This is an optimization exercise on Yosys and OpenROAD, whose aim is small area and a short achievable clock period, not a production implementation. At most, simulation tests tie the RTL to the original design; equivalence was not proved. The series may have gaps, and a smaller design here may also do less where the tests do not look. Function not checked in runs 1 to 4 and 9: the RTL went through the layout flow alone.

Fig. 1: run 1, selected gate families
Drawn at 4 px/um.
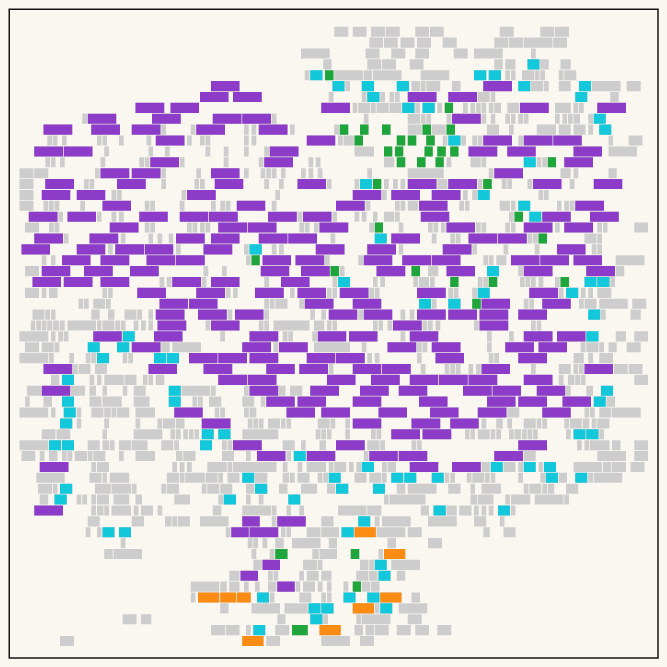
Fig. 2: run 1, signal wires on met3
Drawn at 3 px/um.
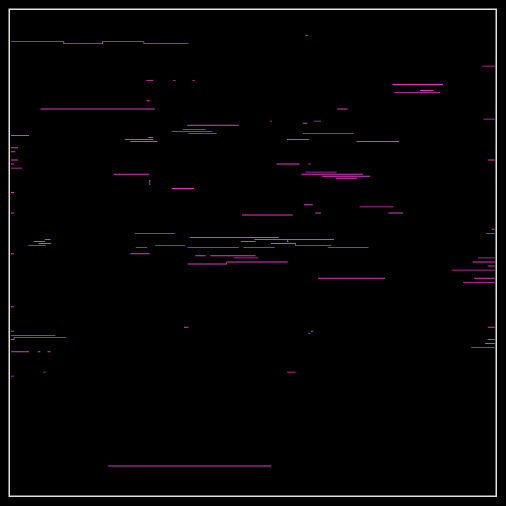
Fig. 3: run 1, placement view
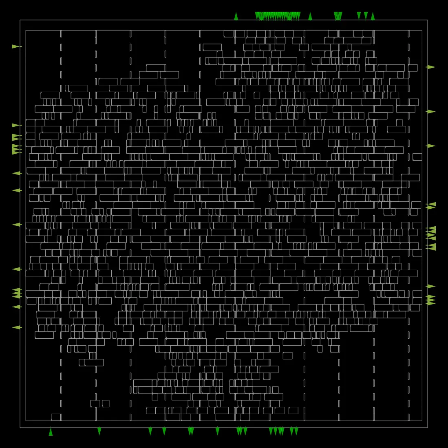
Fig. 4: run 1, wires at chosen ports, followed through buffers
Drawn at 3 px/um.
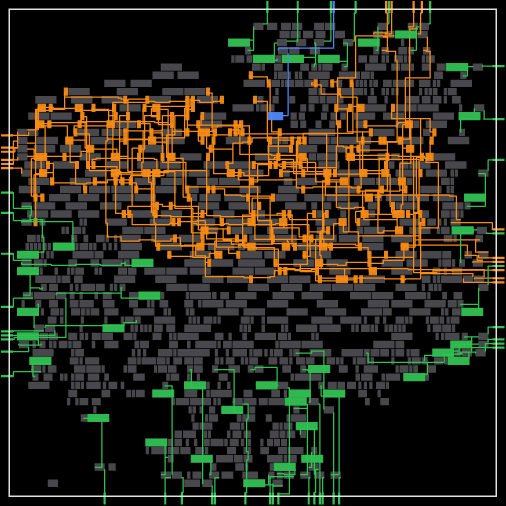
--- flow/design.v: outline only ---
// module ALU: 1991 lines
// module c_hipre: 12 lines
// module c_f0: 5 lines
// module c_f1: 5 lines
// module c_f2: 5 lines
// module c_f3: 5 lines
// module c_f4: 5 lines
// module c_f5: 5 lines
// module c_f6: 5 lines
// module c_f7: 5 lines
// module c_f8: 5 lines
// module c_f9: 5 lines
// module c_f10: 5 lines
// module c_f11: 5 lines
// module c_f12: 5 lines
// module c_f13: 5 lines
// module c_f14: 5 lines
// module c_f15: 5 lines
// module c_f16: 5 lines
// module c_f17: 5 lines
// module c_f18: 5 lines
// module c_f19: 5 lines
module ALU(X, B, R, y, valid_in, clk);
  // ...
==> flow/run.sh <==
#!/bin/bash
# synth_recipe.tcl (not shown) runs the flow's synth.tcl, then flattens the netlist and writes it again
# the make line also repeats each setting of config.mk as NAME=value (left out here)
make -C /OpenROAD-flow-scripts/flow DESIGN_CONFIG=/design/flow/config.mk WORK_HOME=/design/flow/orfs CLKGATE_MAP_FILE= SYNTH_SCRIPT=/design/flow/synth_recipe.tcl finish
==> flow/config.mk <==
export PLATFORM = sky130hd
export DESIGN_NAME = ALU
export DESIGN_NICKNAME = ALU
export VERILOG_FILES = /design/flow/design.v
export SDC_FILE = /design/flow/constraint.sdc
export NUM_CORES = 4
export LEC_CHECK = 0
export CAP_MARGIN = 20
export CORE_MARGIN = 2
export CORE_UTILIZATION = 40
export SLEW_MARGIN = 20
export SYNTH_HIERARCHICAL = 1
export SYNTH_MINIMUM_KEEP_SIZE = 0
==> flow/constraint.sdc <==
create_clock -name core_clock -period 10.0 [get_ports {clk}]
set_input_delay 2.0000 -clock core_clock [delete_from_list [all_inputs] [get_ports {clk}]]
set_output_delay 2.0000 -clock core_clock [all_outputs]
set_load 0.01 [all_outputs]
==> impl_metrics.json, run 1 <==
{
  "die_w_um": 162,
  "critical_path.endpoint_type": "flop",
  "start_util": 0.409,
  "dieHeight_um": 162,
  "postRouteAntennaNets": 0,
  "slowest_delay_ns": 0.61,
  "drtIter0Drc": 361,
  "buffers": 91,
  "final-max-slew-violation-count": 0,
  "gp_congestion": 0.809,
  "startpoint_type": "input port",
  "r2r_slack_ns": 6.93,
  "cpMostUsedCell": "fa_1",
  "top_usage_layer": "met2",
  "critPathBufInv": 2,
  "cts_sinks": 39,
  "regArea_um2": 781,
  "grt_overflow": 0,
  "clkLatencyLatePin_ns": 0.31,
  "syn_avg_cell_area_um2": 9.07,
  "stdcell_area_um2": 11400,
  "synth_top_family_by_area": "adder cells",
  "synth_mux_area_frac": 0.0127,
  "syn_inst": 1099,
  "rsz0062_at_grt": "false",
  "synth_compound_area_frac": 0.0966,
  "critical_path.max_fanout": 16,
  "cts_tree": "yes",
  "use_met3": 0.0179,
  "clock_buffers": 5,
  "finish.utilization": 0.467,
  "dpl_cell_area_um2": 11200,
  "drt_first_pass_iters": 7,
  "largest_register_ffs": 39,
  "finClkSkew_ns": 0.00676,
  "area_share_nonclk_buffers": 0.0760,
  "synth_top_flop_cell": "dfxtp_1",
  "met1_length_um": 10200,
  "grt_pass1_vias": 8112,
  "wl_per_cell_um": 16.3,
  "final_cell_mix": "nand2_1 (362), fa_1 (227), nor2_1 (85)",
  "dr_wl_met2_um": 13000,
  "nMultiInputCombCells": 1004,
  "synthArstFlopShare": 0,
  "use_met1": 0.261,
  "status": "finished clean",
  "holdWs_ns": 0.540,
  "ys_warn_count": 7,
  "fin_setup_tns_ns": 0,
  "synth_top_area_frac": 0.456,
  "vias": 7650,
  "inv_count": 58,
  "worstHoldPathType": "flop to flop",
  "syn_area_um2": 9960,
  "hold_viol": 0,
  "drive_above_1_share": 0.118,
  "dp_slack_ns": 0.746,
  "hold_buffers": 0,
  "maxCapViolCount": 0,
  "row_count": 57,
  "cpLargestDelayFamily": "adder cells",
  "cts_resized": 0,
  "cts_buffers": 5,
  "dp_cells": 1516,
  "clock_area_frac": 0.0150,
  "multi_input_area_um2": 8960,
  "synthDistinctLibCells": 42,
  "synth.most_common_cell": "nand2_1",
  "ys_seq_area_frac": 0.0784,
  "fin_nets": 1466,
  "grtUsageTotal": 0.200,
  "routed_wl_um": 24800,
  "htree_levels": 2,
  "diodes": 0,
  "drc": 0,
  "post_cts_buffers": 0,
  "clockBufferDepth": 2,
  "min_period_ns": 8.87,
  "critPathArrivalTime_ns": 9.07,
  "top_layer": "met4",
  "min_period_over_period": 0.887,
  "n_tap_cell": 324,
  "cp.depth": 19,
  "synth_common_cells": "nand2_1 (362), fa_1 (227), nor2_1 (85), xor2_1 (69), a21oi_2 (65)",
  "post-synth-top-area-cell": "fa_1",
  "antenna_found_initial": 0,
  "clock-root-buffer": "clkbuf_16",
  "grt_util_met2": 0.350,
  "clkTransAtPathRegs_ns": 0.08,
  "grt_max_degree": 40,
  "dieArea_um2": 26200,
  "required_ns": 10.20,
  "setup_slack_ns": 1.13,
  "max-slew-margin-rel": 0.431,
  "worstSetupPathType": "input port to flop",
  "synthXorXnorAreaFrac": 0.0782,
  "largest_cell_class": "multi-input combinational cells",
  "grt_pass1_wl_um": 41400,
  "crit_chain": "clkdlybuf4s50_1, nor2b_4, and2_1, nand2_1, fa_1, fa_1, fa_1, fa_1, fa_1, fa_1, fa_1, nor2_1, a21oi_2, o21ai_1, a21oi_2, o21ai_1, a21oi_2, inv_1, mux2_4"
}
## Picture notes: Fig. 1
legend:
  cyan:
    family: XOR/XNOR gates
    cells: 89
    most_used: xor2_1
    where: widely spread
  purple:
    family: adder and majority cells
    cells: 232
    most_used: fa_1
  orange:
    family: multiplexers
    cells: 9
    most_used: mux2_4
    where: bottom middle
  green:
    family: AND and OR gates
    cells: 36
    most_used: or2_1
fraction of area in multi-input gates: 0.786
Final Non-Filler Cells: 1,524
most common cell after layout, fill and taps aside: nand2_1

## Picture notes: Fig. 2
share of all routed wire: 3.3%
main direction: horizontal
wire length on this layer: 807 um
longest straight run: 54.1 um
nets with wire on the layer: 71

## Picture notes: Fig. 3
Seq area share: 0.0685
num sequential: 39
CORE AREA: 24,400 um^2
FILL cells: 2,382

## Picture notes: Fig. 4
legend:
  green:
    port: `y`
    bits: 39
    direction: output
    end_cells: 39
    buffers: 39
    wire: 1,190 um
  blue:
    port: `valid_in`
    bits: 1
    direction: input
    end_cells: 1
    buffers: 1
    wire: 54.1 um
  orange:
    port: `X`
    bits: 16
    direction: input
    end_cells: 256
    buffers: 23
    wire: 3,990 um
IO Count: 74
input/output buffers: 73

==> run 2: changes to the inputs <==
--- a/flow/design.v
+++ b/flow/design.v
@@ -1997,9 +1997,7 @@
   wire [6:0] yinc = yh + 7'd1;
   wire [6:0] ydec = yh - 7'd1;
-  wire [1:0] b = b0 + b1;
-  wire [1:0] a = {1'b0, a1};
-  wire [1:0] ap = a + 2'd1;
-  assign h1 = (ap > b) ? yinc : (ap < b) ? ydec : yh;
-  assign h0 = (a > b) ? yinc : (a < b) ? ydec : yh;
+  wire [6:0] m = b0 ? yh : yinc;
+  assign h1 = m;
+  assign h0 = a1 ? m : b0 ? ydec : yh;
 endmodule
 module c_f0(i0, i1, o0);
--- a/flow/config.mk
+++ b/flow/config.mk
@@ -9,4 +9,5 @@
 export CORE_MARGIN = 2
 export CORE_UTILIZATION = 40
+export SETUP_SLACK_MARGIN = 2
 export SLEW_MARGIN = 20
 export SYNTH_HIERARCHICAL = 1
Fig. 5: run 2, full-chip view from the flow's report step
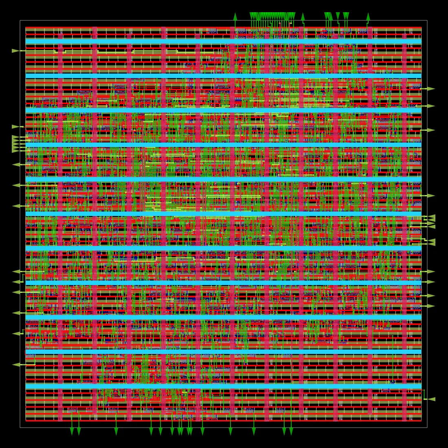
Final Cell Area: 11,500 um^2
Core Rows: 57

==> run 2 against run 1 <==
Against the previous run: global-route usage down 0.21 points; first-iteration DRC count up 17%; critical path depth up 1; wire length down 1.6%; sequential share of layout area down 0.054 points; critical path type unchanged.
==> impl_metrics.json, run 2 <==
{
  "required_ns": 10.19,
  "cts_tree": "yes",
  "hold_buffers": 0,
  "ff2ff_path_depth": 12,
  "synthArstFlopShare": 0,
  "drt_first_pass_iters": 4,
  "ys_warn_count": 7,
  "cpLargestDelayFamily": "adder cells",
  "final-max-slew-violation-count": 0,
  "buffers": 108,
  "cpMostUsedCell": "fa_1",
  "rsz0062_at_grt": "false",
  "dr_wl_met2_um": 12700,
  "slowest_delay_ns": 0.58,
  "cts_sinks": 39,
  "tightest_slew_ns": 0.855,
  "synth_top_area_frac": 0.459,
  "cts_buffers": 5,
  "use_met3": 0.0253,
  "grt_max_degree": 40,
  "clkLatencyLatePin_ns": 0.31,
  "largest_register_ffs": 39,
  "synth_common_cells": "nand2_1 (360), fa_1 (225), nor2_1 (82), xor2_1 (68), a21oi_2 (65)",
  "final_cell_mix": "nand2_1 (359), fa_1 (225), nor2_1 (80)",
  "startpoint_type": "input port",
  "synthDistinctLibCells": 35,
  "clockBufferDepth": 2,
  "finish.utilization": 0.475,
  "dpl_cell_area_um2": 11000,
  "worstSetupPathType": "input port to flop",
  "fill_cells": 2318,
  "setup_viol": 0,
  "syn_area_um2": 9810,
  "holdWs_ns": 0.543,
  "synth_compound_area_frac": 0.0953,
  "dieArea_um2": 25800,
  "core-area_um2": 24200,
  "vias": 7663,
  "wl_met3_um": 1120,
  "synthAdderAreaFrac": 0.462,
  "dp_cells": 1486,
  "start_util": 0.406,
  "synth_edf_count": 0,
  "dieHeight_um": 161,
  "ios": 74,
  "cts_resized": 20,
  "postRouteAntennaNets": 0,
  "n_tap_cell": 324,
  "drtIter0Drc": 424,
  "synth_area_leaders": "fa_1 (46%), nand2_1 (14%), dfxtp_1 (8.0%)",
  "multi_input_area_um2": 8890,
  "critPathArrivalTime_ns": 7.97,
  "area_share_nonclk_buffers": 0.0881,
  "met1_length_um": 9910,
  "htree_levels": 2,
  "final_common_cell": "nand2_1",
  "via_per_inst": 5.05,
  "finClkSkew_ns": 0.00889,
  "largest_cell_class": "multi-input combinational cells",
  "fin_setup_tns_ns": 0,
  "yosys.area_share.simple": 0.245,
  "grt_overflow": 0,
  "wl_per_cell_um": 16.1,
  "setup_slack_ns": 2.23,
  "critical_path.endpoint_type": "flop",
  "regArea_um2": 781,
  "synth_top_family_by_area": "adder cells",
  "min_period_over_period": 0.777,
  "cp.depth": 20,
  "diodes": 0,
  "critPathBufInv": 3,
  "synth_seq_cells": 39,
  "antenna_found_initial": 0,
  "clock_buffers": 5,
  "inv_count": 55,
  "grt_pass1_vias": 7909,
  "synth_top_flop_cell": "dfxtp_1",
  "synth_mux_area_frac": 0.0130,
  "grtUsageTotal": 0.198,
  "worstHoldPathCells": 3,
  "post_cts_buffers": 2,
  "syn2layout_area_growth_pct": 17.1,
  "dp_hpwl_um": 19500,
  "crit_chain": "clkdlybuf4s50_1, nor2b_4, and2_4, buf_4, nand2_1, fa_1, fa_1, fa_1, fa_1, fa_1, fa_1, fa_1, nand2_1, nand2_1, nor2_4, nand2_4, nor2_1, a21oi_4, inv_1, mux2_4",
  "worstHoldPathType": "flop to flop",
  "clkTransAtPathRegs_ns": 0.07,
  "grt_util_met2": 0.348,
  "syn_inst": 1079,
  "io_buffer_count": 73,
  "fmax_ghz": 0.129,
  "multi_input_area_share": 0.774,
  "ys_seq_area_frac": 0.0796,
  "synth.most_common_cell": "nand2_1",
  "dp_slack_ns": 0.864,
  "hold_viol": 0,
  "top_usage_layer": "met2",
  "gp_congestion": 0.842,
  "fin_nets": 1453,
  "r2r_slack_ns": 7.09,
  "clock_area_frac": 0.0168,
  "slowest_stage": "fa_1",
  "synthXorXnorAreaFrac": 0.0795,
  "drive_above_1_share": 0.147,
  "use_met1": 0.256,
  "top_layer": "met4",
  "sequential_cell_total": 39,
  "grt_pass1_wl_um": 40600,
  "maxCapViolCount": 0,
  "die_w_um": 161,
  "min_period_ns": 7.77,
  "clock-root-buffer": "clkbuf_16",
  "max-slew-margin-rel": 0.428,
  "sh_seq_area": 0.0680,
  "fin_cells": 1516,
  "critical_path.max_fanout": 9,
  "drc": 0,
  "routed_wl_um": 24400,
  "syn_avg_cell_area_um2": 9.09,
  "status": "finished clean",
  "nMultiInputCombCells": 982,
  "post-synth-top-area-cell": "fa_1"
}
Fig. 6: run 2, routed clock nets over the placement
Drawn at 4 px/um.
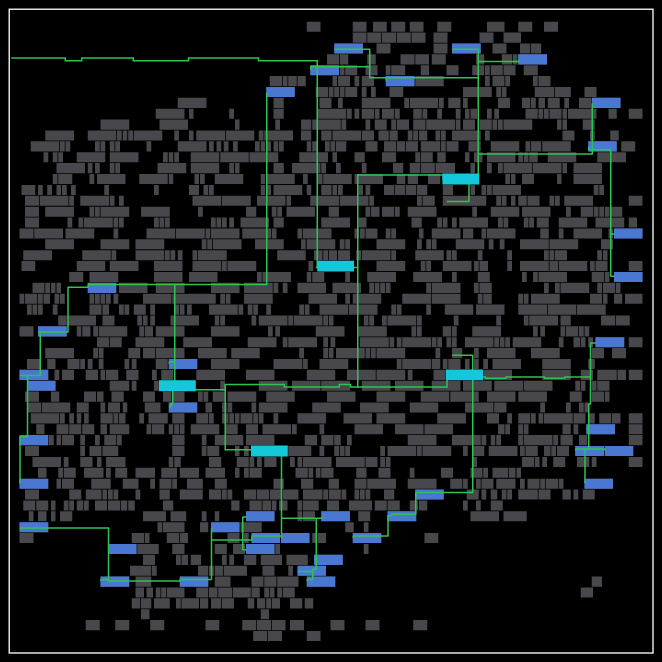
legend:
  green:
    item: clock wires
    length: 1,020 um
  cyan:
    item: cells driving clock nets
    count: 5
  blue:
    item: flip-flops
    count: 39
routed clock nets: 6
flops lie: widely spread

==> run 3: changes to the inputs <==
--- a/flow/config.mk
+++ b/flow/config.mk
@@ -9,5 +9,5 @@
 export CORE_MARGIN = 2
 export CORE_UTILIZATION = 40
-export SETUP_SLACK_MARGIN = 2
+export SETUP_SLACK_MARGIN = 4
 export SLEW_MARGIN = 20
 export SYNTH_HIERARCHICAL = 1
Fig. 7: run 3, routed clock nets over the placement
Drawn at 4 px/um.
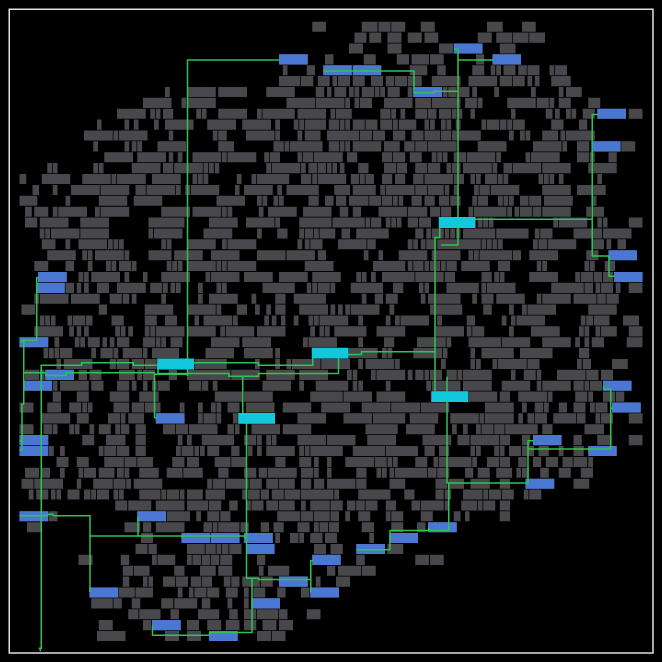
legend:
  blue:
    item: flip-flops
    count: 39
  green:
    item: clock wires
    length: 1,000 um
  cyan:
    item: cells driving clock nets
    count: 5
flops lie: widely spread

==> run 3 against run 2 <==
Against the previous run: design area is 8.9% higher; count of clock-buffer cells in the layout stayed put; critical path depth is 1 higher; wire length is 7.5% higher; first-iteration DRC count is 2.1% higher; synthesized cell count stayed put; fmax is 7.4% higher; via count is 4.4% higher; sequential cell count stayed put; synthesized area stayed put; largest cell class unchanged; highest routed layer unchanged.
==> impl_metrics.json, run 3 <==
{
  "required_ns": 10.19,
  "grt_pass1_wl_um": 42800,
  "largest_cell_class": "multi-input combinational cells",
  "synth_top_flop_cell": "dfxtp_1",
  "dieArea_um2": 25800,
  "r2r_slack_ns": 7.13,
  "synth_edf_count": 0,
  "synth.most_common_cell": "nand2_1",
  "ys_warn_count": 7,
  "min_period_ns": 7.24,
  "clock_area_frac": 0.0154,
  "yosys.area_share.simple": 0.245,
  "synthArstFlopShare": 0,
  "regArea_um2": 781,
  "dieHeight_um": 161,
  "grt_pass1_vias": 8475,
  "final_cell_mix": "nand2_1 (331), fa_1 (186), buf_4 (76)",
  "cts_buffers": 5,
  "clkTransAtPathRegs_ns": 0.07,
  "clkLatencyLatePin_ns": 0.30,
  "via_per_inst": 5.06,
  "routed_wl_um": 26200,
  "critical_path.max_fanout": 7,
  "use_met3": 0.0276,
  "hold_viol": 0,
  "postRouteAntennaNets": 0,
  "cpMostUsedCell": "fa_2",
  "synth_seq_cells": 39,
  "grt_max_degree": 40,
  "slowest_stage": "fa_2",
  "synth_mux_area_frac": 0.0130,
  "setup_viol": 0,
  "top_layer": "met4",
  "diodes": 0,
  "syn_avg_cell_area_um2": 9.09,
  "buffers": 173,
  "stdcell_area_um2": 12500,
  "critPathArrivalTime_ns": 7.43,
  "clockBufferDepth": 2,
  "top_usage_layer": "met2",
  "drtIter0Drc": 433,
  "drc": 0,
  "multi_input_area_share": 0.739,
  "antenna_found_initial": 0,
  "io_buffer_count": 73,
  "dp_hpwl_um": 19500,
  "clock-root-buffer": "clkbuf_16",
  "synthAdderAreaFrac": 0.462,
  "slowest_delay_ns": 0.60,
  "inv_count": 55,
  "largest_register_ffs": 39,
  "syn_area_um2": 9810,
  "synth_top_area_frac": 0.459,
  "post_cts_buffers": 66,
  "final-max-slew-violation-count": 0,
  "dp_cells": 1477,
  "worstHoldPathType": "flop to flop",
  "status": "finished clean",
  "cts_tree": "yes",
  "gp_congestion": 0.807,
  "grtUsageTotal": 0.209,
  "fmax_ghz": 0.138,
  "drt_first_pass_iters": 5,
  "synth_top_family_by_area": "adder cells",
  "min_period_over_period": 0.724,
  "grt_overflow": 0,
  "ys_seq_area_frac": 0.0796,
  "final_common_cell": "nand2_1",
  "drive_above_1_share": 0.285,
  "nMultiInputCombCells": 983,
  "crit_chain": "buf_12, nor2b_4, and2_4, buf_4, nand2_1, fa_2, fa_1, fa_2, fa_2, fa_1, fa_1, fa_2, nor2_2, a21oi_2, o21ai_4, a21oi_4, o21ai_2, a21oi_4, buf_12, inv_2, mux2_4",
  "cts_resized": 139,
  "synthDistinctLibCells": 35,
  "synthXorXnorAreaFrac": 0.0795,
  "wl_per_cell_um": 16.5,
  "ios": 74,
  "cp.depth": 21,
  "use_met1": 0.267,
  "hold_buffers": 0,
  "fin_nets": 1519,
  "max-slew-margin-rel": 0.479,
  "cpLargestDelayFamily": "adder cells",
  "met1_length_um": 10800,
  "clock_buffers": 5,
  "critical_path.endpoint_type": "flop",
  "finClkSkew_ns": 0.00579,
  "synth_common_cells": "nand2_1 (360), fa_1 (225), nor2_1 (82), xor2_1 (68), a21oi_2 (65)",
  "synth_area_leaders": "fa_1 (46%), nand2_1 (14%), dfxtp_1 (8.0%)",
  "rsz0062_at_grt": "true",
  "die_w_um": 161,
  "post-synth-top-area-cell": "fa_1",
  "grt_util_met2": 0.372,
  "htree_levels": 2,
  "dp_slack_ns": 1.36,
  "syn_inst": 1079,
  "start_util": 0.406,
  "holdWs_ns": 0.545,
  "area_share_nonclk_buffers": 0.133,
  "ff2ff_path_depth": 13,
  "critPathBufInv": 4,
  "dr_wl_met2_um": 13600,
  "multi_input_area_um2": 9240,
  "setup_slack_ns": 2.76,
  "syn2layout_area_growth_pct": 27.6,
  "vias": 8004,
  "worstSetupPathType": "input port to flop",
  "wl_met3_um": 1150,
  "row_count": 57,
  "dpl_cell_area_um2": 11000,
  "startpoint_type": "input port",
  "cts_sinks": 39
}
Fig. 8: run 3, placement view
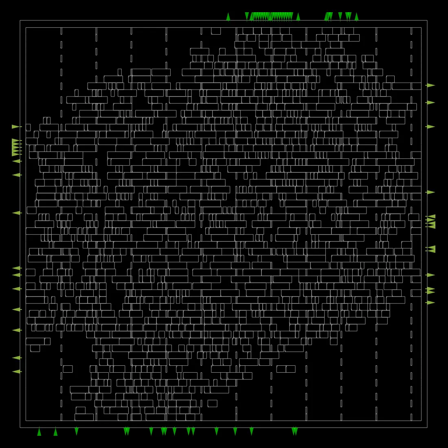
Tap Cells: 324
Seq area share: 0.0624
CORE AREA: 24,200 um^2
Finished Core Util: 0.517
Final Non-Filler Cells: 1,582

==> run 4: changes to the inputs <==
==> flow/flow/run.sh (new file) <==
#!/bin/bash
# The standard layout, with every input and output port buffered by a
# plain buffer (buf_2) instead of the default delay-cell buffer; the
# resizer may then size these buffers like any other.
set -euo pipefail
cd "$(dirname "$0")/.."
export BUFFER_PORTS_ARGS="-buffer_cell sky130_fd_sc_hd__buf_2"
bash standard.sh > flow_standard.log 2>&1
==> flow/standard.sh (new file) <==
#!/bin/bash
# synth_recipe.tcl (not shown) runs the flow's synth.tcl, then flattens the netlist and writes it again
# the make line also repeats each setting of config.mk as NAME=value (left out here)
make -C /OpenROAD-flow-scripts/flow DESIGN_CONFIG=/design/flow/config.mk WORK_HOME=/design/flow/orfs CLKGATE_MAP_FILE= SYNTH_SCRIPT=/design/flow/synth_recipe.tcl "${@:-finish}"
--- a/flow/config.mk
+++ b/flow/config.mk
@@ -9,5 +9,5 @@
 export CORE_MARGIN = 2
 export CORE_UTILIZATION = 40
-export SETUP_SLACK_MARGIN = 4
+export SETUP_SLACK_MARGIN = 2.5
 export SLEW_MARGIN = 20
 export SYNTH_HIERARCHICAL = 1
removed: flow/run.sh
Fig. 9: run 4, selected gate families
Drawn at 4 px/um.
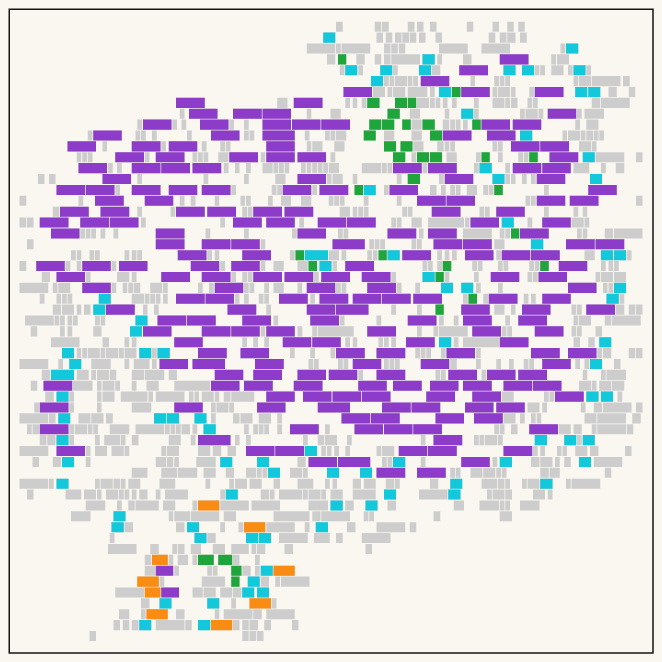
legend:
  green:
    family: AND and OR gates
    cells: 36
    most_used: or2_1
  orange:
    family: multiplexers
    cells: 9
    most_used: mux2_4
  cyan:
    family: XOR/XNOR gates
    cells: 89
    most_used: xor2_1
    where: widely spread
  purple:
    family: adder and majority cells
    cells: 227
    most_used: fa_1
Final Non-Filler Cells: 1,518
fraction of area in multi-input gates: 0.803

==> run 4 against run 3 <==
Against the previous run: still clean; first-iteration DRC count up 8.8%; synthesized cell count unchanged; worst hold slack worse by 0.0020 ns; setup slack worse by 0.073 ns; sequential cell count unchanged; fmax down 0.99%; utilization down 5.5 points; die area unchanged; via count down 4.4%.
==> impl_metrics.json, run 4 <==
{
  "status": "finished clean",
  "synth_edf_count": 0,
  "post_cts_buffers": 10,
  "slowest_delay_ns": 0.57,
  "clkTransAtPathRegs_ns": 0.07,
  "clock_area_frac": 0.0125,
  "nMultiInputCombCells": 982,
  "cp.depth": 19,
  "maxCapViolCount": 0,
  "area_share_nonclk_buffers": 0.0602,
  "critPathBufInv": 2,
  "grt_max_degree": 40,
  "final-max-slew-violation-count": 0,
  "hold_viol": 0,
  "fin_nets": 1455,
  "io_buffer_count": 73,
  "n_tap_cell": 324,
  "setup_viol": 0,
  "grt_pass1_wl_um": 40400,
  "dp_slack_ns": 1.52,
  "met1_length_um": 10400,
  "stdcell_area_um2": 11200,
  "syn_area_um2": 9810,
  "drc": 0,
  "ys_warn_count": 7,
  "min_period_over_period": 0.731,
  "htree_levels": 2,
  "clkLatencyLatePin_ns": 0.30,
  "sequential_cell_total": 39,
  "tightest_slew_ns": 0.650,
  "synth_top_area_frac": 0.459,
  "cts_buffers": 5,
  "syn2layout_area_growth_pct": 13.9,
  "use_met1": 0.255,
  "synthAdderAreaFrac": 0.462,
  "startpoint_type": "input port",
  "cts_tree": "yes",
  "ios": 74,
  "required_ns": 10.18,
  "dpl_cell_area_um2": 10600,
  "clock_buffers": 5,
  "dieHeight_um": 161,
  "grtUsageTotal": 0.197,
  "clockBufferDepth": 2,
  "dp_hpwl_um": 19100,
  "top_usage_layer": "met2",
  "r2r_slack_ns": 6.97,
  "min_period_ns": 7.31,
  "start_util": 0.406,
  "slowest_stage": "fa_1",
  "ff2ff_path_depth": 12,
  "setup_slack_ns": 2.69,
  "critical_path.endpoint_type": "flop",
  "dieArea_um2": 25800,
  "antenna_found_initial": 0,
  "rsz0062_at_grt": "false",
  "synth_seq_cells": 39,
  "sh_seq_area": 0.0699,
  "fin_setup_tns_ns": 0,
  "row_count": 57,
  "drive_above_1_share": 0.227,
  "core-area_um2": 24200,
  "ys_seq_area_frac": 0.0796,
  "via_per_inst": 5.04,
  "synth_top_flop_cell": "dfxtp_1",
  "critPathArrivalTime_ns": 7.49,
  "synthDistinctLibCells": 35,
  "holdWs_ns": 0.543,
  "cts_sinks": 39,
  "synth_common_cells": "nand2_1 (360), fa_1 (225), nor2_1 (82), xor2_1 (68), a21oi_2 (65)",
  "inv_count": 55,
  "cts_resized": 20,
  "wl_met3_um": 1010,
  "yosys.area_share.simple": 0.245,
  "gp_congestion": 0.877,
  "diodes": 0,
  "synth.most_common_cell": "nand2_1",
  "fill_cells": 2333,
  "die_w_um": 161,
  "dp_cells": 1477,
  "regArea_um2": 781,
  "critical_path.max_fanout": 8,
  "syn_avg_cell_area_um2": 9.09,
  "finClkSkew_ns": 0.0145,
  "synth_mux_area_frac": 0.0130
}
Fig. 10: run 4, routed clock nets over the placement
Drawn at 4 px/um.
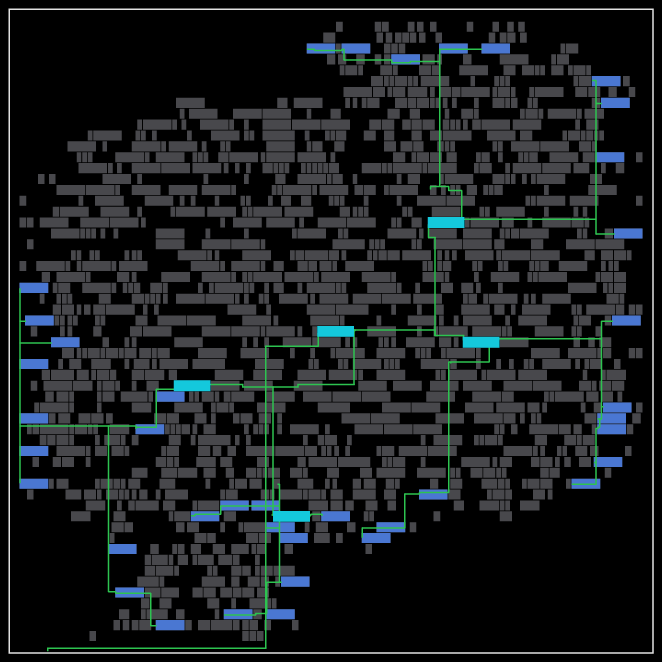
legend:
  green:
    item: clock wires
    length: 896 um
  blue:
    item: flip-flops
    count: 39
  cyan:
    item: cells driving clock nets
    count: 5
flops lie: widely spread

==> run 5: changes to the inputs <==
--- a/flow/design.v
+++ b/flow/design.v
@@ -1591,17 +1591,17 @@
   c_f8 u_n1016 (.i0(n800), .i1(n795), .o0(n1016));
   wire n1017;
-  c_f8 u_n1017 (.i0(n803), .i1(n918), .o0(n1017));
+  c_f3 u_n1017 (.i0(n803), .i1(n918), .o0(n1017));
   wire n1018;
   c_f8 u_n1018 (.i0(n806), .i1(n919), .o0(n1018));
   wire n1019;
-  c_f8 u_n1019 (.i0(n809), .i1(n948), .o0(n1019));
+  c_f3 u_n1019 (.i0(n809), .i1(n948), .o0(n1019));
   wire n1020;
   c_f8 u_n1020 (.i0(n812), .i1(n949), .o0(n1020));
   wire n1021;
-  c_f8 u_n1021 (.i0(n815), .i1(n950), .o0(n1021));
+  c_f3 u_n1021 (.i0(n815), .i1(n950), .o0(n1021));
   wire n1022;
-  c_f8 u_n1022 (.i0(n818), .i1(n951), .o0(n1022));
+  c_f3 u_n1022 (.i0(n818), .i1(n951), .o0(n1022));
   wire n1023;
-  c_f8 u_n1023 (.i0(n821), .i1(n976), .o0(n1023));
+  c_f3 u_n1023 (.i0(n821), .i1(n976), .o0(n1023));
   wire n1024;
   c_f8 u_n1024 (.i0(n824), .i1(n977), .o0(n1024));
@@ -1609,9 +1609,9 @@
   c_f8 u_n1025 (.i0(n827), .i1(n978), .o0(n1025));
   wire n1026;
-  c_f8 u_n1026 (.i0(n830), .i1(n979), .o0(n1026));
+  c_f3 u_n1026 (.i0(n830), .i1(n979), .o0(n1026));
   wire n1027;
   c_f8 u_n1027 (.i0(n833), .i1(n980), .o0(n1027));
   wire n1028;
-  c_f8 u_n1028 (.i0(n836), .i1(n981), .o0(n1028));
+  c_f3 u_n1028 (.i0(n836), .i1(n981), .o0(n1028));
   wire n1029;
   c_f8 u_n1029 (.i0(n839), .i1(n982), .o0(n1029));
@@ -1619,15 +1619,15 @@
   c_f8 u_n1030 (.i0(n842), .i1(n983), .o0(n1030));
   wire n1031;
-  c_f8 u_n1031 (.i0(n845), .i1(n1000), .o0(n1031));
+  c_f3 u_n1031 (.i0(n845), .i1(n1000), .o0(n1031));
   wire n1032;
   c_f8 u_n1032 (.i0(n848), .i1(n1001), .o0(n1032));
   wire n1033;
-  c_f8 u_n1033 (.i0(n851), .i1(n1002), .o0(n1033));
+  c_f3 u_n1033 (.i0(n851), .i1(n1002), .o0(n1033));
   wire n1034;
-  c_f8 u_n1034 (.i0(n854), .i1(n1003), .o0(n1034));
+  c_f3 u_n1034 (.i0(n854), .i1(n1003), .o0(n1034));
   wire n1035;
   c_f8 u_n1035 (.i0(n857), .i1(n1004), .o0(n1035));
   wire n1036;
-  c_f8 u_n1036 (.i0(n860), .i1(n1005), .o0(n1036));
+  c_f3 u_n1036 (.i0(n860), .i1(n1005), .o0(n1036));
   wire n1037;
   c_f8 u_n1037 (.i0(n863), .i1(n1006), .o0(n1037));
@@ -1635,17 +1635,17 @@
   c_f8 u_n1038 (.i0(n866), .i1(n1007), .o0(n1038));
   wire n1039;
-  c_f8 u_n1039 (.i0(n869), .i1(n1008), .o0(n1039));
+  c_f3 u_n1039 (.i0(n869), .i1(n1008), .o0(n1039));
   wire n1040;
-  c_f8 u_n1040 (.i0(n872), .i1(n1009), .o0(n1040));
+  c_f3 u_n1040 (.i0(n872), .i1(n1009), .o0(n1040));
   wire n1041;
-  c_f8 u_n1041 (.i0(n875), .i1(n1010), .o0(n1041));
+  c_f3 u_n1041 (.i0(n875), .i1(n1010), .o0(n1041));
   wire n1042;
-  c_f8 u_n1042 (.i0(n878), .i1(n1011), .o0(n1042));
+  c_f3 u_n1042 (.i0(n878), .i1(n1011), .o0(n1042));
   wire n1043;
-  c_f8 u_n1043 (.i0(n881), .i1(n1012), .o0(n1043));
+  c_f3 u_n1043 (.i0(n881), .i1(n1012), .o0(n1043));
   wire n1044;
-  c_f8 u_n1044 (.i0(n884), .i1(n1013), .o0(n1044));
+  c_f3 u_n1044 (.i0(n884), .i1(n1013), .o0(n1044));
   wire n1045;
-  c_f8 u_n1045 (.i0(n887), .i1(n1014), .o0(n1045));
+  c_f3 u_n1045 (.i0(n887), .i1(n1014), .o0(n1045));
   wire n1046;
   c_f7 u_n1046 (.i0(n19), .i1(n34), .o0(n1046));
@@ -1881,111 +1881,61 @@
   c_f18 u_n1161 (.i0(n733), .o0(n1161));
   wire n1162;
-  c_f18 u_n1162 (.i0(n1017), .o0(n1162));
+  c_f18 u_n1162 (.i0(n1160), .o0(n1162));
   wire n1163;
-  c_f18 u_n1163 (.i0(n1019), .o0(n1163));
+  c_f19 u_n1163 (.i0(n1015), .i1(h0[0]), .i2(h1[0]), .o0(n1163));
   wire n1164;
-  c_f18 u_n1164 (.i0(n1021), .o0(n1164));
+  c_f19 u_n1164 (.i0(n1015), .i1(h0[1]), .i2(h1[1]), .o0(n1164));
   wire n1165;
-  c_f18 u_n1165 (.i0(n1022), .o0(n1165));
+  c_f19 u_n1165 (.i0(n1015), .i1(h0[2]), .i2(h1[2]), .o0(n1165));
   wire n1166;
-  c_f18 u_n1166 (.i0(n1023), .o0(n1166));
+  c_f19 u_n1166 (.i0(n1015), .i1(h0[3]), .i2(h1[3]), .o0(n1166));
   wire n1167;
-  c_f18 u_n1167 (.i0(n1026), .o0(n1167));
+  c_f19 u_n1167 (.i0(n1015), .i1(h0[4]), .i2(h1[4]), .o0(n1167));
   wire n1168;
-  c_f18 u_n1168 (.i0(n1028), .o0(n1168));
+  c_f19 u_n1168 (.i0(n1015), .i1(h0[5]), .i2(h1[5]), .o0(n1168));
   wire n1169;
-  c_f18 u_n1169 (.i0(n1031), .o0(n1169));
-  wire n1170;
-  c_f18 u_n1170 (.i0(n1033), .o0(n1170));
-  wire n1171;
-  c_f18 u_n1171 (.i0(n1034), .o0(n1171));
-  wire n1172;
-  c_f18 u_n1172 (.i0(n1036), .o0(n1172));
-  wire n1173;
-  c_f18 u_n1173 (.i0(n1039), .o0(n1173));
-  wire n1174;
-  c_f18 u_n1174 (.i0(n1040), .o0(n1174));
-  wire n1175;
-  c_f18 u_n1175 (.i0(n1041), .o0(n1175));
-  wire n1176;
-  c_f18 u_n1176 (.i0(n1042), .o0(n1176));
-  wire n1177;
-  c_f18 u_n1177 (.i0(n1043), .o0(n1177));
-  wire n1178;
-  c_f18 u_n1178 (.i0(n1044), .o0(n1178));
-  wire n1179;
-  c_f18 u_n1179 (.i0(n1045), .o0(n1179));
-  wire n1180;
-  c_f18 u_n1180 (.i0(n1160), .o0(n1180));
-  wire n1181;
-  c_f18 u_n1181 (.i0(n1015), .o0(n1181));
-  wire n1182;
-  c_f19 u_n1182 (.i0(n1181), .i1(h1[0]), .i2(h0[0]), .o0(n1182));
-  wire n1183;
-  c_f18 u_n1183 (.i0(n1015), .o0(n1183));
-  wire n1184;
-  c_f19 u_n1184 (.i0(n1183), .i1(h1[1]), .i2(h0[1]), .o0(n1184));
-  wire n1185;
-  c_f18 u_n1185 (.i0(n1015), .o0(n1185));
-  wire n1186;
-  c_f19 u_n1186 (.i0(n1185), .i1(h1[2]), .i2(h0[2]), .o0(n1186));
-  wire n1187;
-  c_f18 u_n1187 (.i0(n1015), .o0(n1187));
-  wire n1188;
-  c_f19 u_n1188 (.i0(n1187), .i1(h1[3]), .i2(h0[3]), .o0(n1188));
-  wire n1189;
-  c_f18 u_n1189 (.i0(n1015), .o0(n1189));
-  wire n1190;
-  c_f19 u_n1190 (.i0(n1189), .i1(h1[4]), .i2(h0[4]), .o0(n1190));
-  wire n1191;
-  c_f18 u_n1191 (.i0(n1015), .o0(n1191));
-  wire n1192;
-  c_f19 u_n1192 (.i0(n1191), .i1(h1[5]), .i2(h0[5]), .o0(n1192));
-  wire n1193;
-  c_f18 u_n1193 (.i0(n1015), .o0(n1193));
-  wire n1194;
-  c_f19 u_n1194 (.i0(n1193), .i1(h1[6]), .i2(h0[6]), .o0(n1194));
+  c_f19 u_n1169 (.i0(n1015), .i1(h0[6]), .i2(h1[6]), .o0(n1169));
   wire [31:0] lo;
   assign lo[0] = n1161;
   assign lo[1] = n797;
   assign lo[2] = n1016;
-  assign lo[3] = n1162;
+  assign lo[3] = n1017;
   assign lo[4] = n1018;
-  assign lo[5] = n1163;
+  assign lo[5] = n1019;
   assign lo[6] = n1020;
-  assign lo[7] = n1164;
-  assign lo[8] = n1165;
-  assign lo[9] = n1166;
+  assign lo[7] = n1021;
+  assign lo[8] = n1022;
+  assign lo[9] = n1023;
   assign lo[10] = n1024;
   assign lo[11] = n1025;
-  assign lo[12] = n1167;
+  assign lo[12] = n1026;
   assign lo[13] = n1027;
-  assign lo[14] = n1168;
+  assign lo[14] = n1028;
   assign lo[15] = n1029;
   assign lo[16] = n1030;
-  assign lo[17] = n1169;
+  assign lo[17] = n1031;
   assign lo[18] = n1032;
-  assign lo[19] = n1170;
-  assign lo[20] = n1171;
+  assign lo[19] = n1033;
+  assign lo[20] = n1034;
   assign lo[21] = n1035;
-  assign lo[22] = n1172;
+  assign lo[22] = n1036;
   assign lo[23] = n1037;
   assign lo[24] = n1038;
-  assign lo[25] = n1173;
-  assign lo[26] = n1174;
-  assign lo[27] = n1175;
-  assign lo[28] = n1176;
-  assign lo[29] = n1177;
-  assign lo[30] = n1178;
-  assign lo[31] = n1179;
+  assign lo[25] = n1039;
+  assign lo[26] = n1040;
+  assign lo[27] = n1041;
+  assign lo[28] = n1042;
+  assign lo[29] = n1043;
+  assign lo[30] = n1044;
+  assign lo[31] = n1045;
   wire [6:0] h1, h0;
-  c_hipre u_hipre (.yh(yh), .a1(1'b0), .b0(n1180), .b1(1'b0), .h1(h1), .h0(h0));
-  assign hi[0] = n1182;
-  assign hi[1] = n1184;
-  assign hi[2] = n1186;
-  assign hi[3] = n1188;
-  assign hi[4] = n1190;
-  assign hi[5] = n1192;
-  assign hi[6] = n1194;
+  c_hipre u_hipre (.yh(yh), .a1(1'b0), .b0(n1162), .b1(1'b0), .h1(h1), .h0(h0));
+  assign hi[0] = n1163;
+  assign hi[1] = n1164;
+  assign hi[2] = n1165;
+  assign hi[3] = n1166;
+  assign hi[4] = n1167;
+  assign hi[5] = n1168;
+  assign hi[6] = n1169;
   always @(posedge clk)
     y <= {hi, lo};
==> flow/flow/run.sh (replaced) <==
#!/bin/bash
# The standard layout, with every input and output port buffered by a
# plain buffer (buf_2) instead of the default delay-cell buffer, and
# power recovery (downsizing of gates off the critical paths) after
# global routing.
set -euo pipefail
cd "$(dirname "$0")/.."
bash standard.sh "BUFFER_PORTS_ARGS=-buffer_cell sky130_fd_sc_hd__buf_2" RECOVER_POWER=100 finish > flow_standard.log 2>&1
Fig. 11: run 5, wires at chosen ports, followed through buffers
Drawn at 3 px/um.
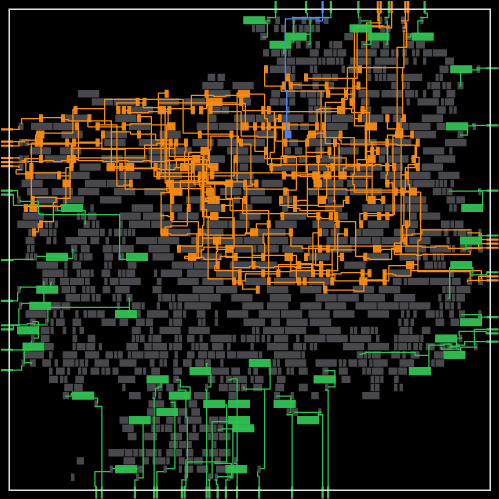
legend:
  blue:
    port: `valid_in`
    bits: 1
    direction: input
    end_cells: 1
    buffers: 1
    wire: 56.2 um
  orange:
    port: `X`
    bits: 16
    direction: input
    end_cells: 256
    buffers: 16
    wire: 3,940 um
  green:
    port: `y`
    bits: 39
    direction: output
    end_cells: 39
    buffers: 39
    wire: 1,170 um

==> run 5 against run 4 <==
Against the previous run: register-to-register slack worse by 0.45 ns; worst hold slack better by 0.0036 ns; design area down 3.3%; still clean on timing, DRC and antenna; highest routed layer unchanged; die area down 0.93%; clock skew down 0.0032 ns; utilization down 1.4 points; wire length down 0.41%; first-iteration DRC count down 21%; sequential cell count unchanged.
==> impl_metrics.json, run 5 <==
{
  "ys_warn_count": 7,
  "die_w_um": 160,
  "slowest_stage": "and2_0",
  "io_buffer_count": 73,
  "drt_first_pass_iters": 5,
  "synth_common_cells": "nand2_1 (360), fa_1 (225), nor2_1 (82), a21oi_2 (65), xor2_1 (50)",
  "use_met3": 0.0197,
  "top_layer": "met4",
  "start_util": 0.403,
  "area_share_nonclk_buffers": 0.0497,
  "cpMostUsedCell": "fa_1",
  "synthDistinctLibCells": 35,
  "clkTransAtPathRegs_ns": 0.08,
  "clock-root-buffer": "clkbuf_16",
  "synth_compound_area_frac": 0.0962,
  "multi_input_area_um2": 8790,
  "n_tap_cell": 324,
  "min_period_ns": 8.36,
  "cpLargestDelayFamily": "adder cells",
  "cts_buffers": 5,
  "multi_input_area_share": 0.814,
  "cts_sinks": 39,
  "postRouteAntennaNets": 0,
  "synthArstFlopShare": 0,
  "antenna_found_initial": 0,
  "inv_count": 30,
  "wl_per_cell_um": 16.3,
  "final-max-slew-violation-count": 0,
  "slowest_delay_ns": 0.89,
  "synthXorXnorAreaFrac": 0.0803,
  "required_ns": 10.19,
  "grt_max_degree": 40,
  "drtIter0Drc": 372,
  "synth.most_common_cell": "nand2_1",
  "post-synth-top-area-cell": "fa_1",
  "clkLatencyLatePin_ns": 0.31,
  "synth_edf_count": 0,
  "syn2layout_area_growth_pct": 11.2,
  "worstSetupPathType": "input port to flop",
  "fin_setup_tns_ns": 0,
  "diodes": 0,
  "largest_cell_class": "multi-input combinational cells",
  "dp_cells": 1452,
  "hold_viol": 0,
  "dp_slack_ns": 1.68,
  "tightest_slew_ns": 1.06,
  "syn_inst": 1054,
  "met1_length_um": 10200,
  "dieArea_um2": 25500,
  "critPathArrivalTime_ns": 8.54,
  "syn_avg_cell_area_um2": 9.22,
  "finClkSkew_ns": 0.0113,
  "fin_nets": 1424,
  "gp_congestion": 0.846,
  "routed_wl_um": 24300,
  "crit_chain": "clkbuf_1, nor2b_1, clkbuf_1, and2_0, nand2_1, fa_1, fa_1, fa_1, fa_1, fa_1, fa_1, nand2_1, a21oi_2, o21ai_1, a21oi_1, o21ai_4, clkbuf_1, a21oi_4, clkbuf_1, mux2_1",
  "syn_area_um2": 9710,
  "ff2ff_path_depth": 12,
  "ys_seq_area_frac": 0.0804,
  "clockBufferDepth": 2,
  "setup_slack_ns": 1.64,
  "clock_buffers": 6,
  "setup_viol": 0,
  "cp.depth": 20,
  "synth_area_leaders": "fa_1 (46%), nand2_1 (14%), dfxtp_1 (8.0%)",
  "synth_top_flop_cell": "dfxtp_1",
  "min_period_over_period": 0.836,
  "status": "finished clean"
}
Fig. 12: run 5, placement view
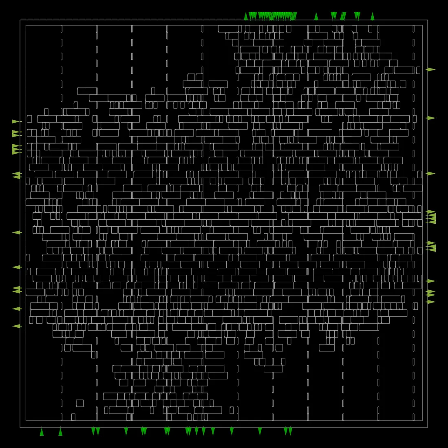
FILL cells: 2,460
Seq area share: 0.0723
CORE AREA: 24,100 um^2
Final Non-Filler Cells: 1,487
Finished Core Util: 0.448

==> run 6: changes to the inputs <==
==> flow/flow/run.sh (replaced) <==
#!/bin/bash
# The standard layout, with every input and output port buffered by a
# plain buffer (buf_2) instead of the default delay-cell buffer; the
# resizer may then size these buffers like any other.
set -euo pipefail
cd "$(dirname "$0")/.."
export BUFFER_PORTS_ARGS="-buffer_cell sky130_fd_sc_hd__buf_2"
bash standard.sh > flow_standard.log 2>&1
--- a/flow/config.mk
+++ b/flow/config.mk
@@ -9,5 +9,5 @@
 export CORE_MARGIN = 2
 export CORE_UTILIZATION = 40
-export SETUP_SLACK_MARGIN = 2.5
+export SETUP_SLACK_MARGIN = 3.5
 export SLEW_MARGIN = 20
 export SYNTH_HIERARCHICAL = 1
Fig. 13: run 6, full-chip view from the flow's report step
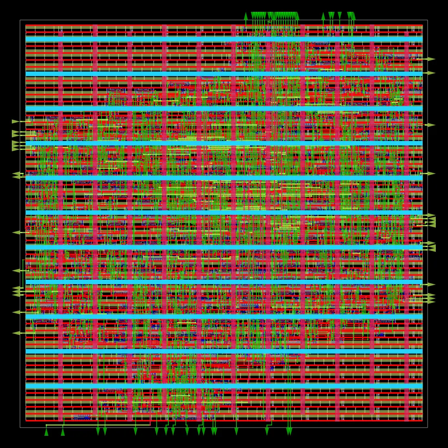
Final Cell Area: 12,000 um^2
chip height: 160 um
Die X-Extent: 160 um
die area: 25,500 um^2
Post-Route WL: 25,200 um

==> run 6 against run 5 <==
Against the previous run: still clean; wire length up 3.8%; synthesized cell count unchanged; register-to-register slack better by 0.56 ns.
==> impl_metrics.json, run 6 <==
{
  "critical_path.max_fanout": 7,
  "sequential_cell_total": 39,
  "grtUsageTotal": 0.202,
  "inv_count": 30,
  "top_usage_layer": "met2",
  "dp_cells": 1449,
  "synth_top_flop_cell": "dfxtp_1",
  "row_count": 57,
  "critical_path.endpoint_type": "flop",
  "clockBufferDepth": 2,
  "synth_common_cells": "nand2_1 (360), fa_1 (225), nor2_1 (82), a21oi_2 (65), xor2_1 (50)",
  "antenna_found_initial": 0,
  "fin_setup_tns_ns": 0,
  "syn_avg_cell_area_um2": 9.22,
  "dp_hpwl_um": 18700,
  "status": "finished clean",
  "finish.utilization": 0.498,
  "setup_viol": 0,
  "final_common_cell": "nand2_1",
  "synthXorXnorAreaFrac": 0.0803,
  "crit_chain": "buf_12, nor2b_4, and2_4, buf_4, nand2_1, fa_1, fa_1, fa_1, fa_2, fa_1, fa_2, fa_2, nand2_4, a21oi_4, o21ai_4, a21oi_4, o21ai_2, a21oi_4, buf_12, mux2_4",
  "cp.depth": 20,
  "diodes": 0,
  "cts_sinks": 39,
  "regArea_um2": 781,
  "multi_input_area_share": 0.771,
  "clkLatencyLatePin_ns": 0.31,
  "ys_warn_count": 7,
  "r2r_slack_ns": 7.08,
  "top_layer": "met4",
  "cpMostUsedCell": "fa_1",
  "ff2ff_path_depth": 14,
  "cts_resized": 75,
  "fill_cells": 2283,
  "clock_buffers": 5,
  "ys_seq_area_frac": 0.0804,
  "synth_top_area_frac": 0.464,
  "gp_congestion": 0.844,
  "finClkSkew_ns": 0.0112,
  "synth_edf_count": 0,
  "min_period_ns": 7.07,
  "largest_register_ffs": 39,
  "synth_mux_area_frac": 0.0131,
  "n_tap_cell": 324,
  "area_share_nonclk_buffers": 0.107,
  "ios": 74,
  "min_period_over_period": 0.707,
  "startpoint_type": "input port",
  "drt_first_pass_iters": 5,
  "critPathBufInv": 3,
  "grt_overflow": 0,
  "synthArstFlopShare": 0,
  "synth_seq_cells": 39,
  "postRouteAntennaNets": 0,
  "maxCapViolCount": 0,
  "post_cts_buffers": 62,
  "slowest_stage": "fa_2",
  "grt_max_degree": 40,
  "use_met3": 0.0236,
  "syn2layout_area_growth_pct": 23.5,
  "final-max-slew-violation-count": 0,
  "post-synth-top-area-cell": "fa_1",
  "clkTransAtPathRegs_ns": 0.08,
  "buffers": 171,
  "setup_slack_ns": 2.93,
  "syn_area_um2": 9710,
  "met1_length_um": 10000,
  "core-area_um2": 24100
}
Fig. 14: run 6, selected gate families
Drawn at 4 px/um.
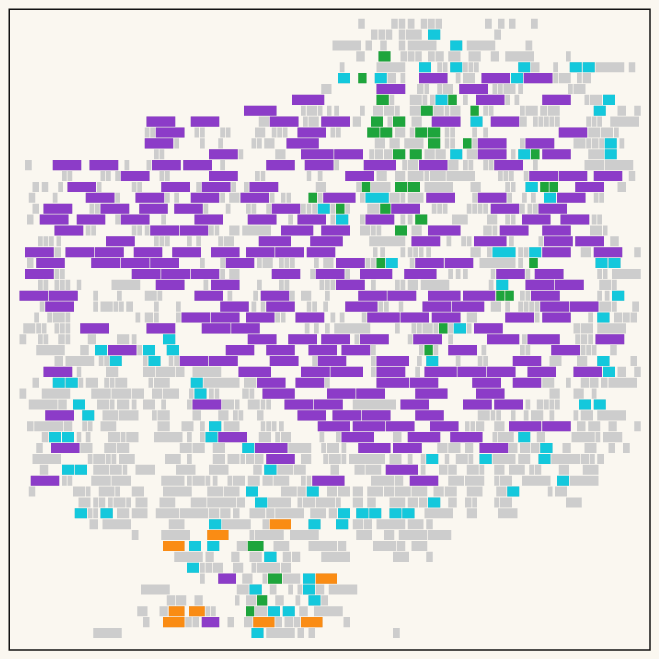
legend:
  purple:
    family: adder and majority cells
    cells: 227
    most_used: fa_1
  orange:
    family: multiplexers
    cells: 9
    most_used: mux2_4
  green:
    family: AND and OR gates
    cells: 37
  cyan:
    family: XOR/XNOR gates
    cells: 89
    most_used: xor2_1
    where: widely spread

==> run 7: changes to the inputs <==
--- a/flow/config.mk
+++ b/flow/config.mk
@@ -9,5 +9,5 @@
 export CORE_MARGIN = 2
 export CORE_UTILIZATION = 40
-export SETUP_SLACK_MARGIN = 3.5
+export SETUP_SLACK_MARGIN = 3
 export SLEW_MARGIN = 20
 export SYNTH_HIERARCHICAL = 1
Fig. 15: run 7, signal wires on met3
Drawn at 3 px/um.
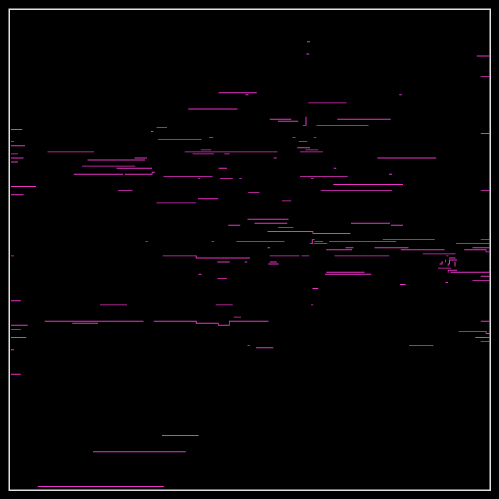
wire length on this layer: 1,040 um
main direction: horizontal
share of all routed wire: 4.2%
longest straight run: 41.6 um
Post-Route WL: 24,500 um
via count: 7,599
grt met3 use: 0.0221

==> run 7 against run 6 <==
Against the previous run: via count down 3.2%; critical path depth unchanged; register-to-register slack better by 0.05 ns; clock skew down 0.0023 ns; critical endpoint is now y[36]; highest routed layer unchanged.
==> impl_metrics.json, run 7 <==
{
  "synth_area_leaders": "fa_1 (46%), nand2_1 (14%), dfxtp_1 (8.0%)",
  "synth_edf_count": 0,
  "status": "finished clean",
  "rsz0062_at_grt": "true",
  "ios": 74,
  "hold_buffers": 0,
  "finish.utilization": 0.473,
  "gp_congestion": 0.859,
  "multi_input_area_um2": 9140,
  "startpoint_type": "input port",
  "grt_pass1_wl_um": 40400,
  "nMultiInputCombCells": 981,
  "clock-root-buffer": "clkbuf_16",
  "die_w_um": 160,
  "critPathBufInv": 3,
  "clkLatencyLatePin_ns": 0.30,
  "ys_seq_area_frac": 0.0804,
  "cts_tree": "yes",
  "r2r_slack_ns": 7.13,
  "critPathArrivalTime_ns": 7.34,
  "fill_cells": 2337,
  "dieArea_um2": 25500,
  "holdWs_ns": 0.538,
  "syn_area_um2": 9710,
  "clock_area_frac": 0.0169,
  "top_usage_layer": "met2",
  "final_cell_mix": "nand2_1 (338), fa_1 (202), buf_2 (71)",
  "crit_chain": "buf_12, nor2b_4, buf_6, and2_4, nand2_1, fa_1, fa_1, fa_1, fa_2, fa_1, fa_1, fa_2, nand2_4, a21oi_4, o21ai_4, a21oi_4, o21ai_2, a21oi_4, buf_12, mux2_4",
  "drtIter0Drc": 367,
  "dp_cells": 1449,
  "dpl_cell_area_um2": 10600,
  "synth_top_family_by_area": "adder cells",
  "tightest_slew_ns": 0.642,
  "worstSetupPathType": "input port to flop",
  "clkTransAtPathRegs_ns": 0.07,
  "grtUsageTotal": 0.199,
  "grt_overflow": 0,
  "buffers": 117,
  "inv_count": 30,
  "antenna_found_initial": 0,
  "largest_cell_class": "multi-input combinational cells",
  "wl_met3_um": 1040,
  "synth_top_flop_cell": "dfxtp_1",
  "cp.depth": 20,
  "dr_wl_met2_um": 12700,
  "post-synth-top-area-cell": "fa_1",
  "core-area_um2": 24100,
  "required_ns": 10.18,
  "synth_mux_area_frac": 0.0131,
  "syn_inst": 1054,
  "critical_path.endpoint_type": "flop",
  "post_cts_buffers": 28,
  "area_share_nonclk_buffers": 0.0680,
  "critical_path.max_fanout": 7,
  "final-max-slew-violation-count": 0,
  "final_common_cell": "nand2_1",
  "largest_register_ffs": 39,
  "cts_resized": 41,
  "io_buffer_count": 73,
  "sequential_cell_total": 39,
  "setup_viol": 0,
  "grt_pass1_vias": 8093,
  "regArea_um2": 781,
  "fin_nets": 1436,
  "yosys.area_share.simple": 0.247
}
Fig. 16: run 7, wires at chosen ports, followed through buffers
Drawn at 3 px/um.
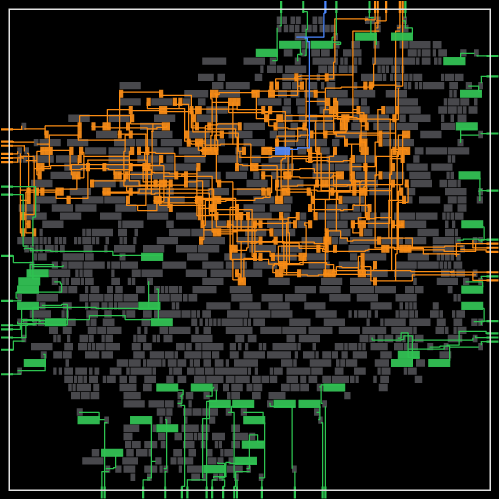
legend:
  blue:
    port: `valid_in`
    bits: 1
    direction: input
    end_cells: 1
    buffers: 1
    wire: 64.3 um
  green:
    port: `y`
    bits: 39
    direction: output
    end_cells: 39
    buffers: 39
    wire: 1,170 um
  orange:
    port: `X`
    bits: 16
    direction: input
    end_cells: 256
    buffers: 16
    wire: 3,830 um

==> run 8: changes to the inputs <==
--- a/flow/config.mk
+++ b/flow/config.mk
@@ -8,5 +8,5 @@
 export CAP_MARGIN = 20
 export CORE_MARGIN = 2
-export CORE_UTILIZATION = 40
+export CORE_UTILIZATION = 60
 export SETUP_SLACK_MARGIN = 3
 export SLEW_MARGIN = 20
Fig. 17: run 8, wires at chosen ports, followed through buffers
Drawn at 4 px/um.
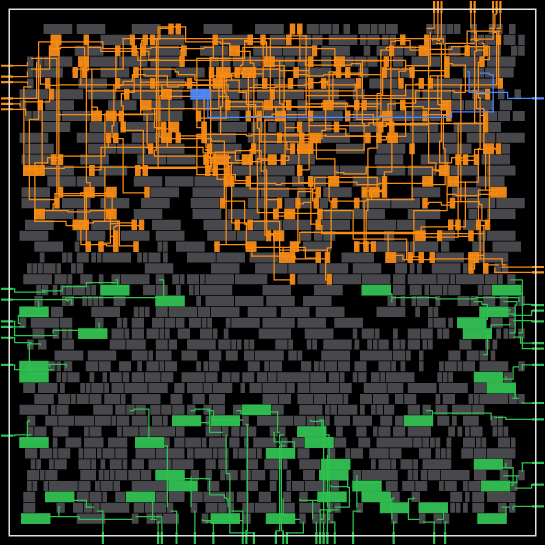
legend:
  blue:
    port: `valid_in`
    bits: 1
    direction: input
    end_cells: 1
    buffers: 1
    wire: 115 um
  green:
    port: `y`
    bits: 39
    direction: output
    end_cells: 39
    buffers: 39
    wire: 923 um
  orange:
    port: `X`
    bits: 16
    direction: input
    end_cells: 256
    buffers: 16
    wire: 4,170 um

==> run 8 against run 7 <==
Against the previous run: still clean; via count up 3.4%; synthesized area stayed put; non-clock buffer count grew 18; wire length increased by 5.2%; register-to-register slack worse by 0.02 ns; utilization is 25 points higher; design area decreased by 0.16%; worst hold slack better by 0.027 ns; sequential cell count is the same; first-iteration DRC count is 11% higher.
==> impl_metrics.json, run 8 <==
{
  "grt_max_degree": 40,
  "slowest_stage": "fa_2",
  "sequential_cell_total": 39,
  "max-slew-margin-rel": 0.549,
  "largest_register_ffs": 39,
  "ios": 74,
  "clockBufferDepth": 2,
  "drc": 0,
  "drive_above_1_share": 0.281,
  "drt_first_pass_iters": 5,
  "finClkSkew_ns": 0.00606,
  "finish.utilization": 0.719,
  "synth_area_leaders": "fa_1 (46%), nand2_1 (14%), dfxtp_1 (8.0%)",
  "cpLargestDelayFamily": "adder cells",
  "slowest_delay_ns": 0.65,
  "fmax_ghz": 0.138,
  "dp_cells": 1340,
  "wl_per_cell_um": 18.3,
  "min_period_ns": 7.25,
  "use_met3": 0.0602,
  "synth_common_cells": "nand2_1 (360), fa_1 (225), nor2_1 (82), a21oi_2 (65), xor2_1 (50)",
  "setup_viol": 0,
  "synthDistinctLibCells": 35,
  "cpMostUsedCell": "fa_2",
  "routed_wl_um": 25800,
  "yosys.area_share.simple": 0.247,
  "largest_cell_class": "multi-input combinational cells",
  "clock_area_frac": 0.0131,
  "final_cell_mix": "nand2_1 (339), fa_1 (205), nor2_1 (73)",
  "use_met1": 0.391,
  "holdWs_ns": 0.565,
  "met1_length_um": 9890,
  "worstHoldPathCells": 3,
  "synth_top_family_by_area": "adder cells",
  "die_w_um": 131,
  "top_usage_layer": "met2",
  "setup_slack_ns": 2.75,
  "synth_top_flop_cell": "dfxtp_1",
  "synth_top_area_frac": 0.464,
  "critical_path.max_fanout": 8,
  "postRouteAntennaNets": 0,
  "fill_cells": 1230,
  "synthArstFlopShare": 0,
  "top_layer": "met4",
  "clock_buffers": 5,
  "critical_path.endpoint_type": "flop",
  "dr_wl_met2_um": 13400,
  "grt_pass1_wl_um": 41900,
  "min_period_over_period": 0.725,
  "syn_area_um2": 9710,
  "regArea_um2": 781,
  "antenna_found_initial": 0,
  "post-synth-top-area-cell": "fa_1",
  "fin_setup_tns_ns": 0,
  "synth.most_common_cell": "nand2_1",
  "area_share_nonclk_buffers": 0.0835,
  "nMultiInputCombCells": 982,
  "row_count": 46,
  "ff2ff_path_depth": 10,
  "ys_warn_count": 7,
  "status": "finished clean",
  "worstHoldPathType": "flop to flop"
}
Fig. 18: run 8, full-chip view from the flow's report step
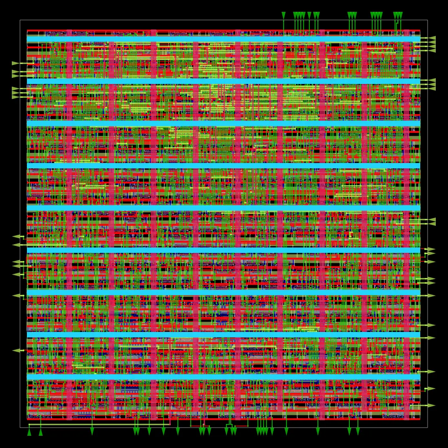
Final Cell Area: 11,400 um^2
die area: 17,200 um^2
chip height: 131 um
Final Non-Filler Cells: 1,410

==> run 9: too many edits to list; what changed since run 8 <==
flow/design.v: 2052 -> 2045 lines; modules unchanged: 1
  ALU: edited, 1941 -> 1939 lines
  c_f0: edited, 5 -> 5 lines
  c_f1: edited, 5 -> 5 lines
  c_f2: edited, 5 -> 5 lines
  c_f3: edited, 5 -> 5 lines
  c_f4: edited, 5 -> 5 lines
  c_f5: edited, 5 -> 5 lines
  c_f6: edited, 5 -> 5 lines
  c_f7: edited, 5 -> 5 lines
  c_f8: edited, 5 -> 5 lines
  c_f9: edited, 5 -> 5 lines
  c_f10: edited, 5 -> 5 lines
  c_f11: edited, 5 -> 5 lines
  c_f12: edited, 5 -> 5 lines
  c_f13: edited, 5 -> 5 lines
  c_f14: edited, 5 -> 5 lines
  c_f15: edited, 5 -> 5 lines
  c_f16: edited, 5 -> 5 lines
  c_f17: edited, 5 -> 5 lines
  c_f18: edited, 5 -> 5 lines
  removed: c_f19
==> module c_f1 as of run 9 <==
module c_f1(i0, i1, o0);
  input i0, i1;
  output o0;
  assign o0 = ~(i0 & i1);
endmodule
==> module c_f10 as of run 9 <==
module c_f10(i0, i1, i2, o0);
  input i0, i1, i2;
  output o0;
  assign o0 = ~(i0 | (i1 & ~i2));
endmodule
==> module c_f17 as of run 9 <==
module c_f17(i0, o0);
  input i0;
  output o0;
  assign o0 = ~i0;
endmodule
==> module c_f4 as of run 9 <==
module c_f4(i0, i1, i2, o0, o1);
  input i0, i1, i2;
  output o0, o1;
  assign o0 = i0 ^ i1 ^ i2; assign o1 = (i0 & i1) | (i2 & (i0 ^ i1));
endmodule
==> module c_f7 as of run 9 <==
module c_f7(i0, i1, o0);
  input i0, i1;
  output o0;
  assign o0 = i0 ^ i1;
endmodule
==> module c_f6 as of run 9 <==
module c_f6(i0, i1, o0);
  input i0, i1;
  output o0;
  assign o0 = ~(i0 | i1);
endmodule
==> module c_f16 as of run 9 <==
module c_f16(i0, i1, i2, o0);
  input i0, i1, i2;
  output o0;
  assign o0 = (~i0 | (i1 & ~i2));
endmodule
==> module c_f8 as of run 9 <==
module c_f8(i0, i1, i2, o0);
  input i0, i1, i2;
  output o0;
  assign o0 = ~(i0 | (i1 & i2));
endmodule
==> module c_f9 as of run 9 <==
module c_f9(i0, i1, i2, o0);
  input i0, i1, i2;
  output o0;
  assign o0 = (~i0 | (~i1 & i2));
endmodule
==> module c_f15 as of run 9 <==
module c_f15(i0, i1, o0);
  input i0, i1;
  output o0;
  assign o0 = (~i0 & i1);
endmodule
==> module c_f18 as of run 9 <==
module c_f18(i0, i1, i2, o0);
  input i0, i1, i2;
  output o0;
  assign o0 = i0 ? i1 : i2;
endmodule
==> module c_f12 as of run 9 <==
module c_f12(i0, i1, i2, o0);
  input i0, i1, i2;
  output o0;
  assign o0 = (~i0 | (~i1 & ~i2));
endmodule
==> module c_f5 as of run 9 <==
module c_f5(i0, i1, o0);
  input i0, i1;
  output o0;
  assign o0 = ~i0 | i1;
endmodule
==> module c_f11 as of run 9 <==
module c_f11(i0, i1, o0);
  input i0, i1;
  output o0;
  assign o0 = (i0 & ~i1);
endmodule
==> module c_f3 as of run 9 <==
module c_f3(i0, i1, o0);
  input i0, i1;
  output o0;
  assign o0 = i0 | i1;
endmodule
==> module c_f0 as of run 9 <==
module c_f0(i0, i1, i2, o0);
  input i0, i1, i2;
  output o0;
  assign o0 = i0 & i1 & ~i2;
endmodule
==> module c_f2 as of run 9 <==
module c_f2(i0, i1, o0);
  input i0, i1;
  output o0;
  assign o0 = ~(i0 ^ i1);
endmodule
==> module c_f13 as of run 9 <==
module c_f13(i0, i1, o0);
  input i0, i1;
  output o0;
  assign o0 = (~i0 & ~i1);
endmodule
==> module c_f14 as of run 9 <==
module c_f14(i0, i1, i2, o0);
  input i0, i1, i2;
  output o0;
  assign o0 = ~(~i0 | (i1 & i2));
endmodule
--- a/flow/config.mk
+++ b/flow/config.mk
@@ -8,5 +8,5 @@
 export CAP_MARGIN = 20
 export CORE_MARGIN = 2
-export CORE_UTILIZATION = 60
+export CORE_UTILIZATION = 40
 export SETUP_SLACK_MARGIN = 3
 export SLEW_MARGIN = 20
Fig. 19: run 9, full-chip view from the flow's report step
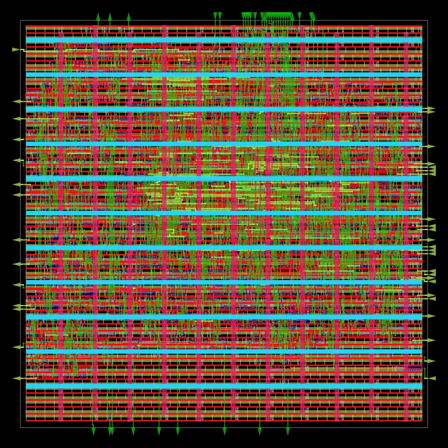
Post-Route WL: 26,700 um
Finished Core Util: 0.487

==> run 9 against run 8 <==
Against the previous run: clock skew shrank 0.0025 ns; cell count grew 8.7%; synthesized area grew 0.27%; via count grew 1.0%; synthesized cell count is essentially flat; fmax grew 3.3%; non-clock buffer count grew 14; utilization shrank 23 points; worst hold slack lost 0.020 ns; critical endpoint is now y[34]; largest cell class unchanged; highest routed layer unchanged.
==> impl_metrics.json, run 9 <==
{
  "ff2ff_path_depth": 11,
  "synth_top_flop_cell": "dfxtp_1",
  "dp_cells": 1447,
  "synth_top_family_by_area": "adder cells",
  "r2r_slack_ns": 7.03,
  "clockBufferDepth": 2,
  "core-area_um2": 24100,
  "status": "finished clean",
  "htree_levels": 2,
  "slowest_delay_ns": 0.59,
  "worstHoldPathCells": 3,
  "synth_seq_cells": 39,
  "cts_buffers": 5,
  "fmax_ghz": 0.142,
  "syn_avg_cell_area_um2": 9.25,
  "synth_common_cells": "nand2_1 (360), fa_1 (225), nor2_1 (82), a21oi_2 (65), xor2_1 (50)",
  "die_w_um": 160,
  "setup_viol": 0,
  "worstSetupPathType": "input port to flop",
  "dr_wl_met2_um": 13300,
  "fill_cells": 2351,
  "largest_cell_class": "multi-input combinational cells",
  "cpMostUsedCell": "fa_1",
  "syn2layout_area_growth_pct": 20.7,
  "grt_pass1_wl_um": 43300,
  "sequential_cell_total": 39,
  "clock-root-buffer": "clkbuf_16",
  "cts_tree": "yes",
  "gp_congestion": 0.836,
  "critPathBufInv": 3,
  "clkTransAtPathRegs_ns": 0.07,
  "synth_edf_count": 0,
  "multi_input_area_share": 0.781,
  "drtIter0Drc": 509,
  "via_per_inst": 5.18,
  "area_share_nonclk_buffers": 0.0957,
  "nMultiInputCombCells": 983,
  "critical_path.max_fanout": 7,
  "start_util": 0.404,
  "clock_area_frac": 0.0124,
  "wl_per_cell_um": 17.4,
  "grtUsageTotal": 0.214,
  "cts_sinks": 39,
  "buffers": 149,
  "grt_pass1_vias": 8166,
  "max-slew-margin-rel": 0.516,
  "dieArea_um2": 25600,
  "cpLargestDelayFamily": "adder cells",
  "worstHoldPathType": "flop to flop",
  "setup_slack_ns": 2.98,
  "dpl_cell_area_um2": 10600,
  "n_tap_cell": 324,
  "maxCapViolCount": 0,
  "fin_nets": 1470,
  "met1_length_um": 11200,
  "synthAdderAreaFrac": 0.465,
  "cts_resized": 41,
  "synth_compound_area_frac": 0.0960,
  "ios": 74,
  "synthDistinctLibCells": 35,
  "required_ns": 10.20,
  "io_buffer_count": 73,
  "largest_register_ffs": 39,
  "syn_area_um2": 9740,
  "drt_first_pass_iters": 5,
  "top_usage_layer": "met2",
  "drc": 0,
  "min_period_over_period": 0.702,
  "multi_input_area_um2": 9180,
  "slowest_stage": "fa_2",
  "drive_above_1_share": 0.289,
  "clkLatencyLatePin_ns": 0.30,
  "grt_util_met2": 0.365,
  "fin_setup_tns_ns": 0,
  "sh_seq_area": 0.0664,
  "post_cts_buffers": 30,
  "row_count": 57,
  "use_met1": 0.283,
  "hold_viol": 0,
  "post-synth-top-area-cell": "fa_1",
  "final_cell_mix": "nand2_1 (343), fa_1 (198), nor2_1 (72)",
  "startpoint_type": "input port",
  "dp_hpwl_um": 19200,
  "syn_inst": 1053,
  "synthArstFlopShare": 0,
  "final-max-slew-violation-count": 0,
  "rsz0062_at_grt": "true",
  "finClkSkew_ns": 0.00356,
  "min_period_ns": 7.02,
  "stdcell_area_um2": 11800,
  "crit_chain": "buf_16, and3b_4, buf_6, nand2_2, fa_2, fa_1, fa_1, fa_2, fa_1, fa_1, fa_2, nand2_2, a21oi_4, o21ai_4, a21oi_4, o21ai_2, a21oi_4, buf_12, mux2_4"
}
Fig. 20: run 9, wires at chosen ports, followed through buffers
Drawn at 3 px/um.
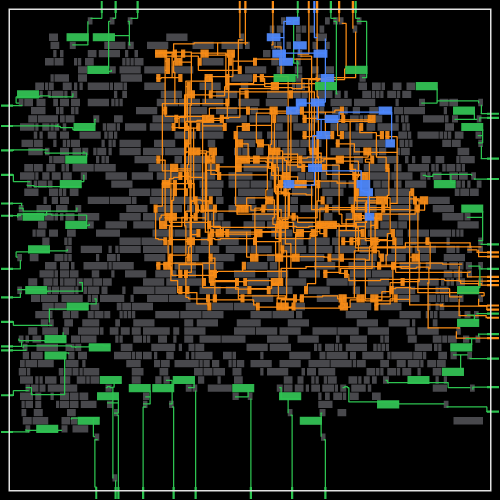
legend:
  blue:
    port: `valid_in`
    bits: 1
    direction: input
    end_cells: 19
    buffers: 1
    wire: 198 um
  orange:
    port: `X`
    bits: 16
    direction: input
    end_cells: 256
    buffers: 16
    wire: 4,240 um
  green:
    port: `y`
    bits: 39
    direction: output
    end_cells: 39
    buffers: 39
    wire: 1,100 um

==> run 10: changes to the inputs <==
--- a/flow/design.v
+++ b/flow/design.v
@@ -1946,6 +1946,6 @@
   wire [6:0] ydec = yh - 7'd1;
   wire [6:0] m = b0 ? yh : yinc;
-  assign h1 = m;
-  assign h0 = a1 ? m : b0 ? ydec : yh;
+  assign h1 = ~m;
+  assign h0 = ~(a1 ? m : b0 ? ydec : yh);
 endmodule
 module c_f0(i0, i1, i2, o0);
@@ -2042,4 +2042,4 @@
   input i0, i1, i2;
   output o0;
-  assign o0 = i0 ? i1 : i2;
+  assign o0 = ~(i0 ? i1 : i2);
 endmodule
Fig. 21: run 10, full-chip view from the flow's report step
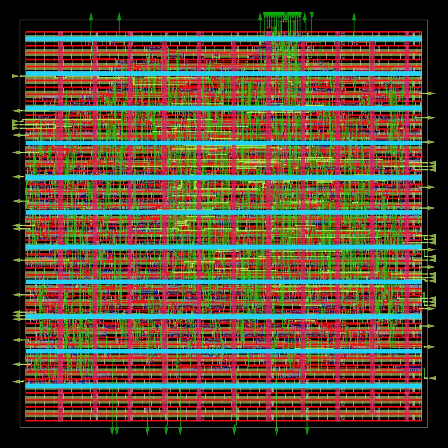
Post-Route WL: 26,300 um
chip height: 160 um
Finished Core Util: 0.488
Core Rows: 56
Final Non-Filler Cells: 1,513

==> run 10 against run 9 <==
Against the previous run: sequential share of layout area increased by 0.14 points; first-iteration DRC count decreased by 34%; clock skew increased by 0.0049 ns; critical path depth increased by 1; via count decreased by 2.8%; highest routed layer unchanged.
==> impl_metrics.json, run 10 <==
{
  "critPathArrivalTime_ns": 7.19,
  "top_layer": "met4",
  "postRouteAntennaNets": 0,
  "cts_tree": "yes",
  "clock-root-buffer": "clkbuf_16",
  "gp_congestion": 0.847,
  "cts_buffers": 5,
  "syn_avg_cell_area_um2": 9.23,
  "slowest_stage": "fa_1",
  "fin_nets": 1454,
  "fill_cells": 2285,
  "drc": 0,
  "grt_pass1_wl_um": 43300,
  "core-area_um2": 23600,
  "multi_input_area_um2": 9090,
  "dp_hpwl_um": 19900,
  "antenna_found_initial": 0,
  "critical_path.endpoint_type": "flop",
  "regArea_um2": 781,
  "top_usage_layer": "met2",
  "vias": 7715,
  "synth_top_area_frac": 0.465,
  "synthArstFlopShare": 0,
  "dp_cells": 1448,
  "hold_buffers": 0,
  "yosys.area_share.simple": 0.251,
  "dp_slack_ns": 2.04,
  "synth_top_flop_cell": "dfxtp_1",
  "inv_count": 30,
  "dieArea_um2": 25500,
  "syn_area_um2": 9690,
  "n_tap_cell": 319,
  "sequential_cell_total": 39,
  "syn2layout_area_growth_pct": 18.8,
  "use_met3": 0.0317,
  "die_w_um": 160,
  "worstHoldPathCells": 3,
  "stdcell_area_um2": 11500,
  "fmax_ghz": 0.143,
  "synth_compound_area_frac": 0.0972,
  "synthDistinctLibCells": 32,
  "rsz0062_at_grt": "true",
  "clkTransAtPathRegs_ns": 0.07,
  "sh_seq_area": 0.0678,
  "cpLargestDelayFamily": "adder cells",
  "status": "finished clean",
  "grt_pass1_vias": 8250,
  "grt_overflow": 0,
  "holdWs_ns": 0.549,
  "synthAdderAreaFrac": 0.467,
  "startpoint_type": "input port",
  "met1_length_um": 10800,
  "synth_seq_cells": 39,
  "grt_util_met2": 0.377,
  "wl_per_cell_um": 17.4,
  "critical_path.max_fanout": 6,
  "largest_register_ffs": 39,
  "final_cell_mix": "nand2_1 (348), fa_1 (206), nor2_1 (74)",
  "synth_common_cells": "nand2_1 (362), fa_1 (225), nor2_1 (82), a21oi_2 (65), xor2_1 (49)",
  "dr_wl_met2_um": 13500,
  "critPathBufInv": 4,
  "cts_resized": 49,
  "tightest_slew_ns": 0.750,
  "nMultiInputCombCells": 985,
  "clock_buffers": 5,
  "cpMostUsedCell": "fa_1",
  "synthXorXnorAreaFrac": 0.0813,
  "min_period_ns": 7.00,
  "drt_first_pass_iters": 7,
  "grt_max_degree": 30,
  "maxCapViolCount": 0,
  "min_period_over_period": 0.700,
  "use_met1": 0.279,
  "final-max-slew-violation-count": 0,
  "worstSetupPathType": "input port to flop",
  "dpl_cell_area_um2": 10600,
  "syn_inst": 1050,
  "crit_chain": "buf_16, and3b_4, buf_4, nand2_1, fa_2, fa_1, fa_1, fa_2, fa_1, fa_1, fa_1, nand2_2, a21oi_4, o21ai_4, a21oi_4, buf_4, buf_4, o21ai_2, a21oi_2, xnor2_1",
  "worstHoldPathType": "flop to flop",
  "required_ns": 10.19,
  "fin_setup_tns_ns": 0,
  "area_share_nonclk_buffers": 0.0849,
  "post_cts_buffers": 42,
  "grtUsageTotal": 0.214,
  "via_per_inst": 5.10,
  "ios": 74,
  "slowest_delay_ns": 0.58,
  "start_util": 0.411,
  "wl_met3_um": 1470,
  "ys_seq_area_frac": 0.0805,
  "setup_slack_ns": 3.00,
  "drive_above_1_share": 0.262,
  "io_buffer_count": 73,
  "htree_levels": 2,
  "final_common_cell": "nand2_1",
  "largest_cell_class": "multi-input combinational cells",
  "cts_sinks": 39,
  "synth_area_leaders": "fa_1 (46%), nand2_1 (14%), dfxtp_1 (8.1%)",
  "hold_viol": 0,
  "setup_viol": 0,
  "r2r_slack_ns": 7.31,
  "clockBufferDepth": 2,
  "multi_input_area_share": 0.790,
  "ff2ff_path_depth": 12
}
Fig. 22: run 10, routed clock nets over the placement
Drawn at 4 px/um.
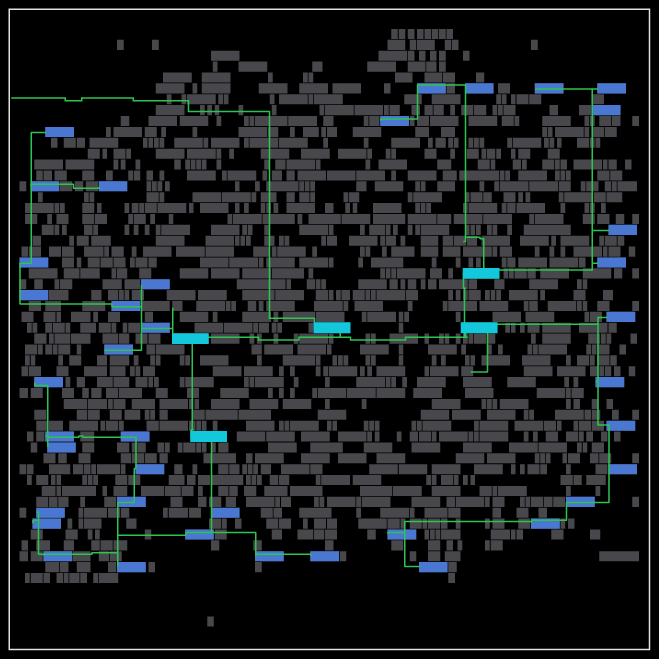
legend:
  green:
    item: clock wires
    length: 943 um
  blue:
    item: flip-flops
    count: 39
  cyan:
    item: cells driving clock nets
    count: 5
flops lie: widely spread
insertion delay to the later sink of the worst-skew pair: 0.30 ns
Worst Clk Skew: 0.00844 ns

==> run 11: changes to the inputs <==
--- a/flow/config.mk
+++ b/flow/config.mk
@@ -9,4 +9,5 @@
 export CORE_MARGIN = 2
 export CORE_UTILIZATION = 40
+export PLACE_DENSITY = 0.8
 export SETUP_SLACK_MARGIN = 3
 export SLEW_MARGIN = 20
Fig. 23: run 11, signal wires on met3
Drawn at 3 px/um.
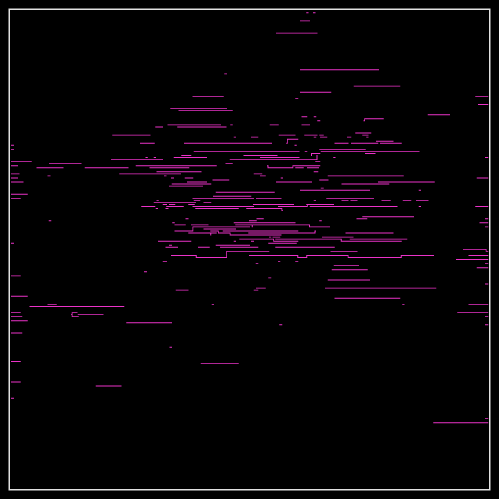
main direction: horizontal
nets with wire on the layer: 129
share of all routed wire: 7.0%

==> run 11 against run 10 <==
Against the previous run: critical path type unchanged; design area is 1.5% lower; first-iteration DRC count increased by 61%; wire length is 2.7% lower; sequential share of layout area is 0.10 points higher; synthesized area is the same.
==> impl_metrics.json, run 11 <==
{
  "syn_inst": 1050,
  "wl_met3_um": 1790,
  "worstHoldPathCells": 3,
  "worstSetupPathType": "input port to flop",
  "hold_viol": 0,
  "met1_length_um": 9670,
  "min_period_ns": 7.07,
  "synthArstFlopShare": 0,
  "finClkSkew_ns": 0.00829,
  "gp_congestion": 0.894,
  "buffers": 117,
  "yosys.area_share.simple": 0.251,
  "cts_resized": 42,
  "routed_wl_um": 25600,
  "crit_chain": "buf_16, and3b_4, buf_12, nand2_4, fa_2, fa_1, fa_1, fa_2, fa_1, fa_1, fa_2, nand2_2, a21oi_4, o21ai_4, a21oi_4, o21ai_2, a21oi_4, buf_12, mux2i_1",
  "regArea_um2": 781,
  "finish.utilization": 0.480,
  "fmax_ghz": 0.141,
  "multi_input_area_share": 0.797,
  "status": "finished clean",
  "htree_levels": 2,
  "slowest_stage": "fa_2",
  "synth_area_leaders": "fa_1 (46%), nand2_1 (14%), dfxtp_1 (8.1%)",
  "slowest_delay_ns": 0.58,
  "ios": 74,
  "worstHoldPathType": "flop to flop",
  "setup_viol": 0,
  "syn2layout_area_growth_pct": 17.0,
  "inv_count": 30,
  "holdWs_ns": 0.544,
  "critical_path.max_fanout": 7,
  "dpl_cell_area_um2": 10500,
  "top_usage_layer": "met2",
  "post-synth-top-area-cell": "fa_1",
  "use_met1": 0.247,
  "syn_area_um2": 9690,
  "clkTransAtPathRegs_ns": 0.07,
  "sh_seq_area": 0.0688,
  "grt_max_degree": 28,
  "diodes": 0,
  "cpMostUsedCell": "fa_1",
  "synth_top_flop_cell": "dfxtp_1",
  "drc": 0,
  "start_util": 0.411,
  "required_ns": 10.23,
  "dp_slack_ns": 1.82,
  "clock-root-buffer": "clkbuf_16",
  "wl_per_cell_um": 17.1,
  "top_layer": "met4",
  "synth.most_common_cell": "nand2_1",
  "vias": 7969,
  "synth_top_area_frac": 0.465,
  "final_common_cell": "nand2_1",
  "fin_cells": 1498,
  "cp.depth": 19,
  "fin_setup_tns_ns": 0,
  "final-max-slew-violation-count": 0,
  "multi_input_area_um2": 9040,
  "largest_cell_class": "multi-input combinational cells",
  "ys_seq_area_frac": 0.0805,
  "postRouteAntennaNets": 0,
  "synth_compound_area_frac": 0.0972,
  "dp_hpwl_um": 18900,
  "core-area_um2": 23600,
  "critical_path.endpoint_type": "flop",
  "synth_top_family_by_area": "adder cells",
  "tightest_slew_ns": 0.756,
  "clkLatencyLatePin_ns": 0.30,
  "largest_register_ffs": 39,
  "drt_first_pass_iters": 5,
  "fin_nets": 1440,
  "rsz0062_at_grt": "true",
  "dieHeight_um": 160,
  "post_cts_buffers": 27,
  "synth_seq_cells": 39,
  "via_per_inst": 5.32,
  "min_period_over_period": 0.707,
  "clockBufferDepth": 2,
  "synth_common_cells": "nand2_1 (362), fa_1 (225), nor2_1 (82), a21oi_2 (65), xor2_1 (49)",
  "synthXorXnorAreaFrac": 0.0813,
  "r2r_slack_ns": 7.31,
  "startpoint_type": "input port",
  "cts_tree": "yes",
  "final_cell_mix": "nand2_1 (352), fa_1 (217), nor2_1 (75)",
  "setup_slack_ns": 2.93,
  "nMultiInputCombCells": 985,
  "synth_edf_count": 0,
  "critPathArrivalTime_ns": 7.30,
  "io_buffer_count": 73,
  "clock_area_frac": 0.0132,
  "stdcell_area_um2": 11300,
  "cts_buffers": 5,
  "drtIter0Drc": 542,
  "sequential_cell_total": 39,
  "critPathBufInv": 3,
  "grt_pass1_wl_um": 41700,
  "synthDistinctLibCells": 32,
  "area_share_nonclk_buffers": 0.0758,
  "dieArea_um2": 25500,
  "cts_sinks": 39,
  "grt_pass1_vias": 8569,
  "maxCapViolCount": 0,
  "grtUsageTotal": 0.204,
  "ff2ff_path_depth": 12,
  "synth_mux_area_frac": 0.00826,
  "n_tap_cell": 319,
  "die_w_um": 160,
  "grt_overflow": 0,
  "synthAdderAreaFrac": 0.467,
  "max-slew-margin-rel": 0.495,
  "ys_warn_count": 7,
  "dr_wl_met2_um": 12900,
  "use_met3": 0.0358,
  "clock_buffers": 5,
  "hold_buffers": 0,
  "drive_above_1_share": 0.237,
  "syn_avg_cell_area_um2": 9.23,
  "dp_cells": 1446,
  "fill_cells": 2146,
  "antenna_found_initial": 0,
  "row_count": 56
}
Fig. 24: run 11, wires at chosen ports, followed through buffers
Drawn at 3 px/um.
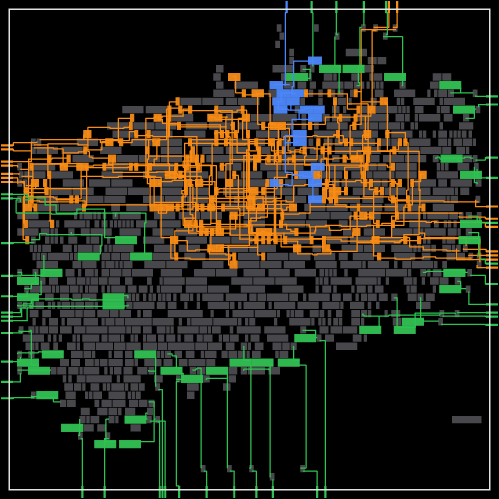
legend:
  green:
    port: `y`
    bits: 39
    direction: output
    end_cells: 39
    buffers: 39
    wire: 1,300 um
  blue:
    port: `valid_in`
    bits: 1
    direction: input
    end_cells: 17
    buffers: 1
    wire: 148 um
  orange:
    port: `X`
    bits: 16
    direction: input
    end_cells: 256
    buffers: 16
    wire: 3,720 um

==> run 12: changes to the inputs <==
==> flow/flow/run.sh (replaced) <==
#!/bin/bash
# The standard layout, with every input and output port buffered by a
# plain buffer (buf_1) instead of the default delay-cell buffer; the
# resizer may then size these buffers like any other.
set -euo pipefail
cd "$(dirname "$0")/.."
export BUFFER_PORTS_ARGS="-buffer_cell sky130_fd_sc_hd__buf_1"
bash standard.sh > flow_standard.log 2>&1
--- a/flow/config.mk
+++ b/flow/config.mk
@@ -9,5 +9,4 @@
 export CORE_MARGIN = 2
 export CORE_UTILIZATION = 40
-export PLACE_DENSITY = 0.8
 export SETUP_SLACK_MARGIN = 3
 export SLEW_MARGIN = 20
Fig. 25: run 12, routed clock nets over the placement
Drawn at 4 px/um.
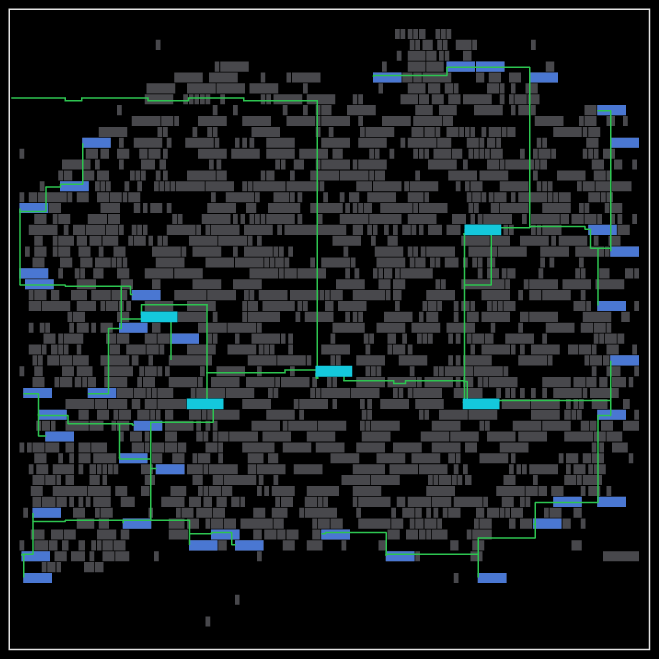
legend:
  blue:
    item: flip-flops
    count: 39
  green:
    item: clock wires
    length: 999 um
  cyan:
    item: cells driving clock nets
    count: 5
flops lie: widely spread
insertion delay to the later sink of the worst-skew pair: 0.31 ns
Worst Clk Skew: 0.00976 ns

==> run 12 against run 11 <==
Against the previous run: register-to-register slack is essentially flat; clock skew up 0.0015 ns; sequential share of layout area hardly changed; sequential cell count stayed put; worst hold slack better by 0.022 ns; first-iteration DRC count decreased by 32%; largest cell class unchanged.
==> impl_metrics.json, run 12 <==
{
  "synthDistinctLibCells": 32,
  "synth_top_family_by_area": "adder cells",
  "final_common_cell": "nand2_1",
  "synth_common_cells": "nand2_1 (362), fa_1 (225), nor2_1 (82), a21oi_2 (65), xor2_1 (49)",
  "setup_viol": 0,
  "clock-root-buffer": "clkbuf_16",
  "synth_top_flop_cell": "dfxtp_1",
  "n_tap_cell": 319,
  "dr_wl_met2_um": 13000,
  "start_util": 0.411,
  "slowest_stage": "fa_2",
  "required_ns": 10.23,
  "grt_max_degree": 30,
  "synth_compound_area_frac": 0.0972,
  "cpLargestDelayFamily": "adder cells",
  "core-area_um2": 23600,
  "regArea_um2": 781,
  "sh_seq_area": 0.0685,
  "slowest_delay_ns": 0.59,
  "largest_cell_class": "multi-input combinational cells",
  "gp_congestion": 0.841,
  "cts_tree": "yes",
  "cts_buffers": 5,
  "grt_util_met2": 0.369,
  "clock_buffers": 5,
  "ys_seq_area_frac": 0.0805,
  "diodes": 0,
  "synthAdderAreaFrac": 0.467,
  "post_cts_buffers": 37,
  "crit_chain": "clkbuf_16, and3b_4, buf_6, nand2_2, fa_2, fa_1, fa_1, fa_2, fa_1, fa_1, fa_2, nand2_4, a21oi_4, o21ai_4, a21oi_4, buf_12, inv_1, a21oi_2, a21boi_2, xnor2_1",
  "cts_resized": 72,
  "cts_sinks": 39,
  "synth_mux_area_frac": 0.00826,
  "min_period_ns": 6.98,
  "grtUsageTotal": 0.217,
  "synthArstFlopShare": 0,
  "fin_setup_tns_ns": 0,
  "multi_input_area_share": 0.796,
  "holdWs_ns": 0.566,
  "use_met3": 0.0353,
  "postRouteAntennaNets": 0,
  "worstSetupPathType": "input port to flop",
  "clockBufferDepth": 2,
  "largest_register_ffs": 39,
  "synth_top_area_frac": 0.465,
  "dp_slack_ns": 1.86,
  "drc": 0,
  "hold_buffers": 0,
  "drt_first_pass_iters": 5,
  "startpoint_type": "input port",
  "hold_viol": 0,
  "final_cell_mix": "nand2_1 (349), fa_1 (203), nor2_1 (73)",
  "status": "finished clean",
  "final-max-slew-violation-count": 0,
  "clkTransAtPathRegs_ns": 0.07,
  "area_share_nonclk_buffers": 0.0739,
  "via_per_inst": 5.19,
  "synth_edf_count": 0,
  "dp_cells": 1452,
  "io_buffer_count": 73,
  "fill_cells": 2275,
  "finish.utilization": 0.483,
  "clock_area_frac": 0.0169,
  "r2r_slack_ns": 7.32,
  "dp_hpwl_um": 19600,
  "buffers": 123,
  "worstHoldPathCells": 3,
  "syn_inst": 1050,
  "synth_seq_cells": 39,
  "grt_pass1_wl_um": 43800,
  "critPathBufInv": 4,
  "stdcell_area_um2": 11400,
  "synth.most_common_cell": "nand2_1",
  "grt_pass1_vias": 8349,
  "wl_per_cell_um": 17.5,
  "inv_count": 30,
  "maxCapViolCount": 0,
  "top_usage_layer": "met2",
  "syn_avg_cell_area_um2": 9.23,
  "row_count": 56,
  "critical_path.max_fanout": 7,
  "wl_met3_um": 1500,
  "critPathArrivalTime_ns": 7.21,
  "synth_area_leaders": "fa_1 (46%), nand2_1 (14%), dfxtp_1 (8.1%)",
  "multi_input_area_um2": 9070,
  "antenna_found_initial": 0,
  "syn_area_um2": 9690,
  "critical_path.endpoint_type": "flop",
  "grt_overflow": 0,
  "use_met1": 0.282,
  "ff2ff_path_depth": 12,
  "top_layer": "met4",
  "vias": 7795,
  "ys_warn_count": 7,
  "drtIter0Drc": 370,
  "syn2layout_area_growth_pct": 17.6,
  "ios": 74,
  "min_period_over_period": 0.698,
  "fmax_ghz": 0.143,
  "synthXorXnorAreaFrac": 0.0813,
  "rsz0062_at_grt": "true",
  "max-slew-margin-rel": 0.357,
  "setup_slack_ns": 3.02,
  "yosys.area_share.simple": 0.251,
  "worstHoldPathType": "flop to flop",
  "sequential_cell_total": 39,
  "fin_nets": 1445,
  "nMultiInputCombCells": 984,
  "cpMostUsedCell": "fa_1",
  "dieArea_um2": 25500,
  "dpl_cell_area_um2": 10500,
  "drive_above_1_share": 0.204,
  "met1_length_um": 11000,
  "tightest_slew_ns": 0.965,
  "post-synth-top-area-cell": "fa_1",
  "htree_levels": 2,
  "cp.depth": 20
}
Fig. 26: run 12, full-chip view from the flow's report step
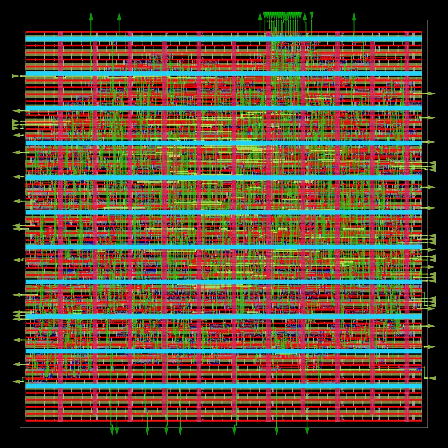
Final Non-Filler Cells: 1,503
Post-Route WL: 26,400 um
Die X-Extent: 160 um

==> run 13: changes to the inputs <==
--- a/flow/config.mk
+++ b/flow/config.mk
@@ -9,4 +9,5 @@
 export CORE_MARGIN = 2
 export CORE_UTILIZATION = 40
+export PLACE_DENSITY = 0.8
 export SETUP_SLACK_MARGIN = 3
 export SLEW_MARGIN = 20
Fig. 27: run 13, full-chip view from the flow's report step
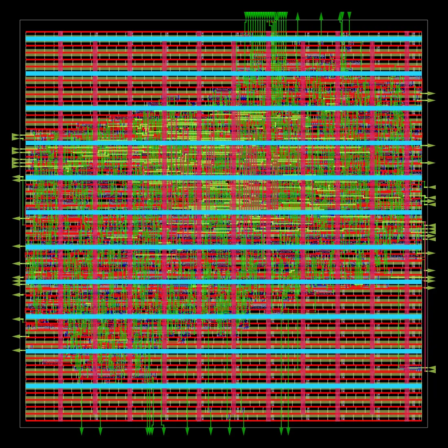
Finished Core Util: 0.479
Final Cell Area: 11,300 um^2
die area: 25,500 um^2
Post-Route WL: 25,800 um

==> run 13 against run 12 <==
Against the previous run: utilization down 0.37 points; setup slack lost 0.011 ns; sequential share of layout area increased by 0.053 points; die area unchanged; critical path depth increased by 1; wire length shrank 2.0%; sequential cell count unchanged; first-iteration DRC count up 52%; synthesized area stayed put; critical path type unchanged.
==> impl_metrics.json, run 13 <==
{
  "grt_max_degree": 28,
  "inv_count": 30,
  "fin_nets": 1438,
  "gp_congestion": 0.915,
  "synth_common_cells": "nand2_1 (362), fa_1 (225), nor2_1 (82), a21oi_2 (65), xor2_1 (49)",
  "yosys.area_share.simple": 0.251,
  "synth_top_family_by_area": "adder cells",
  "met1_length_um": 9630,
  "tightest_slew_ns": 0.867,
  "clock-root-buffer": "clkbuf_16",
  "io_buffer_count": 73,
  "cts_tree": "yes",
  "clkTransAtPathRegs_ns": 0.07,
  "startpoint_type": "input port",
  "fmax_ghz": 0.143,
  "grt_pass1_wl_um": 41800,
  "clock_buffers": 5,
  "hold_buffers": 0,
  "clkLatencyLatePin_ns": 0.30,
  "dp_hpwl_um": 18800,
  "multi_input_area_share": 0.805,
  "buffers": 116,
  "clockBufferDepth": 2,
  "core-area_um2": 23600,
  "use_met3": 0.0345,
  "fin_setup_tns_ns": 0,
  "hold_viol": 0,
  "wl_met3_um": 1730,
  "maxCapViolCount": 0,
  "min_period_over_period": 0.699,
  "postRouteAntennaNets": 0,
  "n_tap_cell": 319,
  "dp_cells": 1446,
  "grt_pass1_vias": 8630,
  "synthAdderAreaFrac": 0.467,
  "final_common_cell": "nand2_1",
  "synth_seq_cells": 39,
  "critical_path.endpoint_type": "flop",
  "holdWs_ns": 0.556,
  "antenna_found_initial": 0,
  "setup_viol": 0,
  "syn_area_um2": 9690,
  "worstHoldPathCells": 3,
  "status": "finished clean",
  "ff2ff_path_depth": 11,
  "min_period_ns": 6.99,
  "clock_area_frac": 0.0149,
  "syn2layout_area_growth_pct": 16.7,
  "dr_wl_met2_um": 13400,
  "cts_resized": 49,
  "worstHoldPathType": "flop to flop",
  "syn_avg_cell_area_um2": 9.23,
  "cts_sinks": 39,
  "grtUsageTotal": 0.203,
  "synthArstFlopShare": 0,
  "start_util": 0.411,
  "post-synth-top-area-cell": "fa_1",
  "dpl_cell_area_um2": 10500,
  "synth_edf_count": 0,
  "finClkSkew_ns": 0.00960,
  "synthXorXnorAreaFrac": 0.0813,
  "cpLargestDelayFamily": "adder cells",
  "synth.most_common_cell": "nand2_1",
  "crit_chain": "clkbuf_16, and3b_4, nand2_1, fa_2, fa_1, fa_1, fa_2, fa_1, fa_2, nand2_1, a21oi_2, o21ai_2, a21oi_2, o21ai_1, a21oi_2, inv_2, buf_4, nand4b_1, nor2_2, xnor2_1, mux2i_1",
  "max-slew-margin-rel": 0.422,
  "area_share_nonclk_buffers": 0.0656,
  "largest_register_ffs": 39,
  "regArea_um2": 781,
  "synthDistinctLibCells": 32,
  "cts_buffers": 5,
  "slowest_stage": "fa_2",
  "synth_top_flop_cell": "dfxtp_1",
  "slowest_delay_ns": 0.59,
  "required_ns": 10.18,
  "top_usage_layer": "met2",
  "critical_path.max_fanout": 7,
  "worstSetupPathType": "input port to flop",
  "use_met1": 0.241,
  "synth_mux_area_frac": 0.00826,
  "setup_slack_ns": 3.01,
  "final_cell_mix": "nand2_1 (348), fa_1 (204), nor2_1 (70)",
  "multi_input_area_um2": 9110,
  "synth_compound_area_frac": 0.0972,
  "dp_slack_ns": 1.64,
  "diodes": 1,
  "die_w_um": 160,
  "grt_util_met2": 0.363,
  "via_per_inst": 5.35,
  "critPathArrivalTime_ns": 7.18,
  "ys_seq_area_frac": 0.0805,
  "drc": 0,
  "row_count": 56,
  "htree_levels": 2,
  "grt_overflow": 0,
  "fill_cells": 2179,
  "final-max-slew-violation-count": 0,
  "vias": 8003,
  "critPathBufInv": 3,
  "drt_first_pass_iters": 6,
  "synth_area_leaders": "fa_1 (46%), nand2_1 (14%), dfxtp_1 (8.1%)",
  "r2r_slack_ns": 7.14,
  "sh_seq_area": 0.0690,
  "top_layer": "met4",
  "drtIter0Drc": 563,
  "dieHeight_um": 160,
  "post_cts_buffers": 34,
  "wl_per_cell_um": 17.3,
  "largest_cell_class": "multi-input combinational cells",
  "nMultiInputCombCells": 984,
  "sequential_cell_total": 39,
  "fin_cells": 1497,
  "drive_above_1_share": 0.209,
  "cp.depth": 21,
  "rsz0062_at_grt": "true",
  "ios": 74,
  "synth_top_area_frac": 0.465,
  "ys_warn_count": 7,
  "syn_inst": 1050
}
Fig. 28: run 13, wires at chosen ports, followed through buffers
Drawn at 3 px/um.
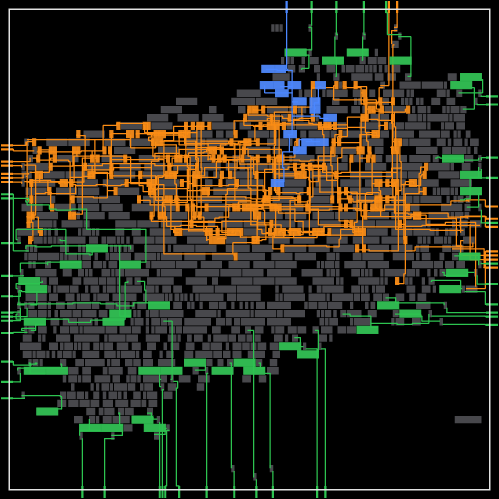
legend:
  orange:
    port: `X`
    bits: 16
    direction: input
    end_cells: 256
    buffers: 17
    wire: 3,950 um
  blue:
    port: `valid_in`
    bits: 1
    direction: input
    end_cells: 16
    buffers: 1
    wire: 134 um
  green:
    port: `y`
    bits: 39
    direction: output
    end_cells: 39
    buffers: 39
    wire: 1,390 um

==> run 14: changes to the inputs <==
--- a/flow/config.mk
+++ b/flow/config.mk
@@ -6,10 +6,10 @@
 export NUM_CORES = 4
 export LEC_CHECK = 0
-export CAP_MARGIN = 20
+export CAP_MARGIN = 5
 export CORE_MARGIN = 2
 export CORE_UTILIZATION = 40
 export PLACE_DENSITY = 0.8
 export SETUP_SLACK_MARGIN = 3
-export SLEW_MARGIN = 20
+export SLEW_MARGIN = 5
 export SYNTH_HIERARCHICAL = 1
 export SYNTH_MINIMUM_KEEP_SIZE = 0
Fig. 29: run 14, routed clock nets over the placement
Drawn at 4 px/um.
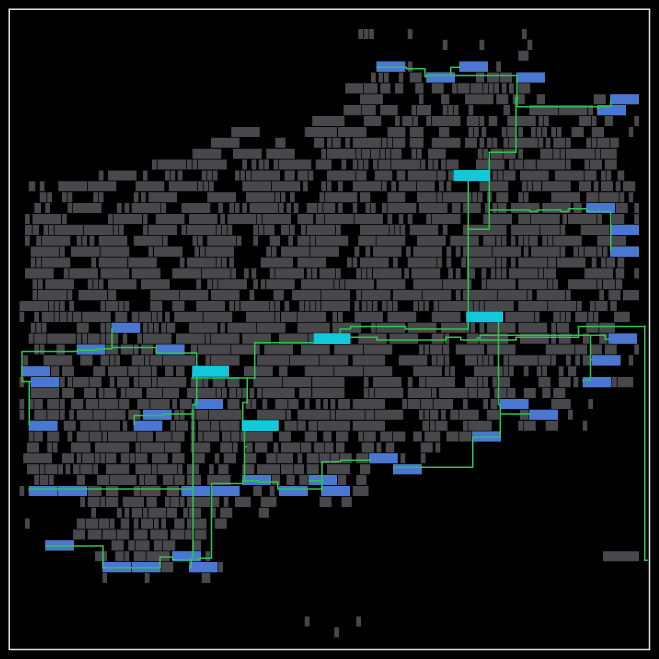
legend:
  blue:
    item: flip-flops
    count: 39
  green:
    item: clock wires
    length: 905 um
  cyan:
    item: cells driving clock nets
    count: 5
flops lie: widely spread
routed clock nets: 6

==> run 14 against run 13 <==
Against the previous run: setup slack is the same; critical path depth is the same; critical endpoint unchanged; die area did not move; synthesized area stayed put; wire length unchanged; non-clock buffer count stayed put; still clean; cell count stayed put; first-iteration DRC count unchanged; count of clock-buffer cells in the layout unchanged; utilization is the same.
==> impl_metrics.json, run 14 <==
{
  "status": "finished clean",
  "area_share_nonclk_buffers": 0.0656,
  "inv_count": 30,
  "buffers": 116,
  "synth_mux_area_frac": 0.00826,
  "setup_viol": 0,
  "synthXorXnorAreaFrac": 0.0813,
  "via_per_inst": 5.35,
  "cp.depth": 21,
  "wl_met3_um": 1730,
  "clock-root-buffer": "clkbuf_16",
  "met1_length_um": 9630,
  "cpLargestDelayFamily": "adder cells",
  "synth_seq_cells": 39,
  "critPathArrivalTime_ns": 7.18,
  "largest_cell_class": "multi-input combinational cells",
  "grtUsageTotal": 0.203,
  "tightest_slew_ns": 0.867,
  "dp_hpwl_um": 18800,
  "ff2ff_path_depth": 11,
  "synth_top_flop_cell": "dfxtp_1",
  "worstSetupPathType": "input port to flop",
  "vias": 8003,
  "hold_buffers": 0,
  "nMultiInputCombCells": 984,
  "finish.utilization": 0.479,
  "dieHeight_um": 160,
  "wl_per_cell_um": 17.3,
  "use_met1": 0.241,
  "post_cts_buffers": 34,
  "syn2layout_area_growth_pct": 16.7,
  "stdcell_area_um2": 11300,
  "grt_util_met2": 0.363,
  "dr_wl_met2_um": 13400,
  "multi_input_area_share": 0.805,
  "antenna_found_initial": 0,
  "drive_above_1_share": 0.209,
  "cts_tree": "yes",
  "rsz0062_at_grt": "true",
  "row_count": 56,
  "grt_pass1_wl_um": 41800,
  "sequential_cell_total": 39,
  "final-max-slew-violation-count": 0,
  "finClkSkew_ns": 0.00960,
  "setup_slack_ns": 3.01,
  "dpl_cell_area_um2": 10500,
  "startpoint_type": "input port",
  "post-synth-top-area-cell": "fa_1",
  "slowest_delay_ns": 0.59,
  "cts_buffers": 5,
  "regArea_um2": 781,
  "grt_overflow": 0,
  "critical_path.max_fanout": 7,
  "clock_area_frac": 0.0149,
  "cts_sinks": 39,
  "top_usage_layer": "met2",
  "postRouteAntennaNets": 0,
  "ys_warn_count": 7,
  "drt_first_pass_iters": 6,
  "gp_congestion": 0.915,
  "largest_register_ffs": 39,
  "final_common_cell": "nand2_1",
  "clkLatencyLatePin_ns": 0.30,
  "dieArea_um2": 25500,
  "diodes": 1,
  "syn_inst": 1050,
  "yosys.area_share.simple": 0.251,
  "critical_path.endpoint_type": "flop",
  "die_w_um": 160,
  "start_util": 0.411,
  "worstHoldPathType": "flop to flop",
  "maxCapViolCount": 0,
  "r2r_slack_ns": 7.14,
  "drc": 0,
  "min_period_over_period": 0.699,
  "syn_avg_cell_area_um2": 9.23,
  "synthDistinctLibCells": 32,
  "critPathBufInv": 3,
  "slowest_stage": "fa_2",
  "grt_max_degree": 28,
  "holdWs_ns": 0.556,
  "synth_edf_count": 0,
  "clockBufferDepth": 2,
  "drtIter0Drc": 563,
  "top_layer": "met4",
  "clkTransAtPathRegs_ns": 0.07,
  "synthArstFlopShare": 0,
  "routed_wl_um": 25800,
  "ys_seq_area_frac": 0.0805,
  "synth_area_leaders": "fa_1 (46%), nand2_1 (14%), dfxtp_1 (8.1%)",
  "hold_viol": 0,
  "synth.most_common_cell": "nand2_1",
  "synthAdderAreaFrac": 0.467,
  "n_tap_cell": 319,
  "crit_chain": "clkbuf_16, and3b_4, nand2_1, fa_2, fa_1, fa_1, fa_2, fa_1, fa_2, nand2_1, a21oi_2, o21ai_2, a21oi_2, o21ai_1, a21oi_2, inv_2, buf_4, nand4b_1, nor2_2, xnor2_1, mux2i_1",
  "final_cell_mix": "nand2_1 (348), fa_1 (204), nor2_1 (70)",
  "fmax_ghz": 0.143,
  "clock_buffers": 5,
  "worstHoldPathCells": 3,
  "grt_pass1_vias": 8630,
  "dp_cells": 1446,
  "htree_levels": 2,
  "cts_resized": 49,
  "ios": 74,
  "dp_slack_ns": 1.64,
  "synth_top_family_by_area": "adder cells",
  "fin_nets": 1438,
  "io_buffer_count": 73,
  "synth_top_area_frac": 0.465,
  "synth_compound_area_frac": 0.0972,
  "multi_input_area_um2": 9110,
  "use_met3": 0.0345,
  "fill_cells": 2179,
  "fin_setup_tns_ns": 0,
  "syn_area_um2": 9690,
  "synth_common_cells": "nand2_1 (362), fa_1 (225), nor2_1 (82), a21oi_2 (65), xor2_1 (49)",
  "required_ns": 10.18,
  "max-slew-margin-rel": 0.422,
  "min_period_ns": 6.99
}
Fig. 30: run 14, placement view
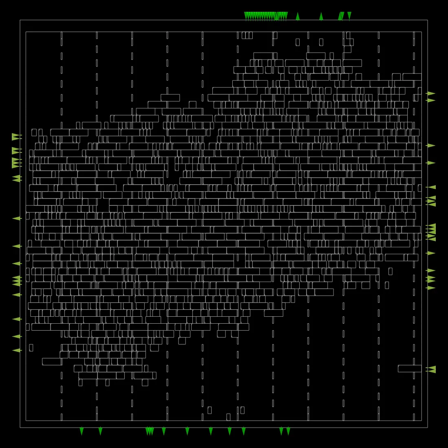
Final Non-Filler Cells: 1,497
CORE AREA: 23,600 um^2
Seq area share: 0.0690

--- run 15: outline of the changes from run 14 ---
flow/design.v: 2045 -> 2043 lines; modules unchanged: 17
  ALU: edited, 1939 -> 1942 lines
  c_f5: edited, 5 -> 5 lines
  c_f17: edited, 5 -> 5 lines
  removed: c_f18
==> module c_f5 as of run 15 <==
module c_f5(i0, o0);
  input i0;
  output o0;
  assign o0 = ~i0;
endmodule
==> module c_f17 as of run 15 <==
module c_f17(i0, i1, i2, o0);
  input i0, i1, i2;
  output o0;
  assign o0 = ~(i0 ? i1 : i2);
endmodule
--- a/flow/config.mk
+++ b/flow/config.mk
@@ -6,10 +6,10 @@
 export NUM_CORES = 4
 export LEC_CHECK = 0
-export CAP_MARGIN = 5
+export CAP_MARGIN = 20
 export CORE_MARGIN = 2
 export CORE_UTILIZATION = 40
 export PLACE_DENSITY = 0.8
 export SETUP_SLACK_MARGIN = 3
-export SLEW_MARGIN = 5
+export SLEW_MARGIN = 20
 export SYNTH_HIERARCHICAL = 1
 export SYNTH_MINIMUM_KEEP_SIZE = 0
Fig. 31: run 15, full-chip view from the flow's report step
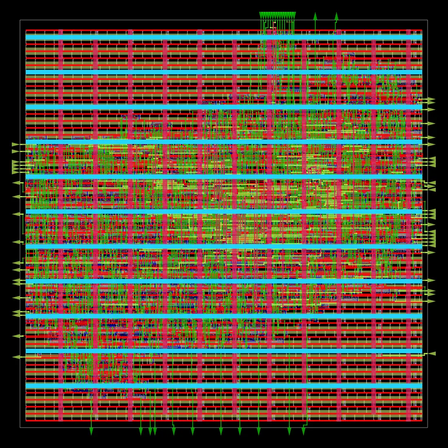
Finished Core Util: 0.482
chip height: 159 um
Post-Route WL: 24,900 um
Final Non-Filler Cells: 1,509

==> run 15 against run 14 <==
Against the previous run: design area grew 0.34%; register-to-register slack better by 0.24 ns; sequential cell count is the same; wire length is 3.6% lower.
==> impl_metrics.json, run 15 <==
{
  "cpMostUsedCell": "fa_2",
  "syn_area_um2": 9620,
  "grt_overflow": 0,
  "grt_max_degree": 40,
  "max-slew-margin-rel": 0.417,
  "grt_pass1_wl_um": 41800,
  "sh_seq_area": 0.0688,
  "antenna_found_initial": 0,
  "critical_path.max_fanout": 7,
  "buffers": 128,
  "cts_buffers": 5,
  "synth_common_cells": "nand2_1 (394), fa_1 (225), nor2_1 (82), a21oi_2 (65), xor2_1 (49)",
  "core-area_um2": 23500,
  "fin_setup_tns_ns": 0,
  "holdWs_ns": 0.538,
  "dp_cells": 1449,
  "hold_buffers": 0,
  "worstHoldPathType": "flop to flop",
  "slowest_delay_ns": 0.63,
  "critPathBufInv": 4,
  "inv_count": 31,
  "synth_area_leaders": "fa_1 (47%), nand2_1 (15%), dfxtp_1 (8.1%)",
  "min_period_ns": 6.98,
  "clkLatencyLatePin_ns": 0.30,
  "grt_pass1_vias": 8786,
  "critPathArrivalTime_ns": 7.22,
  "wl_met3_um": 1970,
  "gp_congestion": 0.848,
  "area_share_nonclk_buffers": 0.0744,
  "io_buffer_count": 73,
  "diodes": 0,
  "multi_input_area_share": 0.794,
  "syn_inst": 1051,
  "critical_path.endpoint_type": "flop",
  "wl_per_cell_um": 16.5,
  "synth_top_family_by_area": "adder cells",
  "die_w_um": 159,
  "via_per_inst": 5.36,
  "dieArea_um2": 25300,
  "grt_util_met2": 0.357,
  "tightest_slew_ns": 0.874,
  "use_met1": 0.242,
  "vias": 8093,
  "cts_sinks": 39,
  "dp_hpwl_um": 19100,
  "final_cell_mix": "nand2_1 (378), fa_1 (199), nor2_1 (72)",
  "dp_slack_ns": 1.94,
  "synthDistinctLibCells": 32,
  "ys_seq_area_frac": 0.0812,
  "cp.depth": 20,
  "post_cts_buffers": 39,
  "ios": 74,
  "maxCapViolCount": 0,
  "min_period_over_period": 0.698,
  "synth.most_common_cell": "nand2_1",
  "regArea_um2": 781,
  "htree_levels": 2,
  "largest_cell_class": "multi-input combinational cells",
  "nMultiInputCombCells": 984,
  "multi_input_area_um2": 9020,
  "setup_slack_ns": 3.02,
  "final-max-slew-violation-count": 0,
  "fin_nets": 1451,
  "use_met3": 0.0396,
  "postRouteAntennaNets": 0,
  "crit_chain": "buf_12, and3b_4, buf_6, nand2_1, fa_2, fa_1, fa_2, fa_2, fa_1, fa_2, fa_2, nor2_4, a21oi_4, o21ai_4, a21oi_4, buf_12, inv_1, a21oi_2, a21boi_2, xnor2_1",
  "required_ns": 10.24,
  "slowest_stage": "fa_2",
  "finClkSkew_ns": 0.00922,
  "synth_seq_cells": 39,
  "synth_edf_count": 0,
  "cts_resized": 49,
  "clock_buffers": 5,
  "synthAdderAreaFrac": 0.471,
  "ff2ff_path_depth": 12,
  "clkTransAtPathRegs_ns": 0.07,
  "r2r_slack_ns": 7.38,
  "setup_viol": 0,
  "status": "finished clean",
  "clock-root-buffer": "clkbuf_16",
  "post-synth-top-area-cell": "fa_1",
  "fmax_ghz": 0.143,
  "sequential_cell_total": 39,
  "synth_top_area_frac": 0.468,
  "drt_first_pass_iters": 5,
  "stdcell_area_um2": 11400
}
Fig. 32: run 15, wires at chosen ports, followed through buffers
Drawn at 3 px/um.
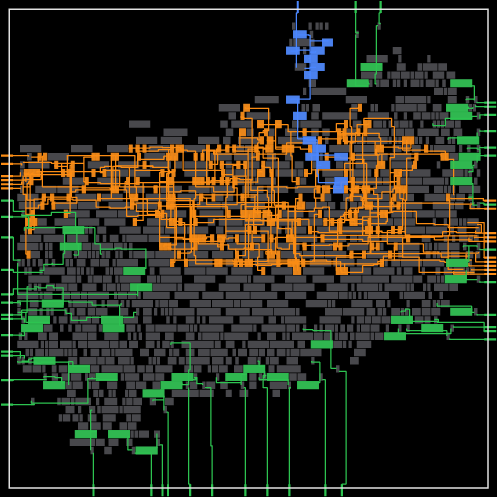
legend:
  blue:
    port: `valid_in`
    bits: 1
    direction: input
    end_cells: 16
    buffers: 1
    wire: 128 um
  orange:
    port: `X`
    bits: 16
    direction: input
    end_cells: 256
    buffers: 17
    wire: 3,630 um
  green:
    port: `y`
    bits: 39
    direction: output
    end_cells: 39
    buffers: 39
    wire: 1,260 um


==> screenshots <==
Routed clock nets over the placement.
Drawn at 4 px/um.
(a)
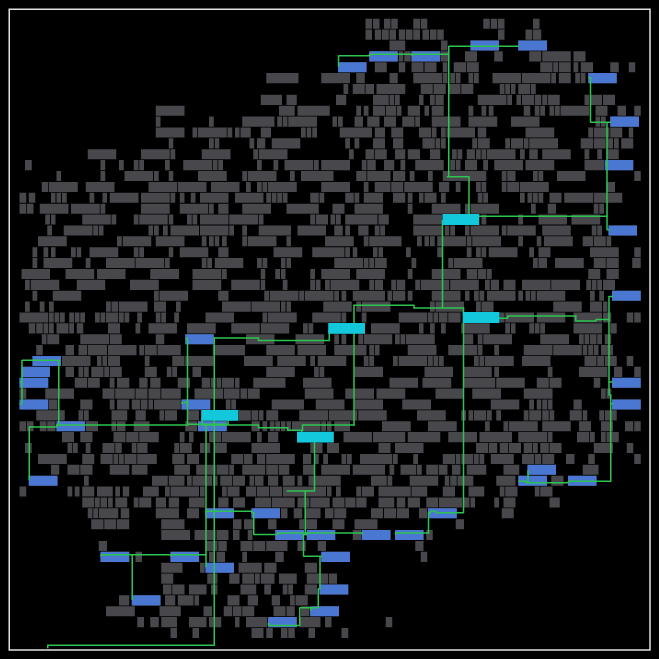
(b)
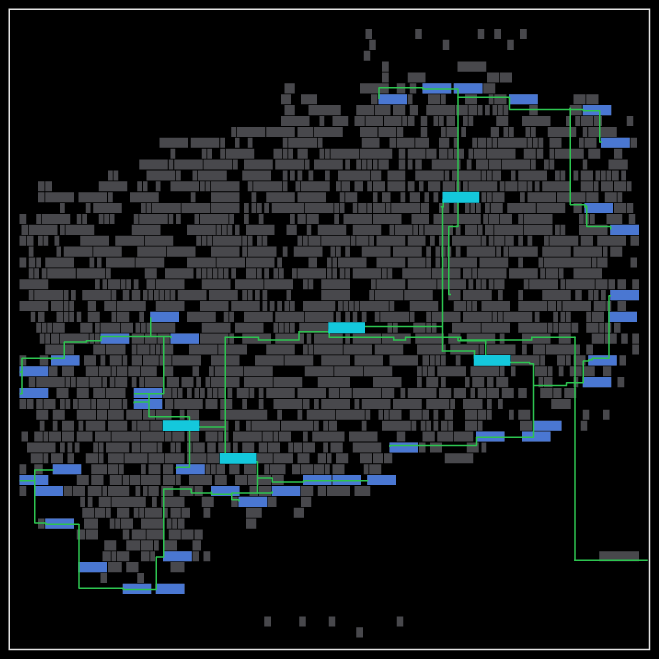
(c)
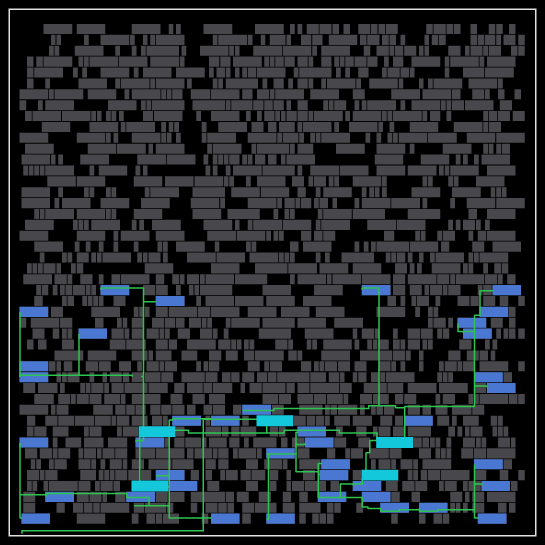
(d)
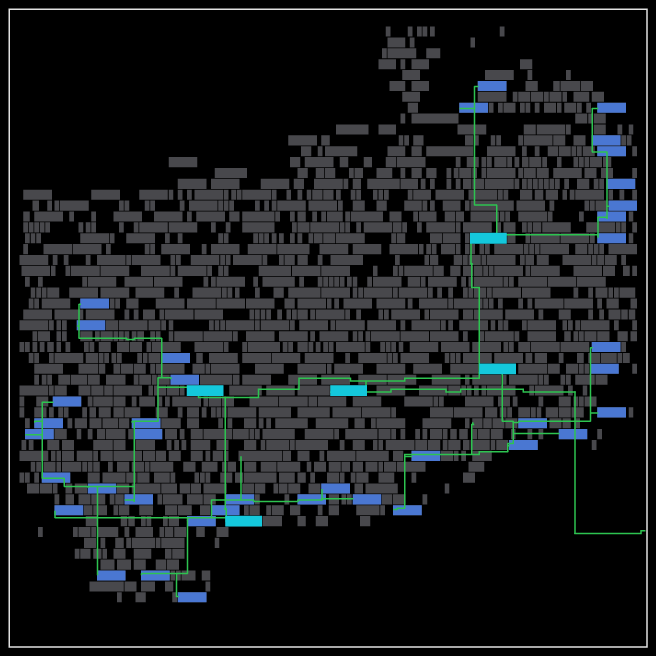
(e)
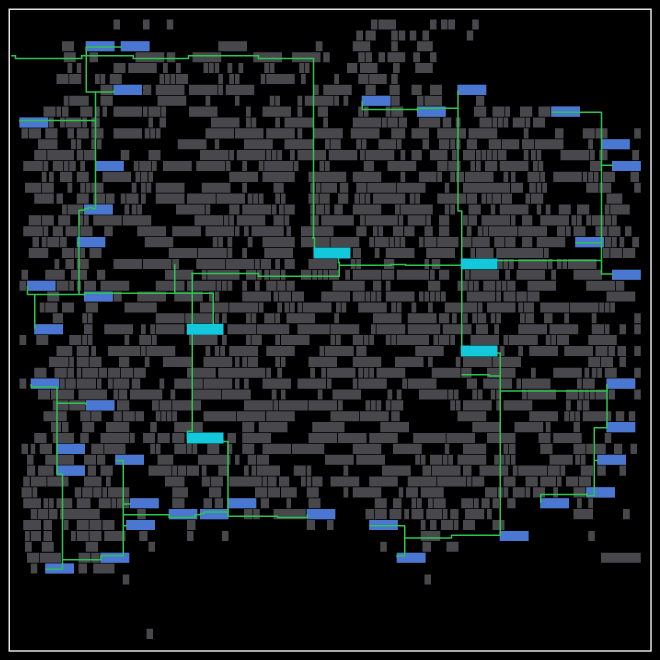
The one with the smallest die is (c).
Run 15 is (d).
Run 8 is (c).
Run 11 is (b).
Run 9 is (e).
Run 7 is (a).

Key to (c):
legend:
  cyan:
    item: cells driving clock nets
    count: 5
  blue:
    item: flip-flops
    count: 39
  green:
    item: clock wires
    length: 691 um
routed clock nets: 6

## port drivers added, routing unchanged
The flow's constraints put no driver on any port. The routed layouts listed below were extracted and timed again, unchanged, in two steps. Step 1: set_driving_cell puts a clkbuf_16 on clk and a buf_2 on each other input, an assumption about the parent block. Step 2 moves the port delays by t, midway between the first and last clock arrival at a register: inputs arrive t later, outputs are due t later. That takes back most of the time a late clock gives input paths. Three values: no drivers, after step 1, after step 2; two values: the first two.
run | t, ns | slack for setup (ns) | worst hold slack (ns) | worst setup path at the end | cell pins on the clock port's net
run 1 | 0.352 | 1.131 / 1.158 / 0.805 | 0.540 / 0.540 / 0.540 | input to register | 1
run 2 | 0.346 | 2.227 / 2.246 / 1.900 | 0.543 / 0.543 / 0.543 | input to register | 1
run 3 | 0.343 | 2.761 / 2.759 / 2.416 | 0.545 / 0.545 / 0.545 | input to register | 1
run 4 | 0.340 | 2.688 / 2.714 / 2.374 | 0.543 / 0.543 / 0.543 | input to register | 1
run 5 | 0.353 | 1.644 / 1.670 / 1.317 | 0.547 / 0.547 / 0.547 | input to register | 1
run 6 | 0.349 | 2.933 / 2.932 / 2.584 | 0.543 / 0.543 / 0.543 | input to register | 1
run 7 | 0.343 | 2.846 / 2.843 / 2.500 | 0.538 / 0.538 / 0.538 | input to register | 1
run 8 | 0.320 | 2.748 / 2.718 / 2.398 | 0.565 / 0.565 / 0.565 | input to register | 1
run 9 | 0.345 | 2.982 / 2.857 / 2.513 | 0.545 / 0.545 / 0.545 | input to register | 1
run 10 | 0.343 | 3.000 / 2.892 / 2.549 | 0.549 / 0.549 / 0.549 | input to register | 1
run 11 | 0.346 | 2.927 / 2.799 / 2.453 | 0.544 / 0.544 / 0.544 | input to register | 1
run 12 | 0.350 | 3.017 / 2.960 / 2.610 | 0.566 / 0.566 / 0.566 | input to register | 1
run 13 | 0.344 | 3.006 / 2.879 / 2.536 | 0.556 / 0.556 / 0.556 | input to register | 1
run 14 | 0.344 | 3.006 / 2.879 / 2.536 | 0.556 / 0.556 / 0.556 | input to register | 1
run 15 | 0.341 | 3.019 / 2.984 / 2.644 | 0.538 / 0.538 / 0.538 | input to register | 1
After both steps setup and hold are still met in every run listed. The setup slack of run 11, which loses most, moves by -0.128 ns with the drivers and by -0.474 ns with both steps.
